Background: an optimization exercise with open tools, aiming at small area. Do not read the settings as production practice. RTL that was checked went through simulation tests only; none was proved equivalent to the original. Some runs may be left out. An edit can pass the tests and still lose a function that they never use. Only the layout flow was run in run 2; the RTL was not checked for function there. No activity file was given, so power comes from the tool's default toggle rates.

**Run 1: M2 wires**

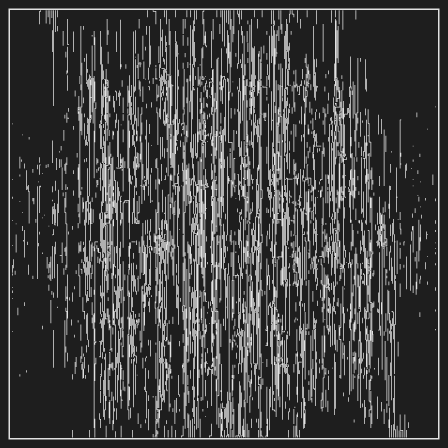
**Run 1: clock nets**

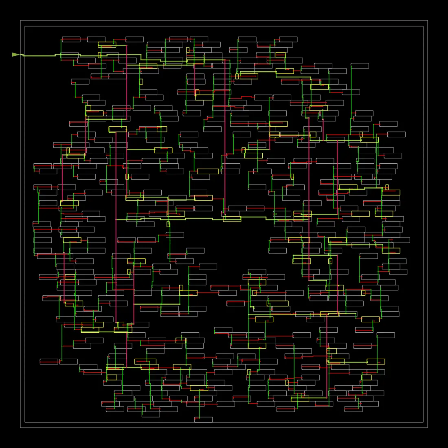
**Run 1: wires at chosen ports, followed through buffers**

Bar = 50 um.
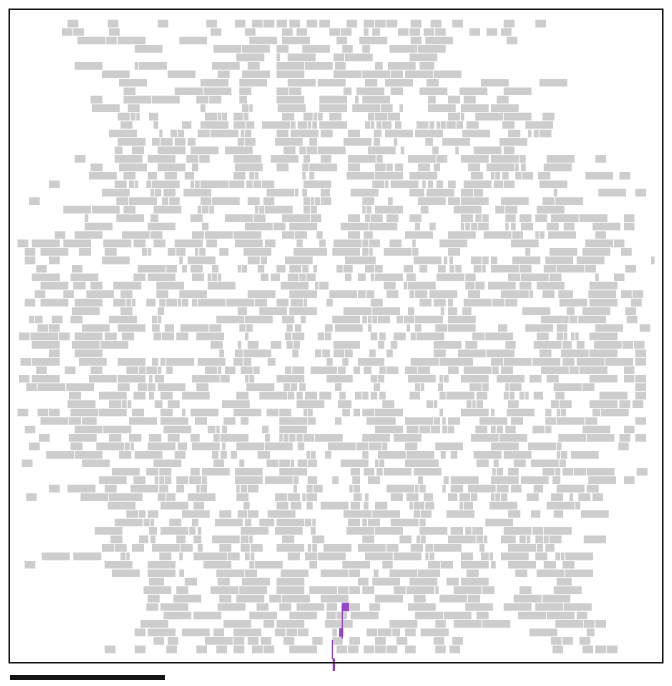
**Run 1: sizing map**

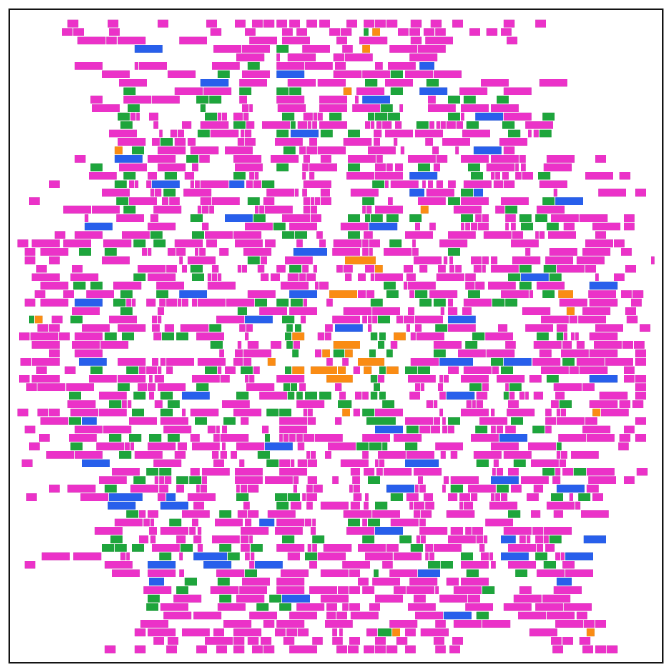
File: run.sh
#!/bin/bash
# synth_recipe.tcl (not shown) runs the flow's synth.tcl, then flattens the netlist and writes it again
# the make line also repeats each setting of config.mk as NAME=value (left out here)
make -C /OpenROAD-flow-scripts/flow DESIGN_CONFIG=/design/flow/config.mk WORK_HOME=/design/flow/orfs CLKGATE_MAP_FILE= SYNTH_SCRIPT=/design/flow/synth_recipe.tcl finish
File: config.mk
export PLATFORM = sky130hd
export DESIGN_NAME = gpio_top
export DESIGN_NICKNAME = gpio_top
export VERILOG_FILES = /design/flow/design.v
export SDC_FILE = /design/flow/constraint.sdc
export NUM_CORES = 4
export LEC_CHECK = 0
export CAP_MARGIN = 20
export CORE_MARGIN = 2
export CORE_UTILIZATION = 40
export SLEW_MARGIN = 20
File: constraint.sdc
create_clock -name core_clock -period 10.0 [get_ports {wb_clk_i}]
set_input_delay 2.0000 -clock core_clock [delete_from_list [all_inputs] [get_ports {wb_clk_i}]]
set_output_delay 2.0000 -clock core_clock [all_outputs]
set_load 0.01 [all_outputs]
File: design.v
`timescale 1ns/10ps
 `timescale 1ns/10ps
module gpio_top(
	wb_clk_i, wb_rst_i, wb_cyc_i, wb_adr_i, wb_dat_i, wb_sel_i, wb_we_i, wb_stb_i,
	wb_dat_o, wb_ack_o, wb_err_o, wb_inta_o,
	ext_pad_i, ext_pad_o, ext_padoe_o
  , clk_pad_i 
);
parameter dw = 32;
parameter aw = 7+1;
parameter gw = 31;
input             wb_clk_i;	 
input             wb_rst_i;	 
input             wb_cyc_i;	 
input   [aw-1:0]	wb_adr_i;	 
input   [dw-1:0]	wb_dat_i;	 
input	  [3:0]     wb_sel_i;	 
input             wb_we_i;	 
input             wb_stb_i;	 
output  [dw-1:0]  wb_dat_o;	 
output            wb_ack_o;	 
output            wb_err_o;	 
output            wb_inta_o;	 
input   [gw-1:0]  ext_pad_i;	 
input             clk_pad_i;	 
output  [gw-1:0]  ext_pad_o;	 
output  [gw-1:0]  ext_padoe_o;	 
reg	[gw-1:0]	rgpio_in;	 
reg	[gw-1:0]	rgpio_out;	 
reg	[gw-1:0]	rgpio_oe;	 
reg	[gw-1:0]	rgpio_inte;	 
reg	[gw-1:0]	rgpio_ptrig;	 
wire	[gw-1:0]	rgpio_aux;	 
reg	[1:0]		rgpio_ctrl;	 
reg	[gw-1:0]	rgpio_ints;	 
reg	[gw-1:0]	rgpio_eclk;	 
reg	[gw-1:0]	rgpio_nec;	 
reg  [gw-1:0]  sync      ,
               ext_pad_s ;
wire            rgpio_out_sel;   
wire            rgpio_oe_sel;  
wire            rgpio_inte_sel;  
wire            rgpio_ptrig_sel; 
wire            rgpio_aux_sel;   
wire            rgpio_ctrl_sel;  
wire            rgpio_ints_sel;  
wire            rgpio_eclk_sel ;
wire            rgpio_nec_sel ;
wire            full_decoding;   
wire  [gw-1:0]  in_muxed;  
wire            wb_ack;    
wire            wb_err;    
wire            wb_inta;   
reg   [dw-1:0]  wb_dat;    
reg             wb_ack_o;  
reg             wb_err_o;  
reg             wb_inta_o;   
reg   [dw-1:0]  wb_dat_o;  
wire  [gw-1:0]  out_pad;   
reg   [gw-1:0]  ext_pad_o;   
wire  [gw-1:0]  extc_in;   
wire  [gw-1:0]  pext_clk;  
reg   [gw-1:0]  pextc_sampled;   
reg   [gw-1:0]  nextc_sampled;   
assign wb_ack = wb_cyc_i & wb_stb_i & !wb_err_o;
always @(posedge wb_clk_i or posedge wb_rst_i)
	if (wb_rst_i)
		wb_ack_o <= 1'b0;
	else
		wb_ack_o <= wb_ack & ~wb_ack_o & (!wb_err) ;
assign wb_err = wb_cyc_i & wb_stb_i & !full_decoding;
always @(posedge wb_clk_i or posedge wb_rst_i)
	if (wb_rst_i)
		wb_err_o <= 1'b0;
	else
		wb_err_o <= wb_err & ~wb_err_o;
assign full_decoding = (wb_adr_i[7:6] == {7-6+1{1'b0}}) &
			(wb_adr_i[1:0] == {1-0+1{1'b0}});
assign rgpio_out_sel = wb_cyc_i & wb_stb_i & (wb_adr_i[6-1:1+1] == 4'h1) & full_decoding;
assign rgpio_oe_sel = wb_cyc_i & wb_stb_i & (wb_adr_i[6-1:1+1] == 4'h2) & full_decoding;
assign rgpio_inte_sel = wb_cyc_i & wb_stb_i & (wb_adr_i[6-1:1+1] == 4'h3) & full_decoding;
assign rgpio_ptrig_sel = wb_cyc_i & wb_stb_i & (wb_adr_i[6-1:1+1] == 4'h4) & full_decoding;
assign rgpio_ctrl_sel = wb_cyc_i & wb_stb_i & (wb_adr_i[6-1:1+1] == 4'h6) & full_decoding;
assign rgpio_ints_sel = wb_cyc_i & wb_stb_i & (wb_adr_i[6-1:1+1] == 4'h7) & full_decoding;
assign rgpio_eclk_sel = wb_cyc_i & wb_stb_i & (wb_adr_i[6-1:1+1] == 4'h8) & full_decoding;
assign rgpio_nec_sel = wb_cyc_i & wb_stb_i & (wb_adr_i[6-1:1+1] == 4'h9) & full_decoding;
always @(posedge wb_clk_i or posedge wb_rst_i)
	if (wb_rst_i)
		rgpio_ctrl <= 2'b0;
	else if (rgpio_ctrl_sel && wb_we_i)
		rgpio_ctrl <= wb_dat_i[1:0];
	else if (rgpio_ctrl[0])
		rgpio_ctrl[1] <= rgpio_ctrl[1] | wb_inta_o;
always @(posedge wb_clk_i or posedge wb_rst_i)
	if (wb_rst_i)
		rgpio_out <= {gw{1'b0}};
	else if (rgpio_out_sel && wb_we_i)
    begin
     if ( wb_sel_i [3] == 1'b1 )
       rgpio_out [gw-1:24] <= wb_dat_i [gw-1:24] ;
     if ( wb_sel_i [2] == 1'b1 )
       rgpio_out [23:16] <= wb_dat_i [23:16] ;
     if ( wb_sel_i [1] == 1'b1 )
       rgpio_out [15:8] <= wb_dat_i [15:8] ;
     if ( wb_sel_i [0] == 1'b1 )
       rgpio_out [7:0] <= wb_dat_i [7:0] ;
   end
always @(posedge wb_clk_i or posedge wb_rst_i)
	if (wb_rst_i)
		rgpio_oe <= {gw{1'b0}};
	else if (rgpio_oe_sel && wb_we_i)
  begin
     if ( wb_sel_i [3] == 1'b1 )
       rgpio_oe [gw-1:24] <= wb_dat_i [gw-1:24] ;
     if ( wb_sel_i [2] == 1'b1 )
       rgpio_oe [23:16] <= wb_dat_i [23:16] ;
     if ( wb_sel_i [1] == 1'b1 )
       rgpio_oe [15:8] <= wb_dat_i [15:8] ;
     if ( wb_sel_i [0] == 1'b1 )
       rgpio_oe [7:0] <= wb_dat_i [7:0] ;
   end
always @(posedge wb_clk_i or posedge wb_rst_i)
	if (wb_rst_i)
		rgpio_inte <= {gw{1'b0}};
	else if (rgpio_inte_sel && wb_we_i)
  begin
     if ( wb_sel_i [3] == 1'b1 )
       rgpio_inte [gw-1:24] <= wb_dat_i [gw-1:24] ;
     if ( wb_sel_i [2] == 1'b1 )
       rgpio_inte [23:16] <= wb_dat_i [23:16] ;
     if ( wb_sel_i [1] == 1'b1 )
       rgpio_inte [15:8] <= wb_dat_i [15:8] ;
     if ( wb_sel_i [0] == 1'b1 )
       rgpio_inte [7:0] <= wb_dat_i [7:0] ;
   end
always @(posedge wb_clk_i or posedge wb_rst_i)
	if (wb_rst_i)
		rgpio_ptrig <= {gw{1'b0}};
	else if (rgpio_ptrig_sel && wb_we_i)
  begin
     if ( wb_sel_i [3] == 1'b1 )
       rgpio_ptrig [gw-1:24] <= wb_dat_i [gw-1:24] ;
     if ( wb_sel_i [2] == 1'b1 )
       rgpio_ptrig [23:16] <= wb_dat_i [23:16] ;
     if ( wb_sel_i [1] == 1'b1 )
       rgpio_ptrig [15:8] <= wb_dat_i [15:8] ;
     if ( wb_sel_i [0] == 1'b1 )
       rgpio_ptrig [7:0] <= wb_dat_i [7:0] ;
   end
assign rgpio_aux = 31'h0;	 
always @(posedge wb_clk_i or posedge wb_rst_i)
	if (wb_rst_i)
		rgpio_eclk <= {gw{1'b0}};
	else if (rgpio_eclk_sel && wb_we_i)
  begin
     if ( wb_sel_i [3] == 1'b1 )
       rgpio_eclk [gw-1:24] <= wb_dat_i [gw-1:24] ;
     if ( wb_sel_i [2] == 1'b1 )
       rgpio_eclk [23:16] <= wb_dat_i [23:16] ;
     if ( wb_sel_i [1] == 1'b1 )
       rgpio_eclk [15:8] <= wb_dat_i [15:8] ;
     if ( wb_sel_i [0] == 1'b1 )
       rgpio_eclk [7:0] <= wb_dat_i [7:0] ;
   end
always @(posedge wb_clk_i or posedge wb_rst_i)
	if (wb_rst_i)
		rgpio_nec <= {gw{1'b0}};
	else if (rgpio_nec_sel && wb_we_i)
  begin
     if ( wb_sel_i [3] == 1'b1 )
       rgpio_nec [gw-1:24] <= wb_dat_i [gw-1:24] ;
     if ( wb_sel_i [2] == 1'b1 )
       rgpio_nec [23:16] <= wb_dat_i [23:16] ;
     if ( wb_sel_i [1] == 1'b1 )
       rgpio_nec [15:8] <= wb_dat_i [15:8] ;
     if ( wb_sel_i [0] == 1'b1 )
       rgpio_nec [7:0] <= wb_dat_i [7:0] ;
   end
always @(posedge wb_clk_i or posedge wb_rst_i)
  if (wb_rst_i) begin
    sync      <= {gw{1'b0}} ; 
    ext_pad_s <= {gw{1'b0}} ; 
  end else begin
    sync      <= ext_pad_i  ; 
    ext_pad_s <= sync       ; 
  end
always @(posedge wb_clk_i or posedge wb_rst_i)
	if (wb_rst_i)
		rgpio_in <= {gw{1'b0}};
	else
		rgpio_in <= in_muxed;
reg  sync_clk,
     clk_s   ,
     clk_r   ;
wire pedge   ,
     nedge   ;
wire [gw-1:0] pedge_vec   ,
              nedge_vec   ;
wire [gw-1:0] in_lach     ;
assign pedge =  clk_s & !clk_r ; 
assign nedge = !clk_s &  clk_r ; 
assign pedge_vec = {gw{pedge}} ;   
assign nedge_vec = {gw{nedge}} ;   
assign in_lach = (~rgpio_nec & pedge_vec) | (rgpio_nec & nedge_vec) ;
assign extc_in = (in_lach & ext_pad_s) | (~in_lach & pextc_sampled) ;
always @(posedge wb_clk_i or posedge wb_rst_i)
  if (wb_rst_i) begin
    sync_clk <= 1'b0 ;
    clk_s    <= 1'b0 ;
    clk_r    <= 1'b0 ;
  end else begin
    sync_clk <= clk_pad_i ;
    clk_s    <= sync_clk  ;
    clk_r    <= clk_s     ;
  end
always @(posedge wb_clk_i or posedge wb_rst_i)
  if (wb_rst_i) begin
    pextc_sampled <= {gw{1'b0}};
  end else begin
    pextc_sampled <= extc_in ;
  end
assign in_muxed = (rgpio_eclk & pextc_sampled) | (~rgpio_eclk & ext_pad_s) ;
always @(wb_adr_i or rgpio_in or rgpio_out or rgpio_oe or rgpio_inte or
		rgpio_ptrig or rgpio_aux or rgpio_ctrl or rgpio_ints or rgpio_eclk or rgpio_nec)
	case (wb_adr_i[6-1:1+1])
  	4'h1: begin
			wb_dat[dw-1:0] = rgpio_out;
		end
		4'h2: begin
			wb_dat[dw-1:0] = rgpio_oe;
		end
		4'h3: begin
			wb_dat[dw-1:0] = rgpio_inte;
		end
		4'h4: begin
			wb_dat[dw-1:0] = rgpio_ptrig;
		end
		4'h9: begin
			wb_dat[dw-1:0] = rgpio_nec;
		end
		4'h8: begin
			wb_dat[dw-1:0] = rgpio_eclk;
		end
		4'h6: begin
			wb_dat[1:0] = rgpio_ctrl;
			wb_dat[dw-1:2] = {dw-2{1'b0}};
		end
		4'h7: begin
			wb_dat[dw-1:0] = rgpio_ints;
		end
		default: begin
			wb_dat[dw-1:0] = rgpio_in;
		end
	endcase
always @(posedge wb_clk_i or posedge wb_rst_i)
	if (wb_rst_i)
		wb_dat_o <= {dw{1'b0}};
	else
		wb_dat_o <= wb_dat;
always @(posedge wb_clk_i or posedge wb_rst_i)
	if (wb_rst_i)
		rgpio_ints <= {gw{1'b0}};
	else if (rgpio_ints_sel && wb_we_i)
		rgpio_ints <= wb_dat_i[gw-1:0];
	else if (rgpio_ctrl[0])
		rgpio_ints <= (rgpio_ints | ((in_muxed ^ rgpio_in) & ~(in_muxed ^ rgpio_ptrig)) & rgpio_inte);
assign wb_inta = |rgpio_ints ? rgpio_ctrl[0] : 1'b0;
always @(posedge wb_clk_i or posedge wb_rst_i)
	if (wb_rst_i)
		wb_inta_o <= 1'b0;
	else
		wb_inta_o <= wb_inta;
assign ext_padoe_o = rgpio_oe;
assign out_pad = rgpio_out ;
always @(posedge wb_clk_i or posedge wb_rst_i)
	if (wb_rst_i)
		ext_pad_o <= {gw{1'b0}};
	else
		ext_pad_o <= out_pad;
endmodule
==> summary.md, run 1 <==
| Metric | Value |
|---|---|
| Placed Cells | 1933 |
| Post-CTS sizing | 0 |
| Minimum clock period after layout | approximately 4700 ps |
| Multi-input combinational area share | 0.309 |
| Via density | 5.58 |
| Worst hold start | sync[25] |
| Multiplexer area fraction after synthesis | 0.198 |
| GRT overflow | 0 |
| Switching power share of the total | 0.226 |
| Cells on Worst Hold Path | 0 |
| Hold Fails Final Rpt | 0 |
| Adder-Cell Fraction of Synth Area | 0 |
| Critical Path Start | wb_adr_i[3] |
| Final period util | 0.468 |
| Initial antenna violation count | 1 |
| Inverters | 2 |
| Seq group | about 1.8 mW |
| Post-synthesis register bit count | 411 |
| Sequential power share | 0.477 |
| Synth area leader | dfrtp_1 |
| Pleak | 9.37 nW |
| Layout Cell Area excl Fill | between 20000 and 25000 um^2 |
| Total GRT Usage | 0.218 |
| Crit Path Category | input pin to register |
| Post-synth EDFFs | 0 |
| Area occupied by multi-input gates | 6410 um^2 |
| Combinational power | ~250 uW |
| Utilization after layout | 0.496 |
| Non-clk buf share | 0.0912 |
| Top class by area | registers |
| Compound-cell area share of the yosys netlist | 0.0860 |
| RSZ-0062 raised after global routing | no |
| Status | no timing/DRC/antenna violations |
| Clk slew on worst S/H paths | 60 ps |
| Diode count | 1 |
| Initial Util | 0.404 |
| Fill cells | 3700 |
| Critical register-to-register path startpoint | clk_s |
| Die area | 44000 um^2 |
| Layout cells sized above 1 | 0.248 |
| Total power | approximately 3.7 mW |
| Sequential cell area fraction in the yosys report | 0.608 |
| Multi-input comb cells | just under 800 |
| Post-Synth Simple-Gate Area | 0.0914 |
| Post-CTS Setup Repair Bufs | 0 |
| Register Area | 10300 um^2 |
| Cell variety after synth | between 50 and 60 |
| Synth top area cells | dfrtp_1 (61%), mux2_2 (16%), mux2i_1 (2.7%) |
| Synthesized Nets | 1341 |
| Largest family of logic cells by synthesized area | multiplexers |
| Post-Syn Area | 16900 um^2 |
| Worst-path maximum fanout | 35 |
| Longest Clk Path Bufs | 3 |
| Synth Area in XOR/XNOR | 0 |
| # nets final | 1521 |
| Antenna Violating Nets Remaining | 0 |
| Most frequent cells in the layout | dfrtp_1 (410), mux2_2 (239), clkdlybuf4s50_1 (173) |
| Commonest non-fill, non-tap cell in the layout | dfrtp_1 |
| Min-Delay Path Class | register to register |
| Largest net degree at the start of global routing | 164 |
| 1st-iter DRT viols | approximately 950 |
| Register-to-Register Path Depth | 3 |
| Combinational power share | 0.068 |
| # DRC | 0 |
| Worst-margin pin slew | 1100 ps |
| Row count | 75 |
| Post-DP HPWL | just under 30000 um |
| CTS hold repair buffers | 0 |
| Dpl cell area | 19300 um^2 |
| TritonRoute pass-1 iters | 5 |
| Non-clk bufs | 192 |
| Crit start category | input pin |
| Pins over their slew limit | 0 |
| Min Hold Slack | approximately 340 ps |
| Clock-cell share of area | 0.0719 |
| Skew final | 17.0 ps |
| Internal | 2.85 mW |
| Core footprint | approximately 42000 um^2 |
| TritonCTS clock tree | done |
| H-tree depth | 2 |
| Ys async rst share | 1.00 |
-- 'M2 wires' (at the start) --
nets with wire on the layer: 1337
longest straight run: 80.2 um
main direction: vertical
share of all routed wire: 46%
total vias in the final route: 11200
grt met2 use: 0.336
drt total wl: 47500 um

-- 'clock nets' (at the start) --
clk pwr: 1.67 mW
Clock Sinks: 411
Seq Cell Count: 411
clock latency (worst-skew pair): 570 ps
clock buf count: 64

-- 'wires at chosen ports, followed through buffers' (at the start) --
legend:
  purple:
    port: `wb_stb_i`
    bits: 1
    direction: input
    end_cells: 2
    buffers: 1
    wire: 17.6 um
I/O Buffers: 175
# IOs: 178

-- 'sizing map' (at the start) --
legend:
  green:
    size: _2 cells
    cells: 276
    share: 19%
    most_used: mux2_2
  magenta:
    size: _0 and _1 cells
    cells: 1108
    share: 75%
    most_used: dfrtp_1
  blue:
    size: _6 and larger
    cells: 62
    share: 4.2%
    most_used: clkbuf_16
  orange:
    size: _3 and _4 cells
    cells: 28
    share: 1.9%
    most_used: buf_4
Final WS setup: 5320 ps
Area growth, synth to finish: 22.7%

[run 1: routing by layer]
layer | share of wire | routed length (um) | track usage | vias up
li1 | - | - | - | 4977
met1 | 0.44 | 21000 | 0.301 | 5791
met2 | 0.46 | 21800 | 0.336 | 371
met3 | 0.065 | 3090 | 0.0497 | 95
met4 | 0.035 | 1650 | 0.0871 | 0
met5 | 0 | 0 | 0 | -
[run 1: worst paths after layout]
kind	endpoint	slack, ps
worst max-delay path	rgpio_ints[23]	5320
worst min-delay path	ext_pad_s[25]	340
worst max register to register	register	7970
worst min register to register	ext_pad_s[25]	340
max in group asynchronous	wb_dat_o[2]	6140
min in group asynchronous	rgpio_out[27]	1860
[run 1: critical path: stages]
cell,delay [ps]
clkdlybuf4s50_1,460
buf_4,450
and4b_1,730
nand3_2,710
buf_4,520
nor2_1,150
a21oi_1,50
[run 1: state kept, by name, indices dropped and copies added, names as in the netlist, 2 cells and up, named ones only]
signal	flops
ext_pad_o	31
ext_pad_s	31
rgpio_eclk	31
rgpio_in	31
rgpio_inte	31
rgpio_ints	31
rgpio_nec	31
rgpio_oe	31
rgpio_out	31
rgpio_ptrig	31
sync	31
wb_dat_o	31
rgpio_ctrl	2
**Run 1: clock distribution**

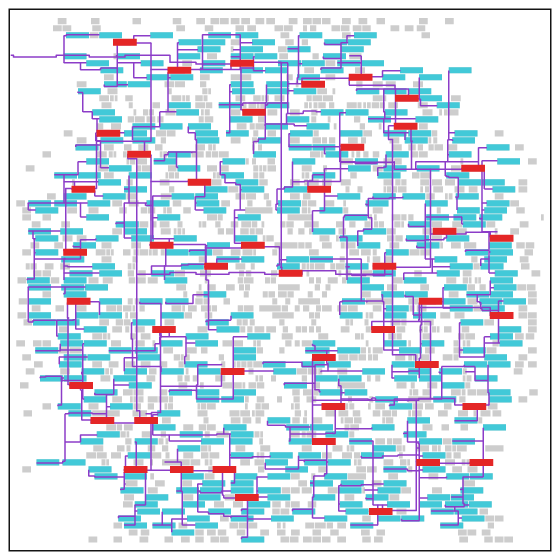

## Run 2: files that changed since run 1, shown whole
removed: run.sh
==> design.v <==
`timescale 1ns/10ps
 `timescale 1ns/10ps
module gpio_top(
	wb_clk_i, wb_rst_i, wb_cyc_i, wb_adr_i, wb_dat_i, wb_sel_i, wb_we_i, wb_stb_i,
	wb_dat_o, wb_ack_o, wb_err_o, wb_inta_o,
	ext_pad_i, ext_pad_o, ext_padoe_o, clk_pad_i
);
parameter dw = 32;
parameter aw = 8;
parameter gw = 31;
input             wb_clk_i;
input             wb_rst_i;
input             wb_cyc_i;
input   [aw-1:0]  wb_adr_i;
input   [dw-1:0]  wb_dat_i;
input   [3:0]     wb_sel_i;
input             wb_we_i;
input             wb_stb_i;
output  [dw-1:0]  wb_dat_o;
output            wb_ack_o;
output            wb_err_o;
output            wb_inta_o;
input   [gw-1:0]  ext_pad_i;
output  [gw-1:0]  ext_pad_o;
output  [gw-1:0]  ext_padoe_o;
input             clk_pad_i;
reg             wb_ack_o;
reg             wb_err_o;
reg             wb_inta_o;
reg   [gw-1:0]  wb_dat_r;
reg   [gw-1:0]  ext_pad_o;
reg   [gw-1:0]  rgpio_in;
reg   [gw-1:0]  rgpio_oe;
reg   [gw-1:0]  rgpio_inte;
reg   [gw-1:0]  rgpio_ptrig;
reg   [1:0]     rgpio_ctrl;
reg   [gw-1:0]  rgpio_ints;
reg   [gw-1:0]  rgpio_eclk;
reg   [gw-1:0]  rgpio_nec;
reg   [gw-1:0]  sync;
reg   [gw-1:0]  ext_pad_s;
reg   [gw-1:0]  pextc_sampled;
reg             sync_clk, clk_s, clk_r;
wire req  = wb_cyc_i & wb_stb_i;
wire dec  = (wb_adr_i[7:6] == 2'b00) & (wb_adr_i[1:0] == 2'b00);
wire wreq = req & dec & wb_we_i;
wire [3:0] ofs = wb_adr_i[5:2];
wire out_we   = wreq & (ofs == 4'h1) & wb_ack_o;
wire oe_we    = wreq & (ofs == 4'h2);
wire inte_we  = wreq & (ofs == 4'h3);
wire ptrig_we = wreq & (ofs == 4'h4);
wire ctrl_we  = wreq & (ofs == 4'h6);
wire ints_we  = wreq & (ofs == 4'h7);
wire eclk_we  = wreq & (ofs == 4'h8);
wire nec_we   = wreq & (ofs == 4'h9);
function [gw-1:0] bmerge;
	input [gw-1:0] old;
	input [dw-1:0] d;
	input [3:0]    s;
	begin
		bmerge[30:24] = s[3] ? d[30:24] : old[30:24];
		bmerge[23:16] = s[2] ? d[23:16] : old[23:16];
		bmerge[15:8]  = s[1] ? d[15:8]  : old[15:8];
		bmerge[7:0]   = s[0] ? d[7:0]   : old[7:0];
	end
endfunction
always @(posedge wb_clk_i or posedge wb_rst_i)
	if (wb_rst_i) begin
		wb_ack_o <= 1'b0;
		wb_err_o <= 1'b0;
	end else begin
		wb_ack_o <= req & dec & ~wb_err_o & ~wb_ack_o;
		wb_err_o <= req & ~dec & ~wb_err_o;
	end
always @(posedge wb_clk_i or posedge wb_rst_i)
	if (wb_rst_i) begin
		ext_pad_o   <= {gw{1'b0}};
		rgpio_oe    <= {gw{1'b0}};
		rgpio_inte  <= {gw{1'b0}};
		rgpio_ptrig <= {gw{1'b0}};
		rgpio_eclk  <= {gw{1'b0}};
		rgpio_nec   <= {gw{1'b0}};
	end else begin
		if (out_we)   ext_pad_o   <= bmerge(ext_pad_o,   wb_dat_i, wb_sel_i);
		if (oe_we)    rgpio_oe    <= bmerge(rgpio_oe,    wb_dat_i, wb_sel_i);
		if (inte_we)  rgpio_inte  <= bmerge(rgpio_inte,  wb_dat_i, wb_sel_i);
		if (ptrig_we) rgpio_ptrig <= bmerge(rgpio_ptrig, wb_dat_i, wb_sel_i);
		if (eclk_we)  rgpio_eclk  <= bmerge(rgpio_eclk,  wb_dat_i, wb_sel_i);
		if (nec_we)   rgpio_nec   <= bmerge(rgpio_nec,   wb_dat_i, wb_sel_i);
	end
always @(posedge wb_clk_i or posedge wb_rst_i)
	if (wb_rst_i)
		rgpio_ctrl <= 2'b0;
	else if (ctrl_we)
		rgpio_ctrl <= wb_dat_i[1:0];
	else if (rgpio_ctrl[0])
		rgpio_ctrl[1] <= rgpio_ctrl[1] | wb_inta_o;
always @(posedge wb_clk_i or posedge wb_rst_i)
	if (wb_rst_i) begin
		sync      <= {gw{1'b0}};
		ext_pad_s <= {gw{1'b0}};
		sync_clk  <= 1'b0;
		clk_s     <= 1'b0;
		clk_r     <= 1'b0;
	end else begin
		sync      <= ext_pad_i;
		ext_pad_s <= sync;
		sync_clk  <= clk_pad_i;
		clk_s     <= sync_clk;
		clk_r     <= clk_s;
	end
wire pedge =  clk_s & ~clk_r;
wire nedge = ~clk_s &  clk_r;
wire [gw-1:0] in_lach  = (~rgpio_nec & {gw{pedge}}) | (rgpio_nec & {gw{nedge}});
wire [gw-1:0] in_muxed = (rgpio_eclk & pextc_sampled) | (~rgpio_eclk & ext_pad_s);
always @(posedge wb_clk_i or posedge wb_rst_i)
	if (wb_rst_i) begin
		pextc_sampled <= {gw{1'b0}};
		rgpio_in      <= {gw{1'b0}};
	end else begin
		pextc_sampled <= (in_lach & ext_pad_s) | (~in_lach & pextc_sampled);
		rgpio_in      <= in_muxed;
	end
wire [gw-1:0] ev = (in_muxed ^ rgpio_in) & ~(in_muxed ^ rgpio_ptrig) & rgpio_inte;
always @(posedge wb_clk_i or posedge wb_rst_i)
	if (wb_rst_i)
		rgpio_ints <= {gw{1'b0}};
	else if (ints_we)
		rgpio_ints <= wb_dat_i[gw-1:0];
	else if (rgpio_ctrl[0])
		rgpio_ints <= rgpio_ints | ev;
always @(posedge wb_clk_i or posedge wb_rst_i)
	if (wb_rst_i)
		wb_inta_o <= 1'b0;
	else
		wb_inta_o <= (|rgpio_ints) & rgpio_ctrl[0];
wire s_out   = (ofs == 4'h1);
wire s_oe    = (ofs == 4'h2);
wire s_inte  = (ofs == 4'h3);
wire s_ptrig = (ofs == 4'h4);
wire s_ctrl  = (ofs == 4'h6);
wire s_ints  = (ofs == 4'h7);
wire s_eclk  = (ofs == 4'h8);
wire s_nec   = (ofs == 4'h9);
wire s_in    = ~(s_out | s_oe | s_inte | s_ptrig | s_ctrl | s_ints | s_eclk | s_nec);
wire [gw-1:0] rd;
gpio_rdsel9 u_rd0 (.s({s_out, s_oe, s_inte, s_ptrig, s_ints, s_eclk, s_nec, s_in, s_ctrl}),
	.d({ext_pad_o[0], rgpio_oe[0], rgpio_inte[0], rgpio_ptrig[0], rgpio_ints[0], rgpio_eclk[0], rgpio_nec[0], rgpio_in[0], rgpio_ctrl[0]}), .y(rd[0]));
gpio_rdsel9 u_rd1 (.s({s_out, s_oe, s_inte, s_ptrig, s_ints, s_eclk, s_nec, s_in, s_ctrl}),
	.d({ext_pad_o[1], rgpio_oe[1], rgpio_inte[1], rgpio_ptrig[1], rgpio_ints[1], rgpio_eclk[1], rgpio_nec[1], rgpio_in[1], rgpio_ctrl[1]}), .y(rd[1]));
genvar gi;
generate for (gi = 2; gi < gw; gi = gi + 1) begin : g_rd
	gpio_rdsel8 u_rd (.s({s_out, s_oe, s_inte, s_ptrig, s_ints, s_eclk, s_nec, s_in}),
		.d({ext_pad_o[gi], rgpio_oe[gi], rgpio_inte[gi], rgpio_ptrig[gi], rgpio_ints[gi], rgpio_eclk[gi], rgpio_nec[gi], rgpio_in[gi]}), .y(rd[gi]));
end endgenerate
always @(posedge wb_clk_i)
	wb_dat_r <= rd;
assign wb_dat_o    = {1'b0, wb_dat_r};
assign ext_padoe_o = rgpio_oe;
endmodule
module gpio_rdsel8 (input [7:0] s, input [7:0] d, output y);
wire [7:0] a = s & d;
assign y = (a[0] | a[1] | a[2]) | (a[3] | a[4] | a[5]) | (a[6] | a[7]);
endmodule
module gpio_rdsel9 (input [8:0] s, input [8:0] d, output y);
wire [8:0] a = s & d;
assign y = (a[0] | a[1] | a[2]) | (a[3] | a[4] | a[5]) | (a[6] | a[7] | a[8]);
endmodule
==> flow/run.sh <==
#!/bin/bash
# Layout flow: the standard ORFS flow (standard.sh) with three changes.
#  1. Synthesis is the standard flow's own synthesis script (synth_recipe.tcl), unchanged
#     except for ABC's technology mapping: the read-data multiplexer slices
#     (modules gpio_rdsel8/9, kept apart by SYNTH_HIERARCHICAL) are mapped
#     with flow/abc_nf_map.script, the rest with the area-oriented
#     flow/abc_area_map.script, instead of ORFS's speed script. Flip-flops
#     are mapped before ABC runs and all live in the top module, so the
#     registers, their names and cell types are those of the standard
#     synthesis.
#  2. Every port still gets a buffer, but the smallest one (buf_1).
#  3. Clock tree synthesis uses larger sink clusters and no dummy loads.
# Each tool's output goes to its own log under orfs/logs; make's output to
# standard_flow.log.
set -euo pipefail
W=$PWD
cat > "$W/area_synth.tcl" <<EOF
proc abc {args} {
  set i [lsearch -exact \$args -script]
  set nf \$args
  set area \$args
  if {\$i >= 0} {
    lset nf [expr {\$i + 1}] $W/flow/abc_nf_map.script
    lset area [expr {\$i + 1}] $W/flow/abc_area_map.script
  }
  yosys abc {*}\$nf gpio_rdsel8 gpio_rdsel9
  yosys abc {*}\$area
}
source $W/synth_recipe.tcl
EOF
sed "s#SYNTH_SCRIPT=[^ ]*synth_recipe.tcl#SYNTH_SCRIPT=$W/area_synth.tcl#" standard.sh > area_standard.sh
grep -q "SYNTH_SCRIPT=$W/area_synth.tcl" area_standard.sh
export BUFFER_PORTS_ARGS="-buffer_cell sky130_fd_sc_hd__buf_1"
export CTS_ARGS="-sink_clustering_enable -repair_clock_nets -dont_use_dummy_load -buf_list sky130_fd_sc_hd__clkbuf_8 -sink_clustering_size 18 -sink_clustering_max_diameter 70"
bash area_standard.sh > standard_flow.log 2>&1
==> flow/abc_area_map.script <==
strash
dc2
dch -f
amap
topo
==> flow/abc_nf_map.script <==
&get -n
&st
&dch
&nf -R 1000
&put
==> standard.sh <==
#!/bin/bash
# synth_recipe.tcl (not shown) runs the flow's synth.tcl, then flattens the netlist and writes it again
# the make line also repeats each setting of config.mk as NAME=value (left out here)
make -C /OpenROAD-flow-scripts/flow DESIGN_CONFIG=/design/flow/config.mk WORK_HOME=/design/flow/orfs CLKGATE_MAP_FILE= SYNTH_SCRIPT=/design/flow/synth_recipe.tcl "${@:-finish}"
==> config.mk <==
export PLATFORM = sky130hd
export DESIGN_NAME = gpio_top
export DESIGN_NICKNAME = gpio_top
export VERILOG_FILES = /design/flow/design.v
export SDC_FILE = /design/flow/constraint.sdc
export NUM_CORES = 4
export LEC_CHECK = 0
export CAP_MARGIN = 20
export CORE_MARGIN = 2
export CORE_UTILIZATION = 65
export SLEW_MARGIN = 20
export SYNTH_HIERARCHICAL = 1
export SYNTH_MINIMUM_KEEP_SIZE = 0
**Run 2: clock distribution**

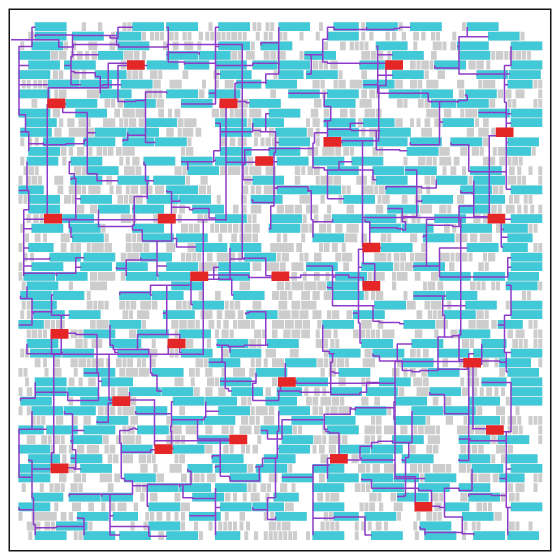
legend:
  cyan:
    item: flip-flops
    count: 380
  purple:
    item: clock wires
    length: 3760 um
  red:
    item: clock drivers
    count: 25
routed clock nets: 26
flops lie: widely spread
clk pwr: 675 uW
clock power share: 0.264
clock latency (worst-skew pair): 590 ps
skew final: 71.7 ps

**Run 2: wires at chosen ports, followed through buffers**

Bar = 50 um.
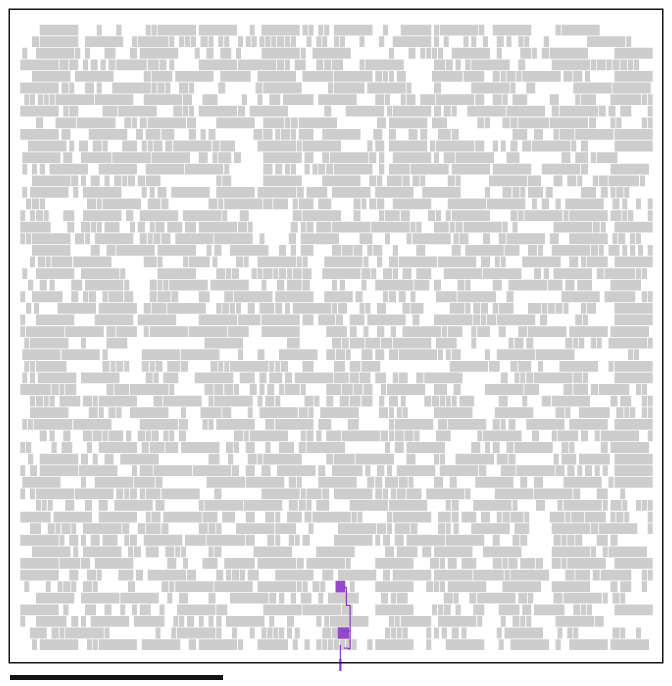
legend:
  purple:
    port: `wb_stb_i`
    bits: 1
    direction: input
    end_cells: 2
    buffers: 1
    wire: 23.1 um

==> summary.md, run 2 <==
| Metric | Value |
|---|---|
| Initial antenna violation count | 1 (unchanged) |
| Min Hold Slack | 345 ps (was 336 ps) |
| Layout cells sized above 1 | 0.0385 (was 0.248) |
| Initial Util | 0.661 (was 0.404) |
| Top layer in use | met4 (unchanged) |
| Post-Syn Area | 14400 um^2 (was 16900 um^2) |
| I/O Buffers | 175 (unchanged) |
| TritonRoute pass-1 iters | 6 (was 5) |
| Setup tns final | 0 ps (unchanged) |
| M1 WL | 15400 um (was 21000 um) |
| Cell variety after synth | 26 (was 52) |
| RSZ-0062 raised after global routing | no (unchanged) |
| Sequential cell area fraction in the yosys report | 0.649 (was 0.608) |
| Met3 layer usage reported by global route | 0.0508 (was 0.0497) |
| Clock Sinks | 380 (was 411) |
| Total vias in the final route | 11800 (was 11200) |
| Synthesized Nets | 1421 (was 1341) |
| Non-clk bufs | 193 (was 192) |
| Multi-input combinational area share | 0.274 (was 0.309) |
| Utilization after layout | 0.734 (was 0.496) |
| # IOs | 178 (unchanged) |
| # DRC | 0 (unchanged) |
| Crit start category | input pin (unchanged) |
| Synth top area cells | dfrtp_1 (61%), o22ai_1 (6.4%), clkinv_1 (5.2%) (was dfrtp_1 (61%), mux2_2 (16%), mux2i_1 (2.7%)) |
| Ys async rst share | 0.918 (was 1.00) |
| Crit Path Category | input pin to register (unchanged) |
| Most frequent cells in the layout | dfrtp_1 (349), clkinv_1 (200), buf_1 (175) (was dfrtp_1 (410), mux2_2 (239), clkdlybuf4s50_1 (173)) |
| Min-Delay Path Class | register to register (unchanged) |
| Worst-path maximum fanout | 32 (was 35) |
| Top class by area | registers (unchanged) |
| Gr busiest metal | met2 (unchanged) |
| Diode count | 1 (unchanged) |
| GRT overflow | 0 (unchanged) |
| Area occupied by multi-input gates | 4380 um^2 (was 6410 um^2) |
| Synth warn | 7 (was 1) |
| Post-synth EDFFs | 0 (unchanged) |
| Metal3 WL | 3640 um (was 3090 um) |
| Largest net degree at the start of global routing | 163 (was 164) |
| Clock buf count | 25 (was 64) |
| Pleak | 6.31 nW (was 9.37 nW) |
| Worst-margin pin slew | 1190 ps (was 1100 ps) |
| Grt met2 use | 0.528 (was 0.336) |
| 1st-iter DRT viols | 1313 (was 952) |
| Drt total wl | 38500 um (was 47500 um) |
| Ys flop type | dfrtp_1 (unchanged) |
| Inverters | 201 (was 2) |
| Dpl cell area | 15600 um^2 (was 19300 um^2) |
| M1 GR Usage | 0.473 (was 0.301) |
| TritonCTS clock tree | done (unchanged) |
| Clock-cell share of area | 0.0215 (was 0.0719) |
| Multi-input comb cells | 758 (was 789) |
| Hold Fails Final Rpt | 0 (unchanged) |
| Total power | 2.55 mW (was 3.68 mW) |
| Antenna Violating Nets Remaining | 0 (unchanged) |
| CTS hold repair buffers | 0 (unchanged) |
| Die area | 23400 um^2 (was 44000 um^2) |
| Longest Clk Path Bufs | 3 (unchanged) |
| Met2 WL post-DR | 18500 um (was 21800 um) |
| Core footprint | 21800 um^2 (was 41900 um^2) |
| Post-CTS Setup Repair Bufs | 0 (unchanged) |
| Post-DP HPWL | 24000 um (was 29500 um) |
| Register Area | 9350 um^2 (was 10300 um^2) |
| Placed Cells | 1810 (was 1933) |
| Final period util | 0.475 (was 0.468) |
| R2R Setup Slk | 8110 ps (was 7970 ps) |
| Clk slew on worst S/H paths | 120 ps (was 60 ps) |
| Minimum clock period after layout | 4750 ps (was 4680 ps) |
| Vias in the first global route | 11500 (was 11600) |
| Total GRT Usage | 0.330 (was 0.218) |
| Synth area leader | dfrtp_1 (unchanged) |
| Row count | 54 (was 75) |
| Status | no timing/DRC/antenna violations (unchanged) |
| Seq Cell Count | 380 (was 411) |
| TritonCTS Buffers | 25 (was 44) |
| Via density | 6.40 (was 5.58) |
| Area growth, synth to finish | 11.1% (was 22.7%) |
| # nets final | 1640 (was 1521) |
| Commonest non-fill, non-tap cell in the layout | dfrtp_1 (unchanged) |
| H-tree depth | 1 (was 2) |
| Post-synthesis register bit count | 380 (was 411) |
-- run 2: worst paths after layout --
check                                       to  cells after the start           from
worst max-delay path             rgpio_inte[3]                      8    wb_adr_i[2]
worst min-delay path             ext_pad_s[13]                      0       sync[13]
worst max register to register       wb_inta_o                      4  rgpio_ints[7]
worst min register to register   ext_pad_s[13]                      0       sync[13]
max in group asynchronous       rgpio_eclk[19]                      3       wb_rst_i
min in group asynchronous             sync[11]                      2       wb_rst_i
-- run 2: critical path: stages --
cell and delay [ps]:
buf_1 350, clkinv_1 360, nor3_2 260, buf_4 470, nand2b_1 300, nor2_1 680, clkinv_1 520, o22ai_1 290
-- run 2: cells by family (layout without fill, tap and decap cells) --
kind of cell           after synthesis  in the layout  synth area share
other                                1              2          0.000260
AND/OR/NAND/NOR                    256            256            0.0758
AO/OA/AOI/OAI                      501            501             0.222
buffers and inverters              202            419            0.0528
flip-flops                         380            380             0.649
-- run 2: power breakdown --
part / total [mW] / leakage [nW] / internal [mW] / switching (mW)
registers: 1.65 / 4.24 / 1.61 / 0.0399
clock network: 0.675 / 0.180 / 0.225 / 0.451
logic: 0.231 / 1.89 / 0.0754 / 0.156
**Run 2: M2 wires**

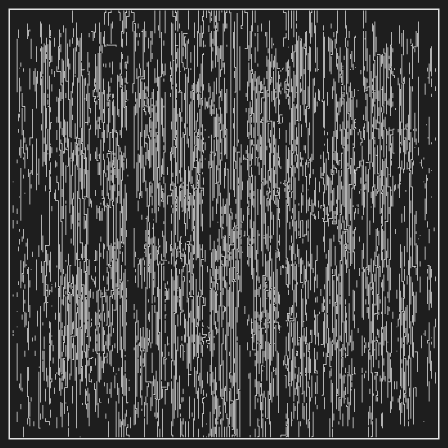

--- run 3 (diff from run 2) ---
--- a/design.v
+++ b/design.v
@@ -114,13 +114,18 @@
 wire [gw-1:0] in_lach  = (~rgpio_nec & {gw{pedge}}) | (rgpio_nec & {gw{nedge}});
 wire [gw-1:0] in_muxed = (rgpio_eclk & pextc_sampled) | (~rgpio_eclk & ext_pad_s);
 always @(posedge wb_clk_i or posedge wb_rst_i)
-	if (wb_rst_i) begin
-		pextc_sampled <= {gw{1'b0}};
-		rgpio_in      <= {gw{1'b0}};
-	end else begin
-		pextc_sampled <= (in_lach & ext_pad_s) | (~in_lach & pextc_sampled);
-		rgpio_in      <= in_muxed;
-	end
+	if (wb_rst_i)
+		rgpio_in <= {gw{1'b0}};
+	else
+		rgpio_in <= in_muxed;
+genvar gp;
+generate for (gp = 0; gp < gw; gp = gp + 1) begin : g_pextc
+	always @(posedge wb_clk_i or posedge wb_rst_i)
+		if (wb_rst_i)
+			pextc_sampled[gp] <= 1'b0;
+		else if (in_lach[gp])
+			pextc_sampled[gp] <= ext_pad_s[gp];
+end endgenerate
 wire [gw-1:0] ev = (in_muxed ^ rgpio_in) & ~(in_muxed ^ rgpio_ptrig) & rgpio_inte;
 always @(posedge wb_clk_i or posedge wb_rst_i)
 	if (wb_rst_i)
--- a/flow/run.sh
+++ b/flow/run.sh
@@ -31,5 +31,5 @@
 sed "s#SYNTH_SCRIPT=[^ ]*synth_recipe.tcl#SYNTH_SCRIPT=$W/area_synth.tcl#" standard.sh > area_standard.sh
 grep -q "SYNTH_SCRIPT=$W/area_synth.tcl" area_standard.sh
 export BUFFER_PORTS_ARGS="-buffer_cell sky130_fd_sc_hd__buf_1"
-export CTS_ARGS="-sink_clustering_enable -repair_clock_nets -dont_use_dummy_load -buf_list sky130_fd_sc_hd__clkbuf_8 -sink_clustering_size 18 -sink_clustering_max_diameter 70"
+export CTS_ARGS="-sink_clustering_enable -repair_clock_nets -dont_use_dummy_load -buf_list sky130_fd_sc_hd__clkbuf_4 -sink_clustering_size 8 -sink_clustering_max_diameter 60"
 bash area_standard.sh > standard_flow.log 2>&1
--- a/config.mk
+++ b/config.mk
@@ -5,9 +5,9 @@
 export SDC_FILE = /design/flow/constraint.sdc
 export NUM_CORES = 4
 export LEC_CHECK = 0
-export CAP_MARGIN = 20
+export CAP_MARGIN = 0
 export CORE_MARGIN = 2
 export CORE_UTILIZATION = 65
-export SLEW_MARGIN = 20
+export SLEW_MARGIN = 0
 export SYNTH_HIERARCHICAL = 1
 export SYNTH_MINIMUM_KEEP_SIZE = 0
**Run 3: M2 wires**

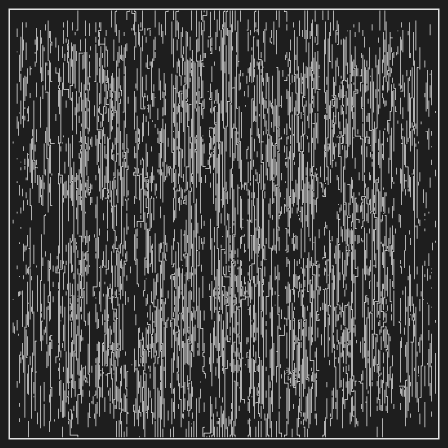
longest straight run: 55.9 um
wire length on this layer: 17700 um
grt met2 use: 0.500
total vias in the final route: 11700
drt total wl: 37900 um

==> summary.md, run 3 <==
| Metric | Value |
|---|---|
| Status | no timing/DRC/antenna violations (unchanged) |
| RSZ-0062 raised after global routing | no (unchanged) |
| Multiplexer area fraction after synthesis | 0 (unchanged) |
| Core footprint | 21800 um^2 (about the same) |
| Synth top area cells | dfrtp_1 (61%), a21oi_1 (6.5%), nor2_1 (4.7%) (was dfrtp_1 (61%), o22ai_1 (6.4%), clkinv_1 (5.2%)) |
| Compound-cell area share of the yosys netlist | 0.219 (was 0.222) |
| Crit Path Category | input pin to register (unchanged) |
| Synth area leader | dfrtp_1 (unchanged) |
| GPL Wtd Cong | 0.823 (was 0.851) |
| Crit start category | input pin (unchanged) |
| CP delay by family, top | simple AND/OR/NAND/NOR gates (was buffers and inverters) |
| Cells on Worst Hold Path | 0 (unchanged) |
| Largest net degree at the start of global routing | 126 (was 163) |
| Die Y | 153 um (about the same) |
| CP peak stage delay | 710 ps (was 680 ps) |
| Worst path cell trace | buf_1, nor4_1, nand4_1, or3_1, nor2_1, clkinv_1, o22ai_1 (was buf_1, clkinv_1, nor3_2, buf_4, nand2b_1, nor2_1, clkinv_1, o22ai_1) |
| Met3 layer usage reported by global route | 0.0691 (was 0.0508) |
| Metal3 WL | 3730 um (was 3640 um) |
| Most common cell in the netlist | dfrtp_1 (unchanged) |
| Total power | 2.54 mW (was 2.55 mW) |
| Dpl cell area | 15500 um^2 (was 15600 um^2) |
| # IOs | 178 (unchanged) |
| Via density | 6.26 (was 6.40) |
| CP endpoint kind | register (unchanged) |
| H-tree depth | 2 (was 1) |
| M1 WL | 15500 um (was 15400 um) |
| Sequential cell area fraction in the yosys report | 0.652 (was 0.649) |
| Utilization after layout | 0.731 (was 0.734) |
| Post-DP HPWL | 23000 um (was 24000 um) |
| Largest family of logic cells by synthesized area | compound AO/OA/AOI/OAI gates (unchanged) |
| Synth top cells by count | dfrtp_1 (349), a21oi_1 (185), nor2_1 (180) (was dfrtp_1 (349), clkinv_1 (201), o22ai_1 (148)) |
| WP data arrival | 5040 ps (was 5240 ps) |
| Placed Cells | 1807 (was 1810) |
| # DRC | 0 (unchanged) |
| Worst-margin pin slew | 1290 ps (was 1190 ps) |
| Layout Cell Area excl Fill | 15900 um^2 (was 16000 um^2) |
| Top layer in use | met4 (unchanged) |
| First-pass GRT wire length | 60100 um (was 61200 um) |
| Clk slew on worst S/H paths | 90 ps (was 120 ps) |
| Synth warn | 7 (unchanged) |
| Pins over their slew limit | 0 (unchanged) |
| Post-CTS sizing | 0 (unchanged) |
| Post-Syn Area | 14300 um^2 (was 14400 um^2) |
| Critical register-to-register path startpoint | wb_ack_o (was rgpio_ints[7]) |
| Total GRT Usage | 0.327 (was 0.330) |
| Ys async rst share | 0.918 (unchanged) |
| Cells after Synth | 1339 (was 1340) |
| Cell variety after synth | 25 (was 26) |
| 1st-iter DRT viols | 1293 (was 1313) |
| Min-Delay Path Class | register to register (unchanged) |
| Post-Syn Area per Cell | 10.7 um^2 (was 10.8 um^2) |
| Skew final | 50.9 ps (was 71.7 ps) |
| Setup tns final | 0 ps (unchanged) |
| Final WS setup | 5560 ps (was 5250 ps) |
| Ys flop type | dfrtp_1 (unchanged) |
| Synth Area in XOR/XNOR | 0 (unchanged) |
| Worst EP required | 10590 ps (was 10490 ps) |
| TritonRoute pass-1 iters | 9 (was 6) |
| Die area | 23300 um^2 (was 23400 um^2) |
| Register-to-Register Path Depth | 3 (was 4) |
| Post-Synth Simple-Gate Area | 0.0898 (was 0.0758) |
| Adder-Cell Fraction of Synth Area | 0 (unchanged) |
| Min Hold Slack | 345 ps (about the same) |
| Worst hold start | sync[25] (was sync[13]) |
| Max VDD drop | 0.129 mV (was 0.146 mV) |
| Row count | 54 (unchanged) |
| Final setup violation count | 0 (unchanged) |
| Critical path's slowest cell | nor2_1 (unchanged) |
| Overall die width | 153 um (about the same) |
| Pleak | 6.34 nW (was 6.31 nW) |
| Antenna Violating Nets Remaining | 0 (unchanged) |
| M1 GR Usage | 0.480 (was 0.473) |
| Vias in the first global route | 11300 (was 11500) |
| Worst-path maximum fanout | 9 (was 32) |
| CP Buf/Inv Count | 2 (was 4) |
| Hold Fails Final Rpt | 0 (unchanged) |
| Non-Filler Instances | 1862 (was 1838) |
| Post-synth EDFFs | 0 (unchanged) |
| Number of max-cap violations | 0 (unchanged) |
| Dpl ws | 4930 ps (was 4850 ps) |
| PD cells | 160 nW/um^2 (was 159 nW/um^2) |
| Longest Clk Path Bufs | 3 (unchanged) |
| Layout cells sized above 1 | 0.0500 (was 0.0385) |
| CTS Root Cell | clkbuf_4 (was clkbuf_8) |
| # nets final | 1663 (was 1640) |
| Minimum clock period after layout | 4440 ps (was 4750 ps) |
| Commonest non-fill, non-tap cell in the layout | dfrtp_1 (unchanged) |
| Final period util | 0.444 (was 0.475) |
| GRT overflow | 0 (unchanged) |
| Met2 WL post-DR | 17700 um (was 18500 um) |
| Initial Util | 0.659 (was 0.661) |
| Synth top area share | 0.609 (was 0.606) |
| Critical Path Start | wb_adr_i[6] (was wb_adr_i[2]) |
| Initial antenna violation count | 1 (unchanged) |
| TritonCTS clock tree | done (unchanged) |
| Post-CTS Setup Repair Bufs | 0 (unchanged) |
| Area growth, synth to finish | 10.9% (was 11.1%) |
| WP depth | 7 (was 8) |
| Gr busiest metal | met2 (unchanged) |
| Synthesized Nets | 1420 (was 1421) |
| Post-synthesis register bit count | 380 (unchanged) |
| CTS hold repair buffers | 0 (unchanged) |
| I/O Buffers | 175 (unchanged) |
| Most frequent cells in the layout | dfrtp_1 (349), a21oi_1 (185), nor2_1 (178) (was dfrtp_1 (349), clkinv_1 (200), buf_1 (175)) |
**Run 3: clock nets**

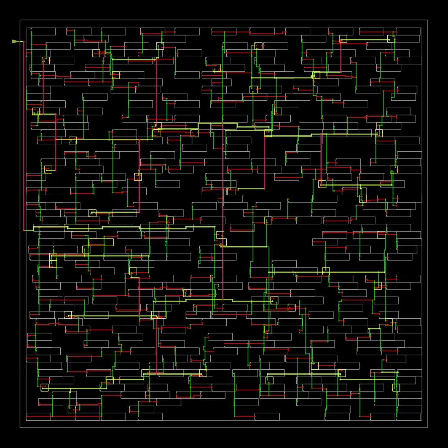
clock latency (worst-skew pair): 710 ps
Clock Sinks: 380
TritonCTS Buffers: 53
clock buf count: 53

run 3: changes by cell type after synthesis, sizes merged:
cell	delta
nand2	-1
o221a	+1
or3	+1
nor3	-1
nor3b	-1
nand3	-1
o21ai	-4
a21oi	+55
nor2b	-2
o22ai	-53
nor4	+2
clkinv	-55
nor2	+60
or4	-2
run 3: path summary, 6_finish.rpt:
check,endpoint,slack (ps)
min,ext_pad_s[25],350
min in group asynchronous,pextc_sampled[27],1480
min reg2reg,ext_pad_s[25],350
max in group asynchronous,pextc_sampled[23],6880
max,rgpio_nec[10],5560
max reg2reg,ext_pad_o[18],8080
run 3: power breakdown:
| group | total [mW] | internal (mW) | switching [mW] |
|---|---|---|---|
| combinational | 0.194 | 0.0595 | 0.134 |
| clock | 0.720 | 0.243 | 0.477 |
| sequential | 1.63 | 1.59 | 0.0310 |
run 3: layout make-up:
type	count	area (um^2)
multi-input combinational	812	4480
clock buffer	53	398
fill	1632	5850
sequential	380	9350
antenna	2	5.00
inverter	146	556
timing repair buffer	189	762
tap	280	350
run 3: modules after synthesis, one instance, submodules excluded:
module       times used  flops+latches
gpio_top              1            380
gpio_rdsel9           2              0
gpio_rdsel8          29              0
**Run 3: clock distribution**

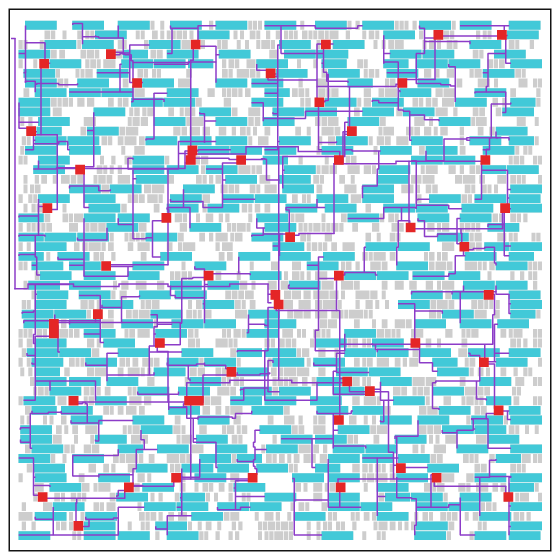

--- run 4 (diff from run 3) ---
--- a/config.mk
+++ b/config.mk
@@ -7,7 +7,7 @@
 export LEC_CHECK = 0
 export CAP_MARGIN = 0
 export CORE_MARGIN = 2
-export CORE_UTILIZATION = 65
+export CORE_UTILIZATION = 72
 export SLEW_MARGIN = 0
 export SYNTH_HIERARCHICAL = 1
 export SYNTH_MINIMUM_KEEP_SIZE = 0
**Run 4: clock distribution**

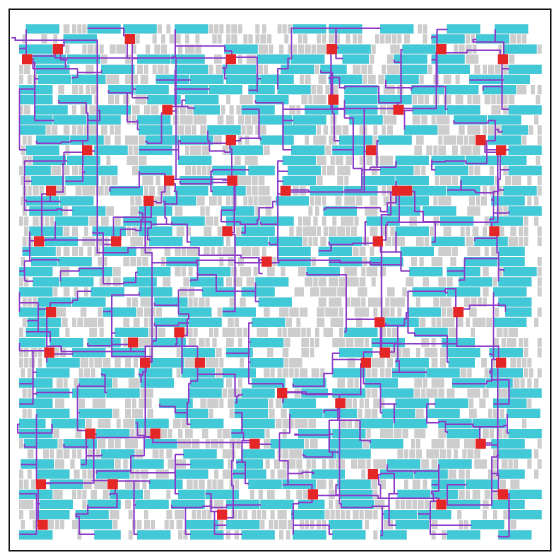
legend:
  cyan:
    item: flip-flops
    count: 380
  purple:
    item: clock wires
    length: 3820 um
  red:
    item: clock drivers
    count: 53
routed clock nets: 54
clock power share: 0.281
skew final: 34.6 ps
clock latency (worst-skew pair): 690 ps
clk pwr: 711 uW

==> summary.md, run 4 <==
| Metric | Value |
|---|---|
| Status | no timing/DRC/antenna violations (unchanged) |
| Clk slew on worst S/H paths | 90 ps (about the same) |
| H-tree depth | 2 (unchanged) |
| Cells after Synth | 1339 (unchanged) |
| Final WS setup | 5430 ps (was 5560 ps) |
| Layout Cell Area excl Fill | 15900 um^2 (about the same) |
| Critical register-to-register path startpoint | rgpio_ctrl[0] (was wb_ack_o) |
| Via density | 6.59 (was 6.26) |
| CTS hold repair buffers | 0 (unchanged) |
| Synthesized Nets | 1420 (unchanged) |
| Number of max-cap violations | 0 (unchanged) |
| Register Area | 9350 um^2 (unchanged) |
| Min Hold Slack | 332 ps (was 345 ps) |
| Post-CTS sizing | 0 (unchanged) |
| Longest Clk Path Bufs | 3 (unchanged) |
| WP depth | 7 (unchanged) |
| Initial Util | 0.735 (was 0.659) |
| WP data arrival | 5140 ps (was 5040 ps) |
| First-pass GRT wire length | 61500 um (was 60100 um) |
| Post-synth EDFFs | 0 (unchanged) |
| Post-Syn Area | 14300 um^2 (unchanged) |
| Fill cells | 1231 (was 1632) |
| Ys async rst share | 0.918 (unchanged) |
| Total power | 2.53 mW (was 2.54 mW) |
| Combinational power share | 0.077 (was 0.076) |
| Dpl ws | 4820 ps (was 4930 ps) |
| GPL Wtd Cong | 0.863 (was 0.823) |
| Synth top area share | 0.609 (unchanged) |
| Cells on Worst Hold Path | 0 (unchanged) |
| 1st-iter DRT viols | 1593 (was 1293) |
| # DRC | 0 (unchanged) |
| Pins over their slew limit | 0 (unchanged) |
| TritonCTS Buffers | 53 (unchanged) |
| Most frequent cells in the layout | dfrtp_1 (349), a21oi_1 (185), nor2_1 (178) (unchanged) |
| CP Buf/Inv Count | 2 (unchanged) |
| Max-slew headroom | 0.121 (was 0.139) |
| GRT overflow | 0 (unchanged) |
| TritonRoute pass-1 iters | 10 (was 9) |
| Fmax | 219 MHz (was 225 MHz) |
| Commonest non-fill, non-tap cell in the layout | dfrtp_1 (unchanged) |
| Worst path cell trace | buf_1, nor4_1, nand4_1, or3_1, nor2_1, clkinv_1, o22ai_1 (unchanged) |
| Post-synthesis register bit count | 380 (unchanged) |
| CTS Root Cell | clkbuf_4 (unchanged) |
| Largest power group | sequential cells (unchanged) |
| CP endpoint kind | register (unchanged) |
| Max VDD drop | 0.140 mV (was 0.129 mV) |
| Vias in the first global route | 12300 (was 11300) |
| Register-to-Register Path Depth | 5 (was 3) |
| Post-DP HPWL | 24100 um (was 23000 um) |
| Area occupied by multi-input gates | 4480 um^2 (unchanged) |
| Min-Delay Path Class | register to register (unchanged) |
| Crit start category | input pin (unchanged) |
| CP peak stage delay | 700 ps (was 710 ps) |
| # IOs | 178 (unchanged) |
| Post-CTS Setup Repair Bufs | 0 (unchanged) |
| Post-Syn Area per Cell | 10.7 um^2 (unchanged) |
| Psw | 637 uW (was 642 uW) |
| Worst-margin pin slew | 1310 ps (was 1290 ps) |
| Reg-to-Reg End | rgpio_ints[30] (was ext_pad_o[18]) |
| RSZ-0062 raised after global routing | no (unchanged) |
| Worst EP required | 10570 ps (was 10590 ps) |
| Cell variety after synth | 25 (unchanged) |
| I/O Buffers | 175 (unchanged) |
| CP delay by family, top | simple AND/OR/NAND/NOR gates (unchanged) |
| Sequential power share | 0.642 (was 0.640) |
| Die Y | 145 um (was 153 um) |
| TritonCTS clock tree | done (unchanged) |
| Internal | 1.90 mW (about the same) |
| Final period util | 0.457 (was 0.444) |
| Worst-path maximum fanout | 9 (unchanged) |
| Combinational power | 196 uW (was 194 uW) |
| Sequential cell area fraction in the yosys report | 0.652 (unchanged) |
| Routed wire per std cell | 20.9 um (was 20.4 um) |
| Switching power share of the total | 0.251 (was 0.253) |
| Setup tns final | 0 ps (unchanged) |
| Worst hold start | sync_clk (was sync[25]) |
| Most common cell in the netlist | dfrtp_1 (unchanged) |
| PD cells | 159 nW/um^2 (was 160 nW/um^2) |
| Antenna Violating Nets Remaining | 0 (unchanged) |
| Initial antenna violation count | 1 (unchanged) |
| Row count | 51 (was 54) |
| Layout cells sized above 1 | 0.0500 (unchanged) |
| Core footprint | 19500 um^2 (was 21800 um^2) |
| Area growth, synth to finish | 10.8% (was 10.9%) |
| Synth top cells by count | dfrtp_1 (349), a21oi_1 (185), nor2_1 (180) (unchanged) |
| Overall die width | 145 um (was 153 um) |
| Ys flop type | dfrtp_1 (unchanged) |
| R2R Setup Slk | 8090 ps (was 8080 ps) |
| Utilization after layout | 0.814 (was 0.731) |
| Final setup violation count | 0 (unchanged) |
| Synth top area cells | dfrtp_1 (61%), a21oi_1 (6.5%), nor2_1 (4.7%) (unchanged) |
| Synth area leader | dfrtp_1 (unchanged) |
| Seq group | 1.63 mW (about the same) |
| Total GRT Usage | 0.369 (was 0.327) |
| Hold Fails Final Rpt | 0 (unchanged) |
| Clock Sinks | 380 (unchanged) |
| # nets final | 1663 (unchanged) |
| Critical path's slowest cell | nor2_1 (unchanged) |
| Die area | 21100 um^2 (was 23300 um^2) |
| Crit Path Category | input pin to register (unchanged) |
| Non-Filler Instances | 1846 (was 1862) |
| Synth warn | 7 (unchanged) |
| Largest net degree at the start of global routing | 126 (unchanged) |
| Pleak | 6.34 nW (about the same) |
| WHS Endpoint | clk_s (was ext_pad_s[25]) |
| Minimum clock period after layout | 4570 ps (was 4440 ps) |
| Placed Cells | 1792 (was 1807) |
| Dpl cell area | 15500 um^2 (about the same) |
**Run 4: M2 wires**

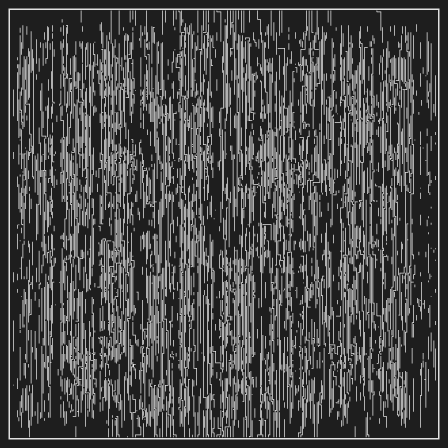
nets with wire on the layer: 1453
wire length on this layer: 18400 um
main direction: vertical
longest straight run: 51.8 um
share of all routed wire: 48%
drt total wl: 38600 um
total vias in the final route: 12200
grt met2 use: 0.585

[run 4: layout make-up]
class	instances	share of cell area
sequential	380	0.589
multi-input combinational	812	0.282
timing repair buffer	189	0.0480
inverter	146	0.0350
clock buffer	53	0.0250
tap	265	0.0209
antenna	1	0.000158
[run 4: worst max path at each step]
stage               slack [ps]   startpoint             to
floorplan                 1520     wb_rst_i          clk_r
global placement          5070  wb_adr_i[6]   rgpio_nec[8]
detailed placement        4820  wb_adr_i[6]  rgpio_nec[10]
CTS                       5520  wb_adr_i[6]  rgpio_nec[10]
global route              5250  wb_adr_i[6]  rgpio_nec[10]
finish                    5430  wb_adr_i[6]  rgpio_nec[15]
[run 4: cell families after synthesis]
logic type | Yosys count | share of synthesized area
compound gates | 500 | 0.219
buf+inv | 147 | 0.0387
flops | 380 | 0.652
other cells | 1 | 0.000261
simple gates | 311 | 0.0898
[run 4: routing by layer]
metal,up-vias,wire length [um],part of all wire,global-route usage
li1,5407,-,-,-
met1,5885,14500,0.38,0.496
met2,731,18400,0.48,0.585
met3,142,4130,0.11,0.0755
met4,0,1550,0.040,0.184
met5,-,0,0,0
**Run 4: sizing map**

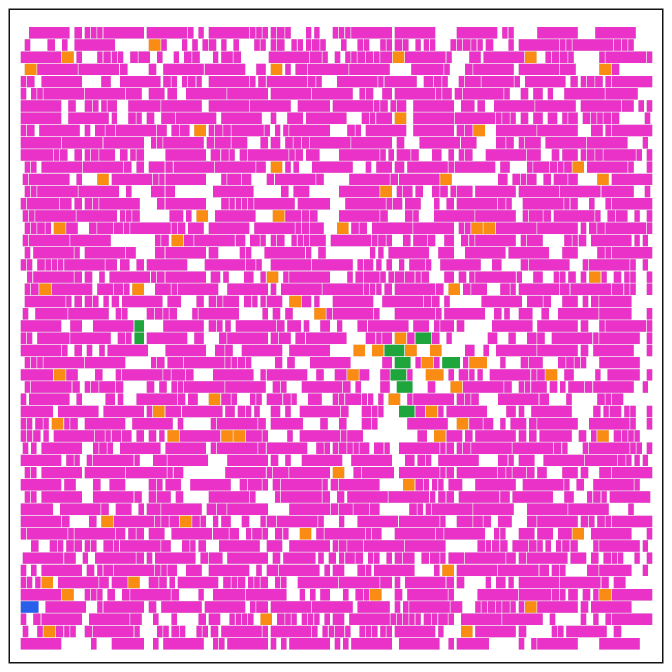

--- run 5 (diff from run 4) ---
--- a/flow/run.sh
+++ b/flow/run.sh
@@ -31,5 +31,5 @@
 sed "s#SYNTH_SCRIPT=[^ ]*synth_recipe.tcl#SYNTH_SCRIPT=$W/area_synth.tcl#" standard.sh > area_standard.sh
 grep -q "SYNTH_SCRIPT=$W/area_synth.tcl" area_standard.sh
 export BUFFER_PORTS_ARGS="-buffer_cell sky130_fd_sc_hd__buf_1"
-export CTS_ARGS="-sink_clustering_enable -repair_clock_nets -dont_use_dummy_load -buf_list sky130_fd_sc_hd__clkbuf_4 -sink_clustering_size 8 -sink_clustering_max_diameter 60"
+export CTS_ARGS="-sink_clustering_enable -repair_clock_nets -dont_use_dummy_load -buf_list sky130_fd_sc_hd__clkbuf_4 -sink_clustering_size 9 -sink_clustering_max_diameter 60"
 bash area_standard.sh > standard_flow.log 2>&1
--- a/config.mk
+++ b/config.mk
@@ -7,7 +7,7 @@
 export LEC_CHECK = 0
 export CAP_MARGIN = 0
 export CORE_MARGIN = 2
-export CORE_UTILIZATION = 72
+export CORE_UTILIZATION = 65
 export SLEW_MARGIN = 0
 export SYNTH_HIERARCHICAL = 1
 export SYNTH_MINIMUM_KEEP_SIZE = 0
**Run 5: sizing map**

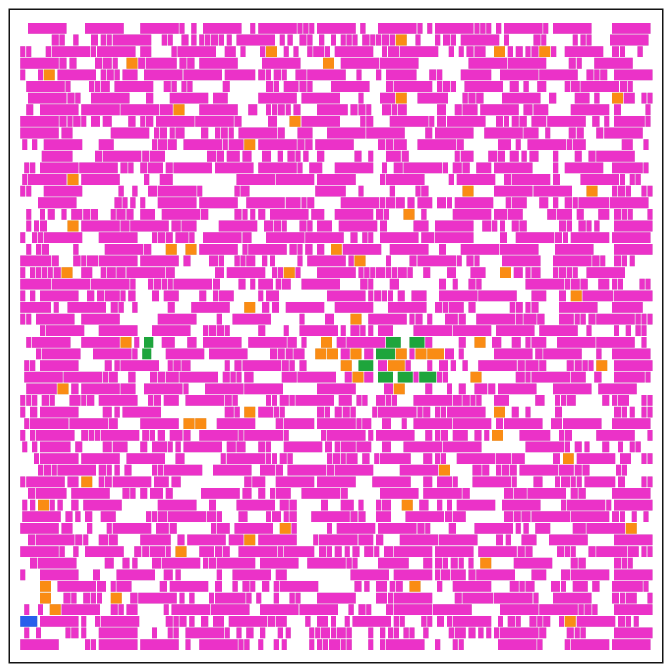
legend:
  green:
    size: _2 cells
    cells: 9
    share: 0.57%
    most_used: nor3_2
  orange:
    size: _3 and _4 cells
    cells: 64
    share: 4.1%
    most_used: clkbuf_4
  magenta:
    size: _0 and _1 cells
    cells: 1501
    share: 95%
    most_used: dfrtp_1
  blue:
    size: _6 and larger
    cells: 1
    share: 0.063%
    most_used: inv_8
Final WS setup: 5560 ps
Non-clk bufs: 189
Layout Cell Area excl Fill: 15900 um^2

**Run 5: clock nets**

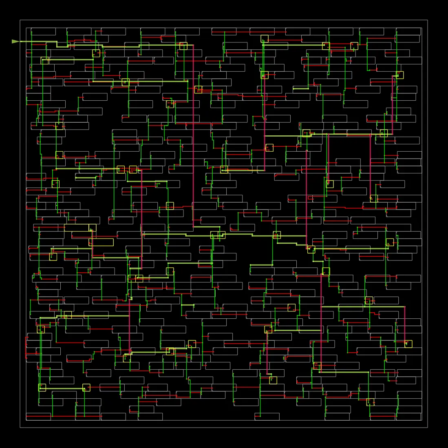
clock buf count: 48
TritonCTS Buffers: 48
clk pwr: 694 uW
skew final: 54.9 ps

==> summary.md, run 5 <==
| Metric | Value |
|---|---|
| Status | no timing/DRC/antenna violations (unchanged) |
| Pins over their slew limit | 0 (unchanged) |
| WHS Endpoint | ext_pad_s[25] (was clk_s) |
| Met2 WL post-DR | 17600 um (was 18400 um) |
| Crit start category | input pin (unchanged) |
| Cell variety after synth | 25 (unchanged) |
| Synth warn | 7 (unchanged) |
| Worst-margin pin slew | 1290 ps (was 1310 ps) |
| Post-CTS sizing | 0 (unchanged) |
| Placed Cells | 1807 (was 1792) |
| Clock Sinks | 380 (unchanged) |
| Most common cell in the netlist | dfrtp_1 (unchanged) |
| Post-CTS Setup Repair Bufs | 0 (unchanged) |
| CTS Root Cell | clkbuf_4 (unchanged) |
| Met3 layer usage reported by global route | 0.0569 (was 0.0755) |
| Hold Fails Final Rpt | 0 (unchanged) |
| Top layer in use | met4 (unchanged) |
| Min Hold Slack | 343 ps (was 332 ps) |
| Drt total wl | 38100 um (was 38600 um) |
| WP depth | 7 (unchanged) |
| Post-DP HPWL | 23000 um (was 24100 um) |
| Layout cells sized above 1 | 0.0470 (was 0.0500) |
| Pleak | 6.32 nW (was 6.34 nW) |
| # DRC | 0 (unchanged) |
| Area growth, synth to finish | 10.6% (was 10.8%) |
| Initial antenna violation count | 1 (unchanged) |
| Sequential cell area fraction in the yosys report | 0.652 (unchanged) |
| Total GRT Usage | 0.328 (was 0.369) |
| First-pass GRT wire length | 60300 um (was 61500 um) |
| CTS hold repair buffers | 0 (unchanged) |
| Setup tns final | 0 ps (unchanged) |
| Switching power share of the total | 0.254 (was 0.251) |
| Most frequent cells in the layout | dfrtp_1 (349), a21oi_1 (185), nor2_1 (178) (unchanged) |
| Synthesized Nets | 1420 (unchanged) |
| # nets final | 1658 (was 1663) |
| Commonest non-fill, non-tap cell in the layout | dfrtp_1 (unchanged) |
| Worst EP required | 10580 ps (was 10570 ps) |
| CP peak stage delay | 700 ps (about the same) |
| Row count | 54 (was 51) |
| RSZ-0062 raised after global routing | no (unchanged) |
| Register Area | 9350 um^2 (unchanged) |
| Clock power share | 0.276 (was 0.281) |
| Ys async rst share | 0.918 (unchanged) |
| Routed wire per std cell | 20.5 um (was 20.9 um) |
| Sequential power share | 0.647 (was 0.642) |
| Synth area leader | dfrtp_1 (unchanged) |
| CP Buf/Inv Count | 2 (unchanged) |
| Psw | 639 uW (was 637 uW) |
| Critical path's slowest cell | nor2_1 (unchanged) |
| Grt met2 use | 0.503 (was 0.585) |
[run 5: cell counts after synthesis]
Identical to the previous run, type by type.
[run 5: kinds of logic (layout without fill, tap and decap cells)]
family                 count (synthesis)  count (layout)  synth area share
AOI/OAI and AO/OA                    500             500             0.219
DFF                                  380             380             0.652
and+or+nand+nor                      311             311            0.0898
buffers and inverters                147             383            0.0387
other                                  1               2          0.000261
[run 5: cell type report]
cell class              instances  share of cell area
flip-flops and latches        380               0.590
multi-input cells             812               0.282
repair buffers                189              0.0480
inverters                     146              0.0350
clock buffers                  48              0.0227
well taps                     280              0.0221
diodes                          1            0.000158
[run 5: Yosys stat by module (local to each module, per instance)]
module / flip-flops and latches / times used / cells / area, um^2
gpio_top: 380 / 1 / 1215 / 13300
gpio_rdsel9: 0 / 2 / 4 / 35.0
gpio_rdsel8: 0 / 29 / 4 / 32.5
[run 5: power groups by stage]
stage | combinational, mW | sequential (mW) | clock [mW]
global route | 0.217 | 1.63 | 0.773
global placement | 0.189 | 1.65 | 0
detailed placement | 0.193 | 1.66 | 0
finish | 0.194 | 1.63 | 0.694
CTS | 0.194 | 1.62 | 0.710
floorplan | 0.113 | 1.66 | 0
**Run 5: clock distribution**

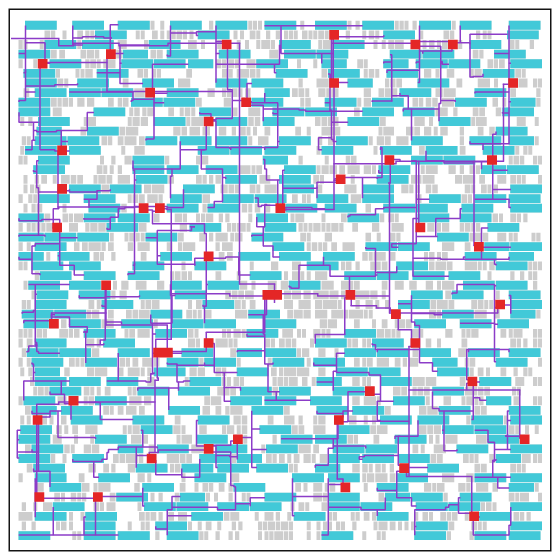

--- run 6 (diff from run 5) ---
--- a/config.mk
+++ b/config.mk
@@ -7,7 +7,7 @@
 export LEC_CHECK = 0
 export CAP_MARGIN = 0
 export CORE_MARGIN = 2
-export CORE_UTILIZATION = 65
+export CORE_UTILIZATION = 72
 export SLEW_MARGIN = 0
 export SYNTH_HIERARCHICAL = 1
 export SYNTH_MINIMUM_KEEP_SIZE = 0
**Run 6: clock distribution**

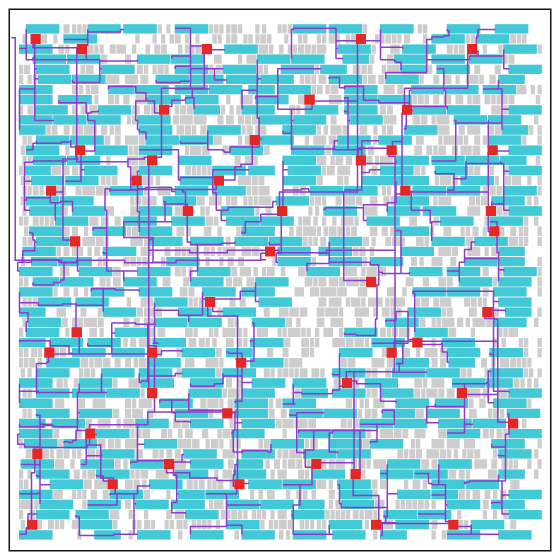
legend:
  purple:
    item: clock wires
    length: 3840 um
  cyan:
    item: flip-flops
    count: 380
  red:
    item: clock drivers
    count: 48
flops lie: widely spread
routed clock nets: 49
clk pwr: 684 uW
clock power share: 0.273
clock latency (worst-skew pair): 710 ps
skew final: 63.1 ps

**Run 6: clock nets**

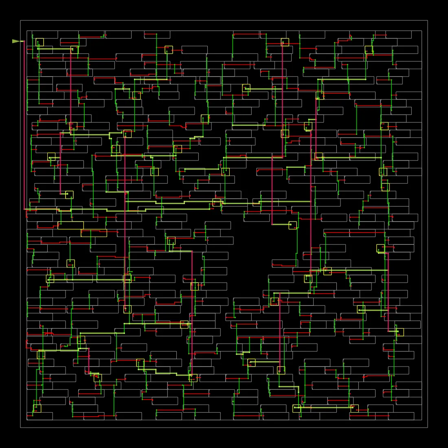
Seq Cell Count: 380

==> summary.md, run 6 <==
| Metric | Value |
|---|---|
| Area occupied by multi-input gates | 4480 um^2 (unchanged) |
| CP peak stage delay | 690 ps (was 700 ps) |
| Final setup violation count | 0 (unchanged) |
| Synth top cells by count | dfrtp_1 (349), a21oi_1 (185), nor2_1 (180) (unchanged) |
| Total vias in the final route | 12200 (was 11700) |
| Post-Syn Area per Cell | 10.7 um^2 (unchanged) |
| Max-slew headroom | 0.132 (was 0.138) |
| Final period util | 0.458 (was 0.444) |
| Sequential cell area fraction in the yosys report | 0.652 (unchanged) |
| Overall die width | 145 um (was 153 um) |
| Pins over their slew limit | 0 (unchanged) |
| Most frequent cells in the layout | dfrtp_1 (349), a21oi_1 (185), nor2_1 (178) (unchanged) |
| Post-CTS Setup Repair Bufs | 0 (unchanged) |
| TritonCTS Buffers | 48 (unchanged) |
| Max VDD drop | 0.120 mV (was 0.123 mV) |
| First-pass GRT wire length | 61300 um (was 60300 um) |
| CTS Root Cell | clkbuf_4 (unchanged) |
| Seq/total area | 0.590 (about the same) |
| Clock buf count | 48 (unchanged) |
| TAP cells | 265 (was 280) |
| Setup tns final | 0 ps (unchanged) |
| Most common cell in the netlist | dfrtp_1 (unchanged) |
| Die Y | 145 um (was 153 um) |
| Register Area | 9350 um^2 (unchanged) |
| R2R Setup Slk | 8050 ps (was 8070 ps) |
| TritonCTS clock tree | done (unchanged) |
| WP depth | 7 (unchanged) |
| Status | no timing/DRC/antenna violations (unchanged) |
| Worst hold start | sync[28] (was sync[25]) |
| Non-clk buf share | 0.0481 (was 0.0480) |
| Cell variety after synth | 25 (unchanged) |
| Crit start category | input pin (unchanged) |
| Worst-margin pin slew | 1300 ps (was 1290 ps) |
| Minimum clock period after layout | 4580 ps (was 4440 ps) |
| Core footprint | 19500 um^2 (was 21800 um^2) |
| Non-clk bufs | 189 (unchanged) |
| Fmax | 218 MHz (was 225 MHz) |
| Utilization after layout | 0.812 (was 0.729) |
| Min-Delay Path Class | register to register (unchanged) |
| Cells after Synth | 1339 (unchanged) |
| Register-to-Register Path Depth | 3 (unchanged) |
| Post-synth EDFFs | 0 (unchanged) |
| Total power | 2.51 mW (about the same) |
| Crit Path Category | input pin to register (unchanged) |
| GPL Wtd Cong | 0.863 (was 0.823) |
| # DRC | 0 (unchanged) |
| CP delay by family, top | simple AND/OR/NAND/NOR gates (unchanged) |
==> run 6: cell counts after synthesis <==
No cell type changed its count.
==> run 6: worst register-to-register path: cells and delay by family (launching register included) <==
| family | cells | cell delay, ps |
|---|---|---|
| compound gates | 1 | 230 |
| flops | 1 | 440 |
| simple gates | 2 | 1070 |
==> run 6: kinds of logic after synthesis <==
logic type / after synthesis / share of synthesized area
compound gates: 500 / 0.219
flops: 380 / 0.652
simple gates: 311 / 0.0898
buf+inv: 147 / 0.0387
other cells: 1 / 0.000261
==> run 6: report_power, final <==
group | total [mW] | internal (mW) | switching (mW) | leakage, nW
logic | 0.196 | 0.0599 | 0.136 | 1.77
clock network | 0.684 | 0.221 | 0.464 | 0.221
registers | 1.63 | 1.59 | 0.0322 | 4.32
==> run 6: metal layers <==
metal  GRT usage  vias to the layer above  part of all wire
li1            -                     5396                 -
met1       0.492                     5904              0.38
met2       0.576                      716              0.47
met3      0.0811                      158              0.10
met4       0.203                        0             0.049
met5           0                        -                 0
==> run 6: per-module statistics from Yosys (local to each module, per instance) <==
module       cells  flip-flops and latches  area, um^2  copies in the design
gpio_rdsel9      4                       0        35.0                     2
gpio_rdsel8      4                       0        32.5                    29
gpio_top      1215                     380       13300                     1
**Run 6: M2 wires**

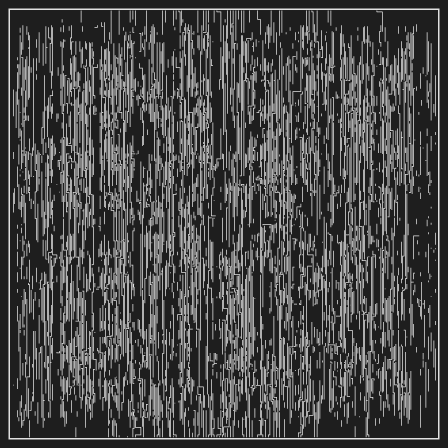

--- run 7 (diff from run 6) ---
--- a/flow/run.sh
+++ b/flow/run.sh
@@ -31,5 +31,5 @@
 sed "s#SYNTH_SCRIPT=[^ ]*synth_recipe.tcl#SYNTH_SCRIPT=$W/area_synth.tcl#" standard.sh > area_standard.sh
 grep -q "SYNTH_SCRIPT=$W/area_synth.tcl" area_standard.sh
 export BUFFER_PORTS_ARGS="-buffer_cell sky130_fd_sc_hd__buf_1"
-export CTS_ARGS="-sink_clustering_enable -repair_clock_nets -dont_use_dummy_load -buf_list sky130_fd_sc_hd__clkbuf_4 -sink_clustering_size 9 -sink_clustering_max_diameter 60"
+export CTS_ARGS="-sink_clustering_enable -repair_clock_nets -dont_use_dummy_load -buf_list sky130_fd_sc_hd__clkbuf_4 -sink_clustering_size 10 -sink_clustering_max_diameter 80"
 bash area_standard.sh > standard_flow.log 2>&1
--- a/config.mk
+++ b/config.mk
@@ -7,7 +7,7 @@
 export LEC_CHECK = 0
 export CAP_MARGIN = 0
 export CORE_MARGIN = 2
-export CORE_UTILIZATION = 72
+export CORE_UTILIZATION = 65
 export SLEW_MARGIN = 0
 export SYNTH_HIERARCHICAL = 1
 export SYNTH_MINIMUM_KEEP_SIZE = 0
**Run 7: M2 wires**

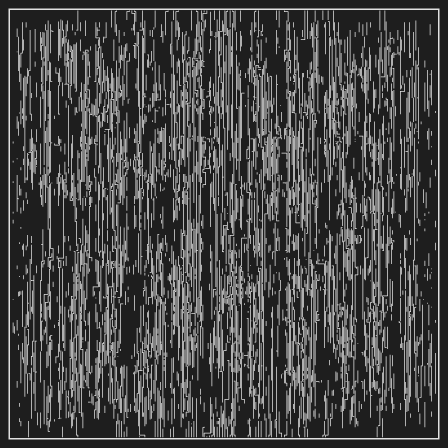
wire length on this layer: 17500 um
share of all routed wire: 46%
main direction: vertical
nets with wire on the layer: 1380
longest straight run: 57.8 um
total vias in the final route: 11600
grt met2 use: 0.506

**Run 7: sizing map**

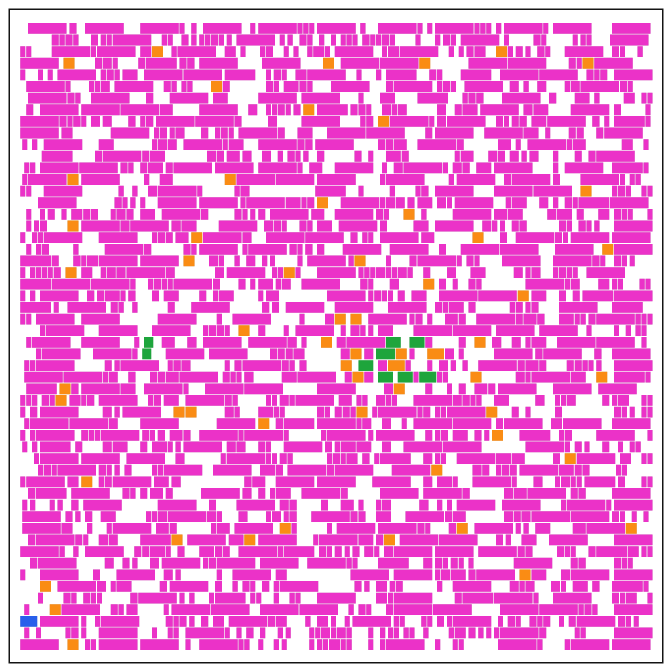
legend:
  blue:
    size: _6 and larger
    cells: 1
    share: 0.064%
    most_used: inv_8
  orange:
    size: _3 and _4 cells
    cells: 59
    share: 3.8%
    most_used: clkbuf_4
  magenta:
    size: _0 and _1 cells
    cells: 1501
    share: 96%
    most_used: dfrtp_1
  green:
    size: _2 cells
    cells: 9
    share: 0.57%
    most_used: nor3_2
Area growth, synth to finish: 10.4%
Final WS setup: 5550 ps

==> summary.md, run 7 <==
| Metric | Value |
|---|---|
| Status | no timing/DRC/antenna violations (unchanged) |
| Clock Sinks | 380 (unchanged) |
| Synth top cells by count | dfrtp_1 (349), a21oi_1 (185), nor2_1 (180) (unchanged) |
| Metal3 WL | 3800 um (was 3890 um) |
| Crit start category | input pin (unchanged) |
| Synth top area share | 0.609 (unchanged) |
| CTS hold repair buffers | 0 (unchanged) |
| Max-slew headroom | 0.135 (was 0.132) |
| Reg-to-Reg End | ext_pad_o[18] (was ext_pad_o[22]) |
| TritonCTS Buffers | 43 (was 48) |
| Fmax | 225 MHz (was 218 MHz) |
| Most frequent cells in the layout | dfrtp_1 (349), a21oi_1 (185), nor2_1 (178) (unchanged) |
| Met3 layer usage reported by global route | 0.0594 (was 0.0811) |
| Core footprint | 21800 um^2 (was 19500 um^2) |
| Skew final | 13.4 ps (was 63.1 ps) |
| Critical register-to-register path startpoint | wb_ack_o (unchanged) |
| GPL Wtd Cong | 0.823 (was 0.863) |
| # IOs | 178 (unchanged) |
| Clock latency (worst-skew pair) | 660 ps (was 710 ps) |
| Routed wire per std cell | 20.4 um (was 20.9 um) |
| Ys async rst share | 0.918 (unchanged) |
| Sequential cell area fraction in the yosys report | 0.652 (unchanged) |
| # nets final | 1653 (was 1658) |
| Cell variety after synth | 25 (unchanged) |
| GRT overflow | 0 (unchanged) |
| # DRC | 0 (unchanged) |
| Post-Synth Simple-Gate Area | 0.0898 (unchanged) |
| Gr busiest metal | met2 (unchanged) |
| TritonCTS clock tree | done (unchanged) |
| Worst hold start | sync[2] (was sync[28]) |
| Non-Filler Instances | 1851 (was 1841) |
| R2R Setup Slk | 8090 ps (was 8050 ps) |
| Multiplexer area fraction after synthesis | 0 (unchanged) |
| Area occupied by multi-input gates | 4480 um^2 (unchanged) |
| Register Area | 9350 um^2 (unchanged) |
| Cells after Synth | 1339 (unchanged) |
| Post-Syn Area per Cell | 10.7 um^2 (unchanged) |
| Layout cells sized above 1 | 0.0439 (was 0.0470) |
| Initial antenna violation count | 1 (unchanged) |
| Via density | 6.27 (was 6.61) |
| Pins over their slew limit | 0 (unchanged) |
| Synth Area in XOR/XNOR | 0 (unchanged) |
| Cells on Worst Hold Path | 0 (unchanged) |
| Synth warn | 7 (unchanged) |
| Max VDD drop | 0.123 mV (was 0.120 mV) |
| Worst EP required | 10570 ps (was 10560 ps) |
| I/O Buffers | 175 (unchanged) |
| Final setup violation count | 0 (unchanged) |
| Post-Syn Area | 14300 um^2 (unchanged) |
| Longest Clk Path Bufs | 3 (unchanged) |
| Antenna Violating Nets Remaining | 0 (unchanged) |
| Post-DP HPWL | 23000 um (was 24100 um) |
| Drt total wl | 37800 um (was 38500 um) |
| RSZ-0062 raised after global routing | no (unchanged) |
| Min-Delay Path Class | register to register (unchanged) |
| CTS Root Cell | clkbuf_4 (unchanged) |
| CP endpoint | rgpio_nec[10] (was rgpio_nec[15]) |
| Adder-Cell Fraction of Synth Area | 0 (unchanged) |
| Dpl cell area | 15500 um^2 (about the same) |
| Overall die width | 153 um (was 145 um) |
| Fill cells | 1631 (was 1268) |
| Initial Util | 0.659 (was 0.735) |
| Total power | 2.48 mW (was 2.51 mW) |
| WP data arrival | 5020 ps (was 5140 ps) |
| Commonest non-fill, non-tap cell in the layout | dfrtp_1 (unchanged) |
| Largest net degree at the start of global routing | 126 (unchanged) |
| Row count | 54 (was 51) |
| Synthesized Nets | 1420 (unchanged) |
| Met2 WL post-DR | 17500 um (was 18100 um) |
| Minimum clock period after layout | 4450 ps (was 4580 ps) |
| Vias in the first global route | 11300 (was 12300) |
| 1st-iter DRT viols | 1402 (was 1606) |
| First-pass GRT wire length | 60100 um (was 61300 um) |
| M1 GR Usage | 0.484 (was 0.492) |
| CP endpoint kind | register (unchanged) |
| Synth area leader | dfrtp_1 (unchanged) |
| Worst-path maximum fanout | 9 (unchanged) |
| Register-to-Register Path Depth | 4 (was 3) |
| Placed Cells | 1807 (was 1792) |
| Min Hold Slack | 354 ps (was 299 ps) |
| Die area | 23300 um^2 (was 21100 um^2) |
| Post-CTS sizing | 0 (unchanged) |
| Utilization after layout | 0.728 (was 0.812) |
| M1 WL | 15400 um (was 14600 um) |
| Top layer in use | met4 (unchanged) |
| Crit Path Category | input pin to register (unchanged) |
| Clk slew on worst S/H paths | 110 ps (was 90 ps) |
| Post-synth EDFFs | 0 (unchanged) |
| Synth top area cells | dfrtp_1 (61%), a21oi_1 (6.5%), nor2_1 (4.7%) (unchanged) |
| Layout Cell Area excl Fill | 15800 um^2 (about the same) |
| Largest family of logic cells by synthesized area | compound AO/OA/AOI/OAI gates (unchanged) |
| Post-CTS Setup Repair Bufs | 0 (unchanged) |
==> run 7: Yosys stat by module, one instance, submodules excluded <==
module	flip-flops and latches	cell area [um^2]
gpio_rdsel8	0	32.5
gpio_rdsel9	0	35.0
gpio_top	380	13300
==> run 7: worst min path at each step <==
stage               endpoint  slack, ps
2_1_floorplan          clk_s        330
3_3_place_gp   ext_pad_s[20]        330
3_5_place_dp   ext_pad_s[25]        330
4_1_cts        ext_pad_s[25]        360
5_1_grt        ext_pad_s[26]        360
6_report        ext_pad_s[2]        350
==> run 7: critical path, cell delays in order <==
cell,delay [ps]
buf_1,70
nor4_1,390
nand4_1,390
or3_1,560
nor2_1,700
clkinv_1,570
o22ai_1,330
==> run 7: final cells by class <==
class / count / share of cell area
Sequential cell: 380 / 0.591
Multi-Input combinational cell: 812 / 0.283
Timing Repair Buffer: 189 / 0.0481
Inverter: 146 / 0.0351
Tap cell: 280 / 0.0221
Clock buffer: 43 / 0.0204
Antenna cell: 1 / 0.000158
==> run 7: where the power goes <==
group	internal, mW	switching (mW)
sequential	1.59	0.0311
clock	0.199	0.463
combinational	0.0595	0.134
**Run 7: clock nets**

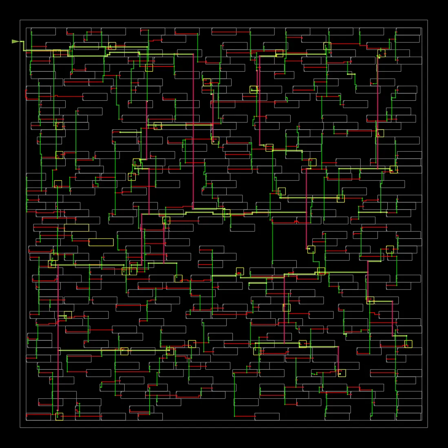

--- run 8 (diff from run 7) ---
--- a/config.mk
+++ b/config.mk
@@ -7,7 +7,8 @@
 export LEC_CHECK = 0
 export CAP_MARGIN = 0
 export CORE_MARGIN = 2
-export CORE_UTILIZATION = 65
+export CORE_UTILIZATION = 72
+export PLACE_DENSITY = 0.9
 export SLEW_MARGIN = 0
 export SYNTH_HIERARCHICAL = 1
 export SYNTH_MINIMUM_KEEP_SIZE = 0
**Run 8: clock nets**

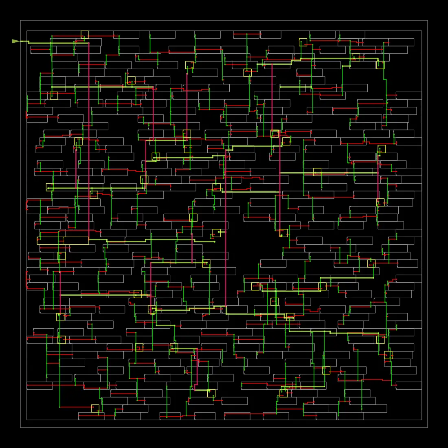
clock latency (worst-skew pair): 690 ps
clock buf count: 43
skew final: 59.4 ps

==> summary.md, run 8 <==
| Metric | Value |
|---|---|
| Die Y | 145 um (was 153 um) |
| 1st-iter DRT viols | 1574 (was 1402) |
| Cell variety after synth | 25 (unchanged) |
| First-pass GRT wire length | 60400 um (was 60100 um) |
| Non-Filler Instances | 1834 (was 1851) |
| Ys async rst share | 0.918 (unchanged) |
| Status | no timing/DRC/antenna violations (unchanged) |
| Min-Delay Path Class | register to register (unchanged) |
| CTS Root Cell | clkbuf_4 (unchanged) |
| Post-CTS Setup Repair Bufs | 0 (unchanged) |
| Reg-to-Reg End | pextc_sampled[11] (was ext_pad_o[18]) |
| Drt total wl | 37700 um (was 37800 um) |
| Commonest non-fill, non-tap cell in the layout | dfrtp_1 (unchanged) |
| CP endpoint kind | register (unchanged) |
| Pleak | 6.28 nW (was 6.29 nW) |
| Post-Syn Area per Cell | 10.7 um^2 (unchanged) |
| Post-synth EDFFs | 0 (unchanged) |
| Synth top cells by count | dfrtp_1 (349), a21oi_1 (185), nor2_1 (180) (unchanged) |
| Combinational power share | 0.079 (was 0.078) |
| Minimum clock period after layout | 4490 ps (was 4450 ps) |
| Utilization after layout | 0.809 (was 0.728) |
| H-tree depth | 2 (unchanged) |
| Placed Cells | 1790 (was 1807) |
| Total GRT Usage | 0.362 (was 0.327) |
| Worst EP required | 10600 ps (was 10570 ps) |
| # DRC | 0 (unchanged) |
| Cells after Synth | 1339 (unchanged) |
| Fill cells | 1182 (was 1631) |
| Die area | 21100 um^2 (was 23300 um^2) |
| Synth Area in XOR/XNOR | 0 (unchanged) |
| Hold Fails Final Rpt | 0 (unchanged) |
| Adder-Cell Fraction of Synth Area | 0 (unchanged) |
| Sequential power share | 0.654 (was 0.655) |
| Critical path's slowest cell | nor2_1 (unchanged) |
| Total power | 2.48 mW (about the same) |
| TritonRoute pass-1 iters | 8 (was 7) |
| Dpl cell area | 15500 um^2 (about the same) |
| I/O Buffers | 175 (unchanged) |
| Critical Path Start | wb_adr_i[6] (unchanged) |
| Layout cells sized above 1 | 0.0427 (was 0.0439) |
| Most common cell in the netlist | dfrtp_1 (unchanged) |
| Post-DP HPWL | 23500 um (was 23000 um) |
| Register-to-Register Path Depth | 5 (was 4) |
| Max-slew headroom | 0.107 (was 0.135) |
| Sequential cell area fraction in the yosys report | 0.652 (unchanged) |
| Final WS setup | 5510 ps (was 5550 ps) |
| Total vias in the final route | 12100 (was 11600) |
| Worst-path maximum fanout | 9 (unchanged) |
| Core footprint | 19500 um^2 (was 21800 um^2) |
| Largest net degree at the start of global routing | 156 (was 126) |
| WHS Endpoint | ext_pad_s[1] (was ext_pad_s[2]) |
| WP data arrival | 5080 ps (was 5020 ps) |
| TritonCTS Buffers | 43 (unchanged) |
| Min Hold Slack | 352 ps (was 354 ps) |
| Psw | 632 uW (was 628 uW) |
| CP peak stage delay | 710 ps (was 700 ps) |
| Worst path cell trace | buf_1, nor4_1, nand4_1, or3_1, nor2_1, clkinv_1, o22ai_1 (unchanged) |
| Largest family of logic cells by synthesized area | compound AO/OA/AOI/OAI gates (unchanged) |
| # IOs | 178 (unchanged) |
| Synthesized Nets | 1420 (unchanged) |
| GPL Wtd Cong | 0.838 (was 0.823) |
**Run 8: clock distribution**

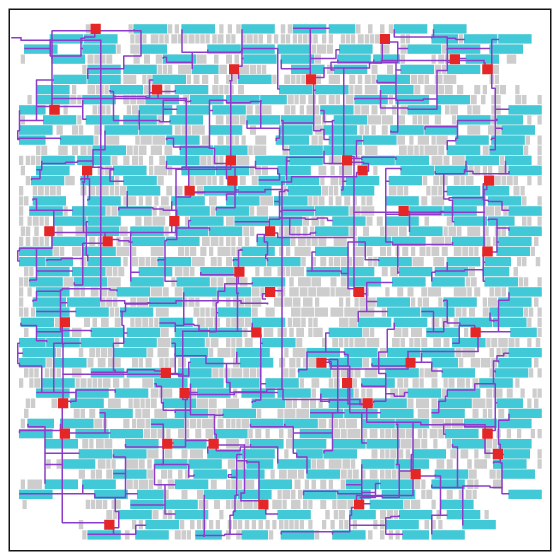
legend:
  red:
    item: clock drivers
    count: 43
  purple:
    item: clock wires
    length: 3880 um
  cyan:
    item: flip-flops
    count: 380
routed clock nets: 44
clk pwr: 664 uW
clock power share: 0.267

run 8: Yosys stat by module (local to each module, per instance):
module / flip-flops and latches / cells
gpio_rdsel8: 0 / 4
gpio_rdsel9: 0 / 4
gpio_top: 380 / 1215
run 8: worst max-delay path by stage:
stage | cells past startpoint | slack, ps | endpoint
2_1_floorplan | 1 | 1520 | clk_r
3_3_place_gp | 7 | 5090 | rgpio_nec[8]
3_5_place_dp | 7 | 5000 | rgpio_nec[19]
4_1_cts | 7 | 5680 | rgpio_nec[21]
5_1_grt | 7 | 5450 | rgpio_nec[19]
6_report | 7 | 5510 | rgpio_nec[2]
run 8: final cells by class:
type,count,area [um^2],share of cell area
Inverter,146,556,0.0352
Antenna cell,1,2.50,0.000158
Timing Repair Buffer,187,747,0.0473
Sequential cell,380,9350,0.592
Tap cell,265,332,0.0210
Clock buffer,43,323,0.0204
Multi-Input combinational cell,812,4480,0.284
run 8: routing by layer:
metal	GRT usage	part of all wire	up-vias
li1	-	-	5382
met1	0.503	0.38	5772
met2	0.572	0.48	769
met3	0.0689	0.11	144
met4	0.157	0.041	0
met5	0	0	-

==> gallery <==
Sizing map.
panel A
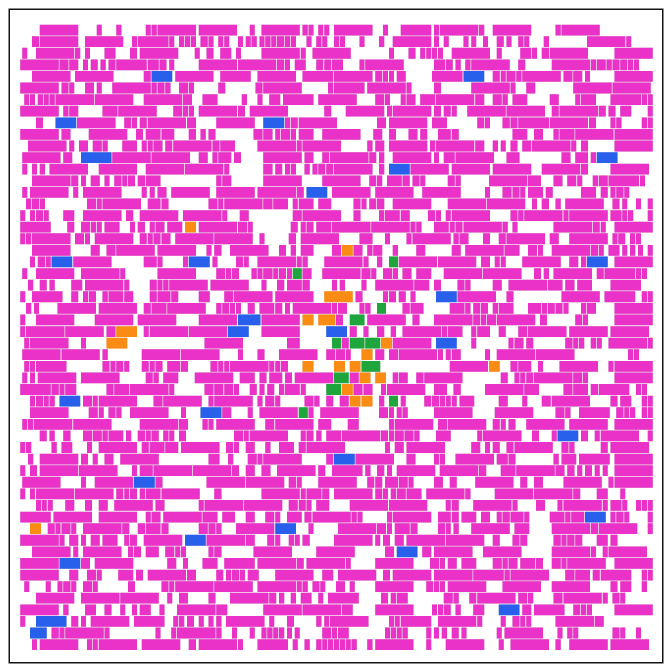
panel B
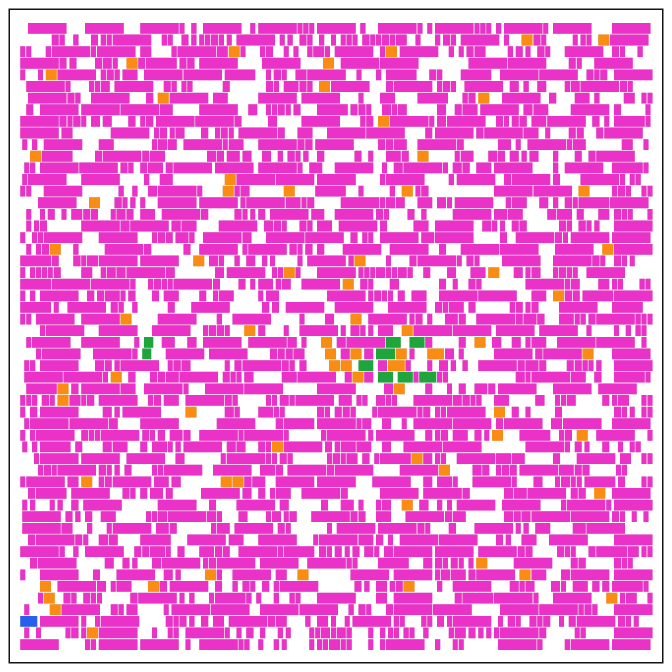
panel C
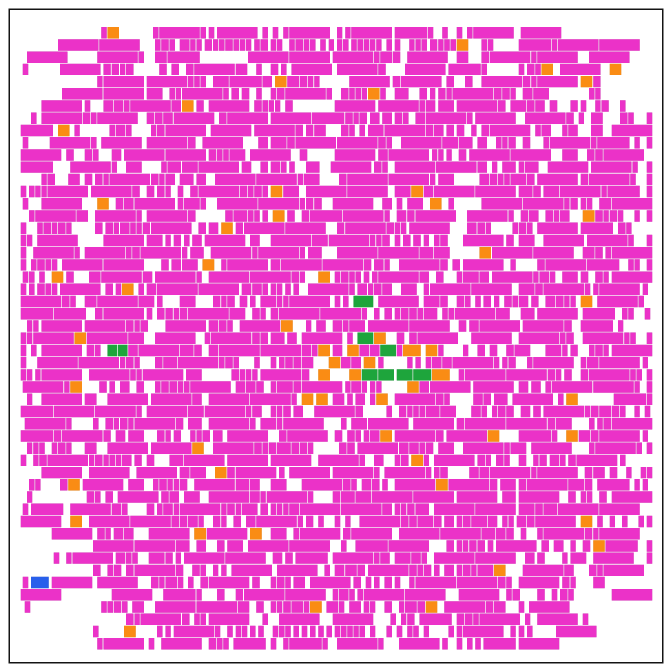
panel D
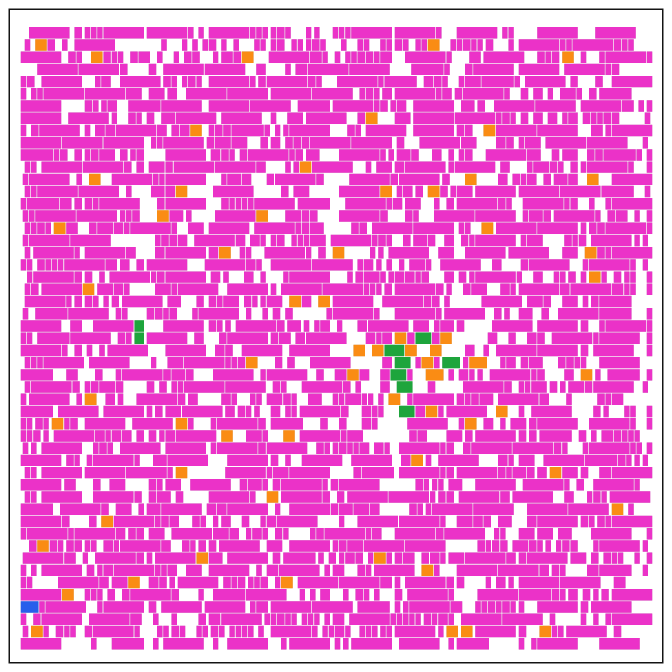
| picture | from |
|---|---|
| panel D | run 6 |
| panel C | run 8 |
| panel A | run 2 |
| panel B | run 3 |

Key to panel A:
legend:
  orange:
    size: _3 and _4 cells
    cells: 19
    share: 1.2%
    most_used: buf_4
  green:
    size: _2 cells
    cells: 12
    share: 0.77%
    most_used: nor2_2
  magenta:
    size: _0 and _1 cells
    cells: 1497
    share: 96%
    most_used: dfrtp_1
  blue:
    size: _6 and larger
    cells: 29
    share: 1.9%
    most_used: clkbuf_8


==> gallery <==
Wires at chosen ports, followed through buffers.
Bar = 50 um.
(a)
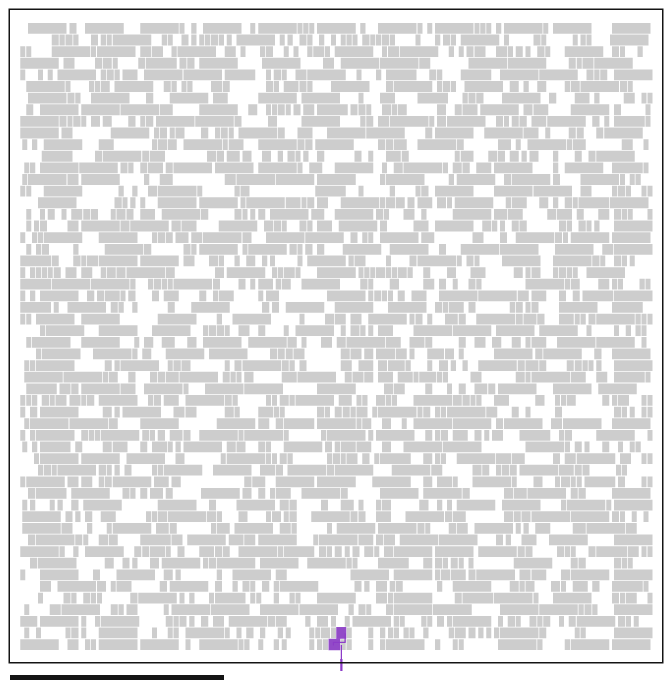
(b)
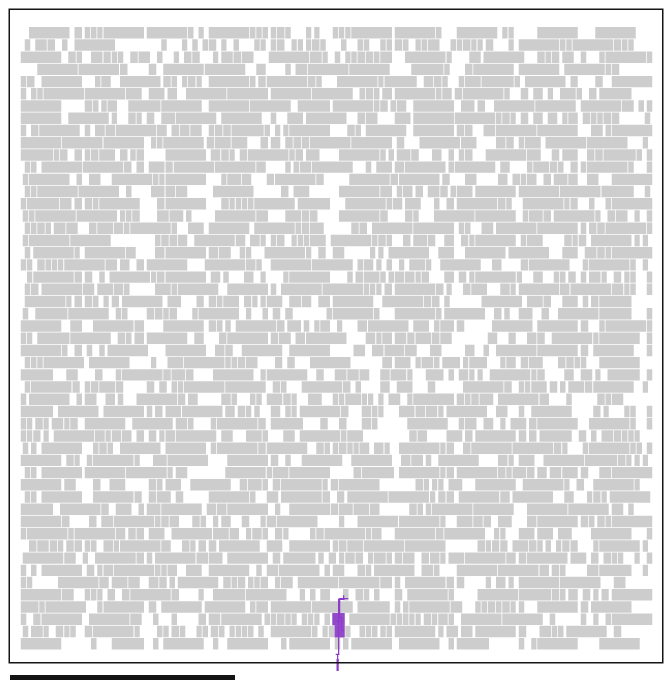
run 7: (a)
run 6: (b)

[re-timing with driven ports]
The flow's constraints put no driver on any port. The routed layouts listed below were extracted and timed again, unchanged, in two steps. Step 1 sets driving cells, clkbuf_16 on the clock port and buf_2 on the other inputs (assumed; they add their load-dependent delay and slew). Step 2 moves the port delays by t, midway between the first and last clock arrival at a register: inputs arrive t later, outputs are due t later. That takes back most of the time a late clock gives input paths. a / b / c = ideal ports / drivers / drivers and shift; a / b = the first two.
run	t, ns	slack for setup (ns)	hold WS [ns]	clock arrival spread, ns	slew at the worst register clock pin (ns)
run 1	0.615	5.320 / 5.344 / 4.730	0.336 / 0.336 / 0.336	0.021 / 0.021	0.06 / 0.06
run 2	0.601	5.255 / 5.211 / 4.610	0.345 / 0.345 / 0.345	0.072 / 0.072	0.12 / 0.12
run 3	0.724	5.558 / 5.578 / 4.854	0.345 / 0.345 / 0.345	0.059 / 0.059	0.10 / 0.10
run 4	0.713	5.426 / 5.447 / 4.734	0.332 / 0.332 / 0.332	0.055 / 0.054	0.09 / 0.09
run 5	0.716	5.557 / 5.582 / 4.866	0.343 / 0.343 / 0.343	0.058 / 0.058	0.11 / 0.11
run 6	0.723	5.422 / 5.439 / 4.716	0.299 / 0.299 / 0.299	0.067 / 0.068	0.10 / 0.10
run 7	0.692	5.550 / 5.571 / 4.879	0.354 / 0.354 / 0.354	0.017 / 0.017	0.11 / 0.11
run 8	0.705	5.512 / 5.533 / 4.828	0.352 / 0.352 / 0.352	0.062 / 0.062	0.11 / 0.11
After both steps setup and hold are still met in every run listed. For run 6, which loses most, drivers alone change the setup slack by +0.017 ns; drivers and shift together by -0.706 ns.
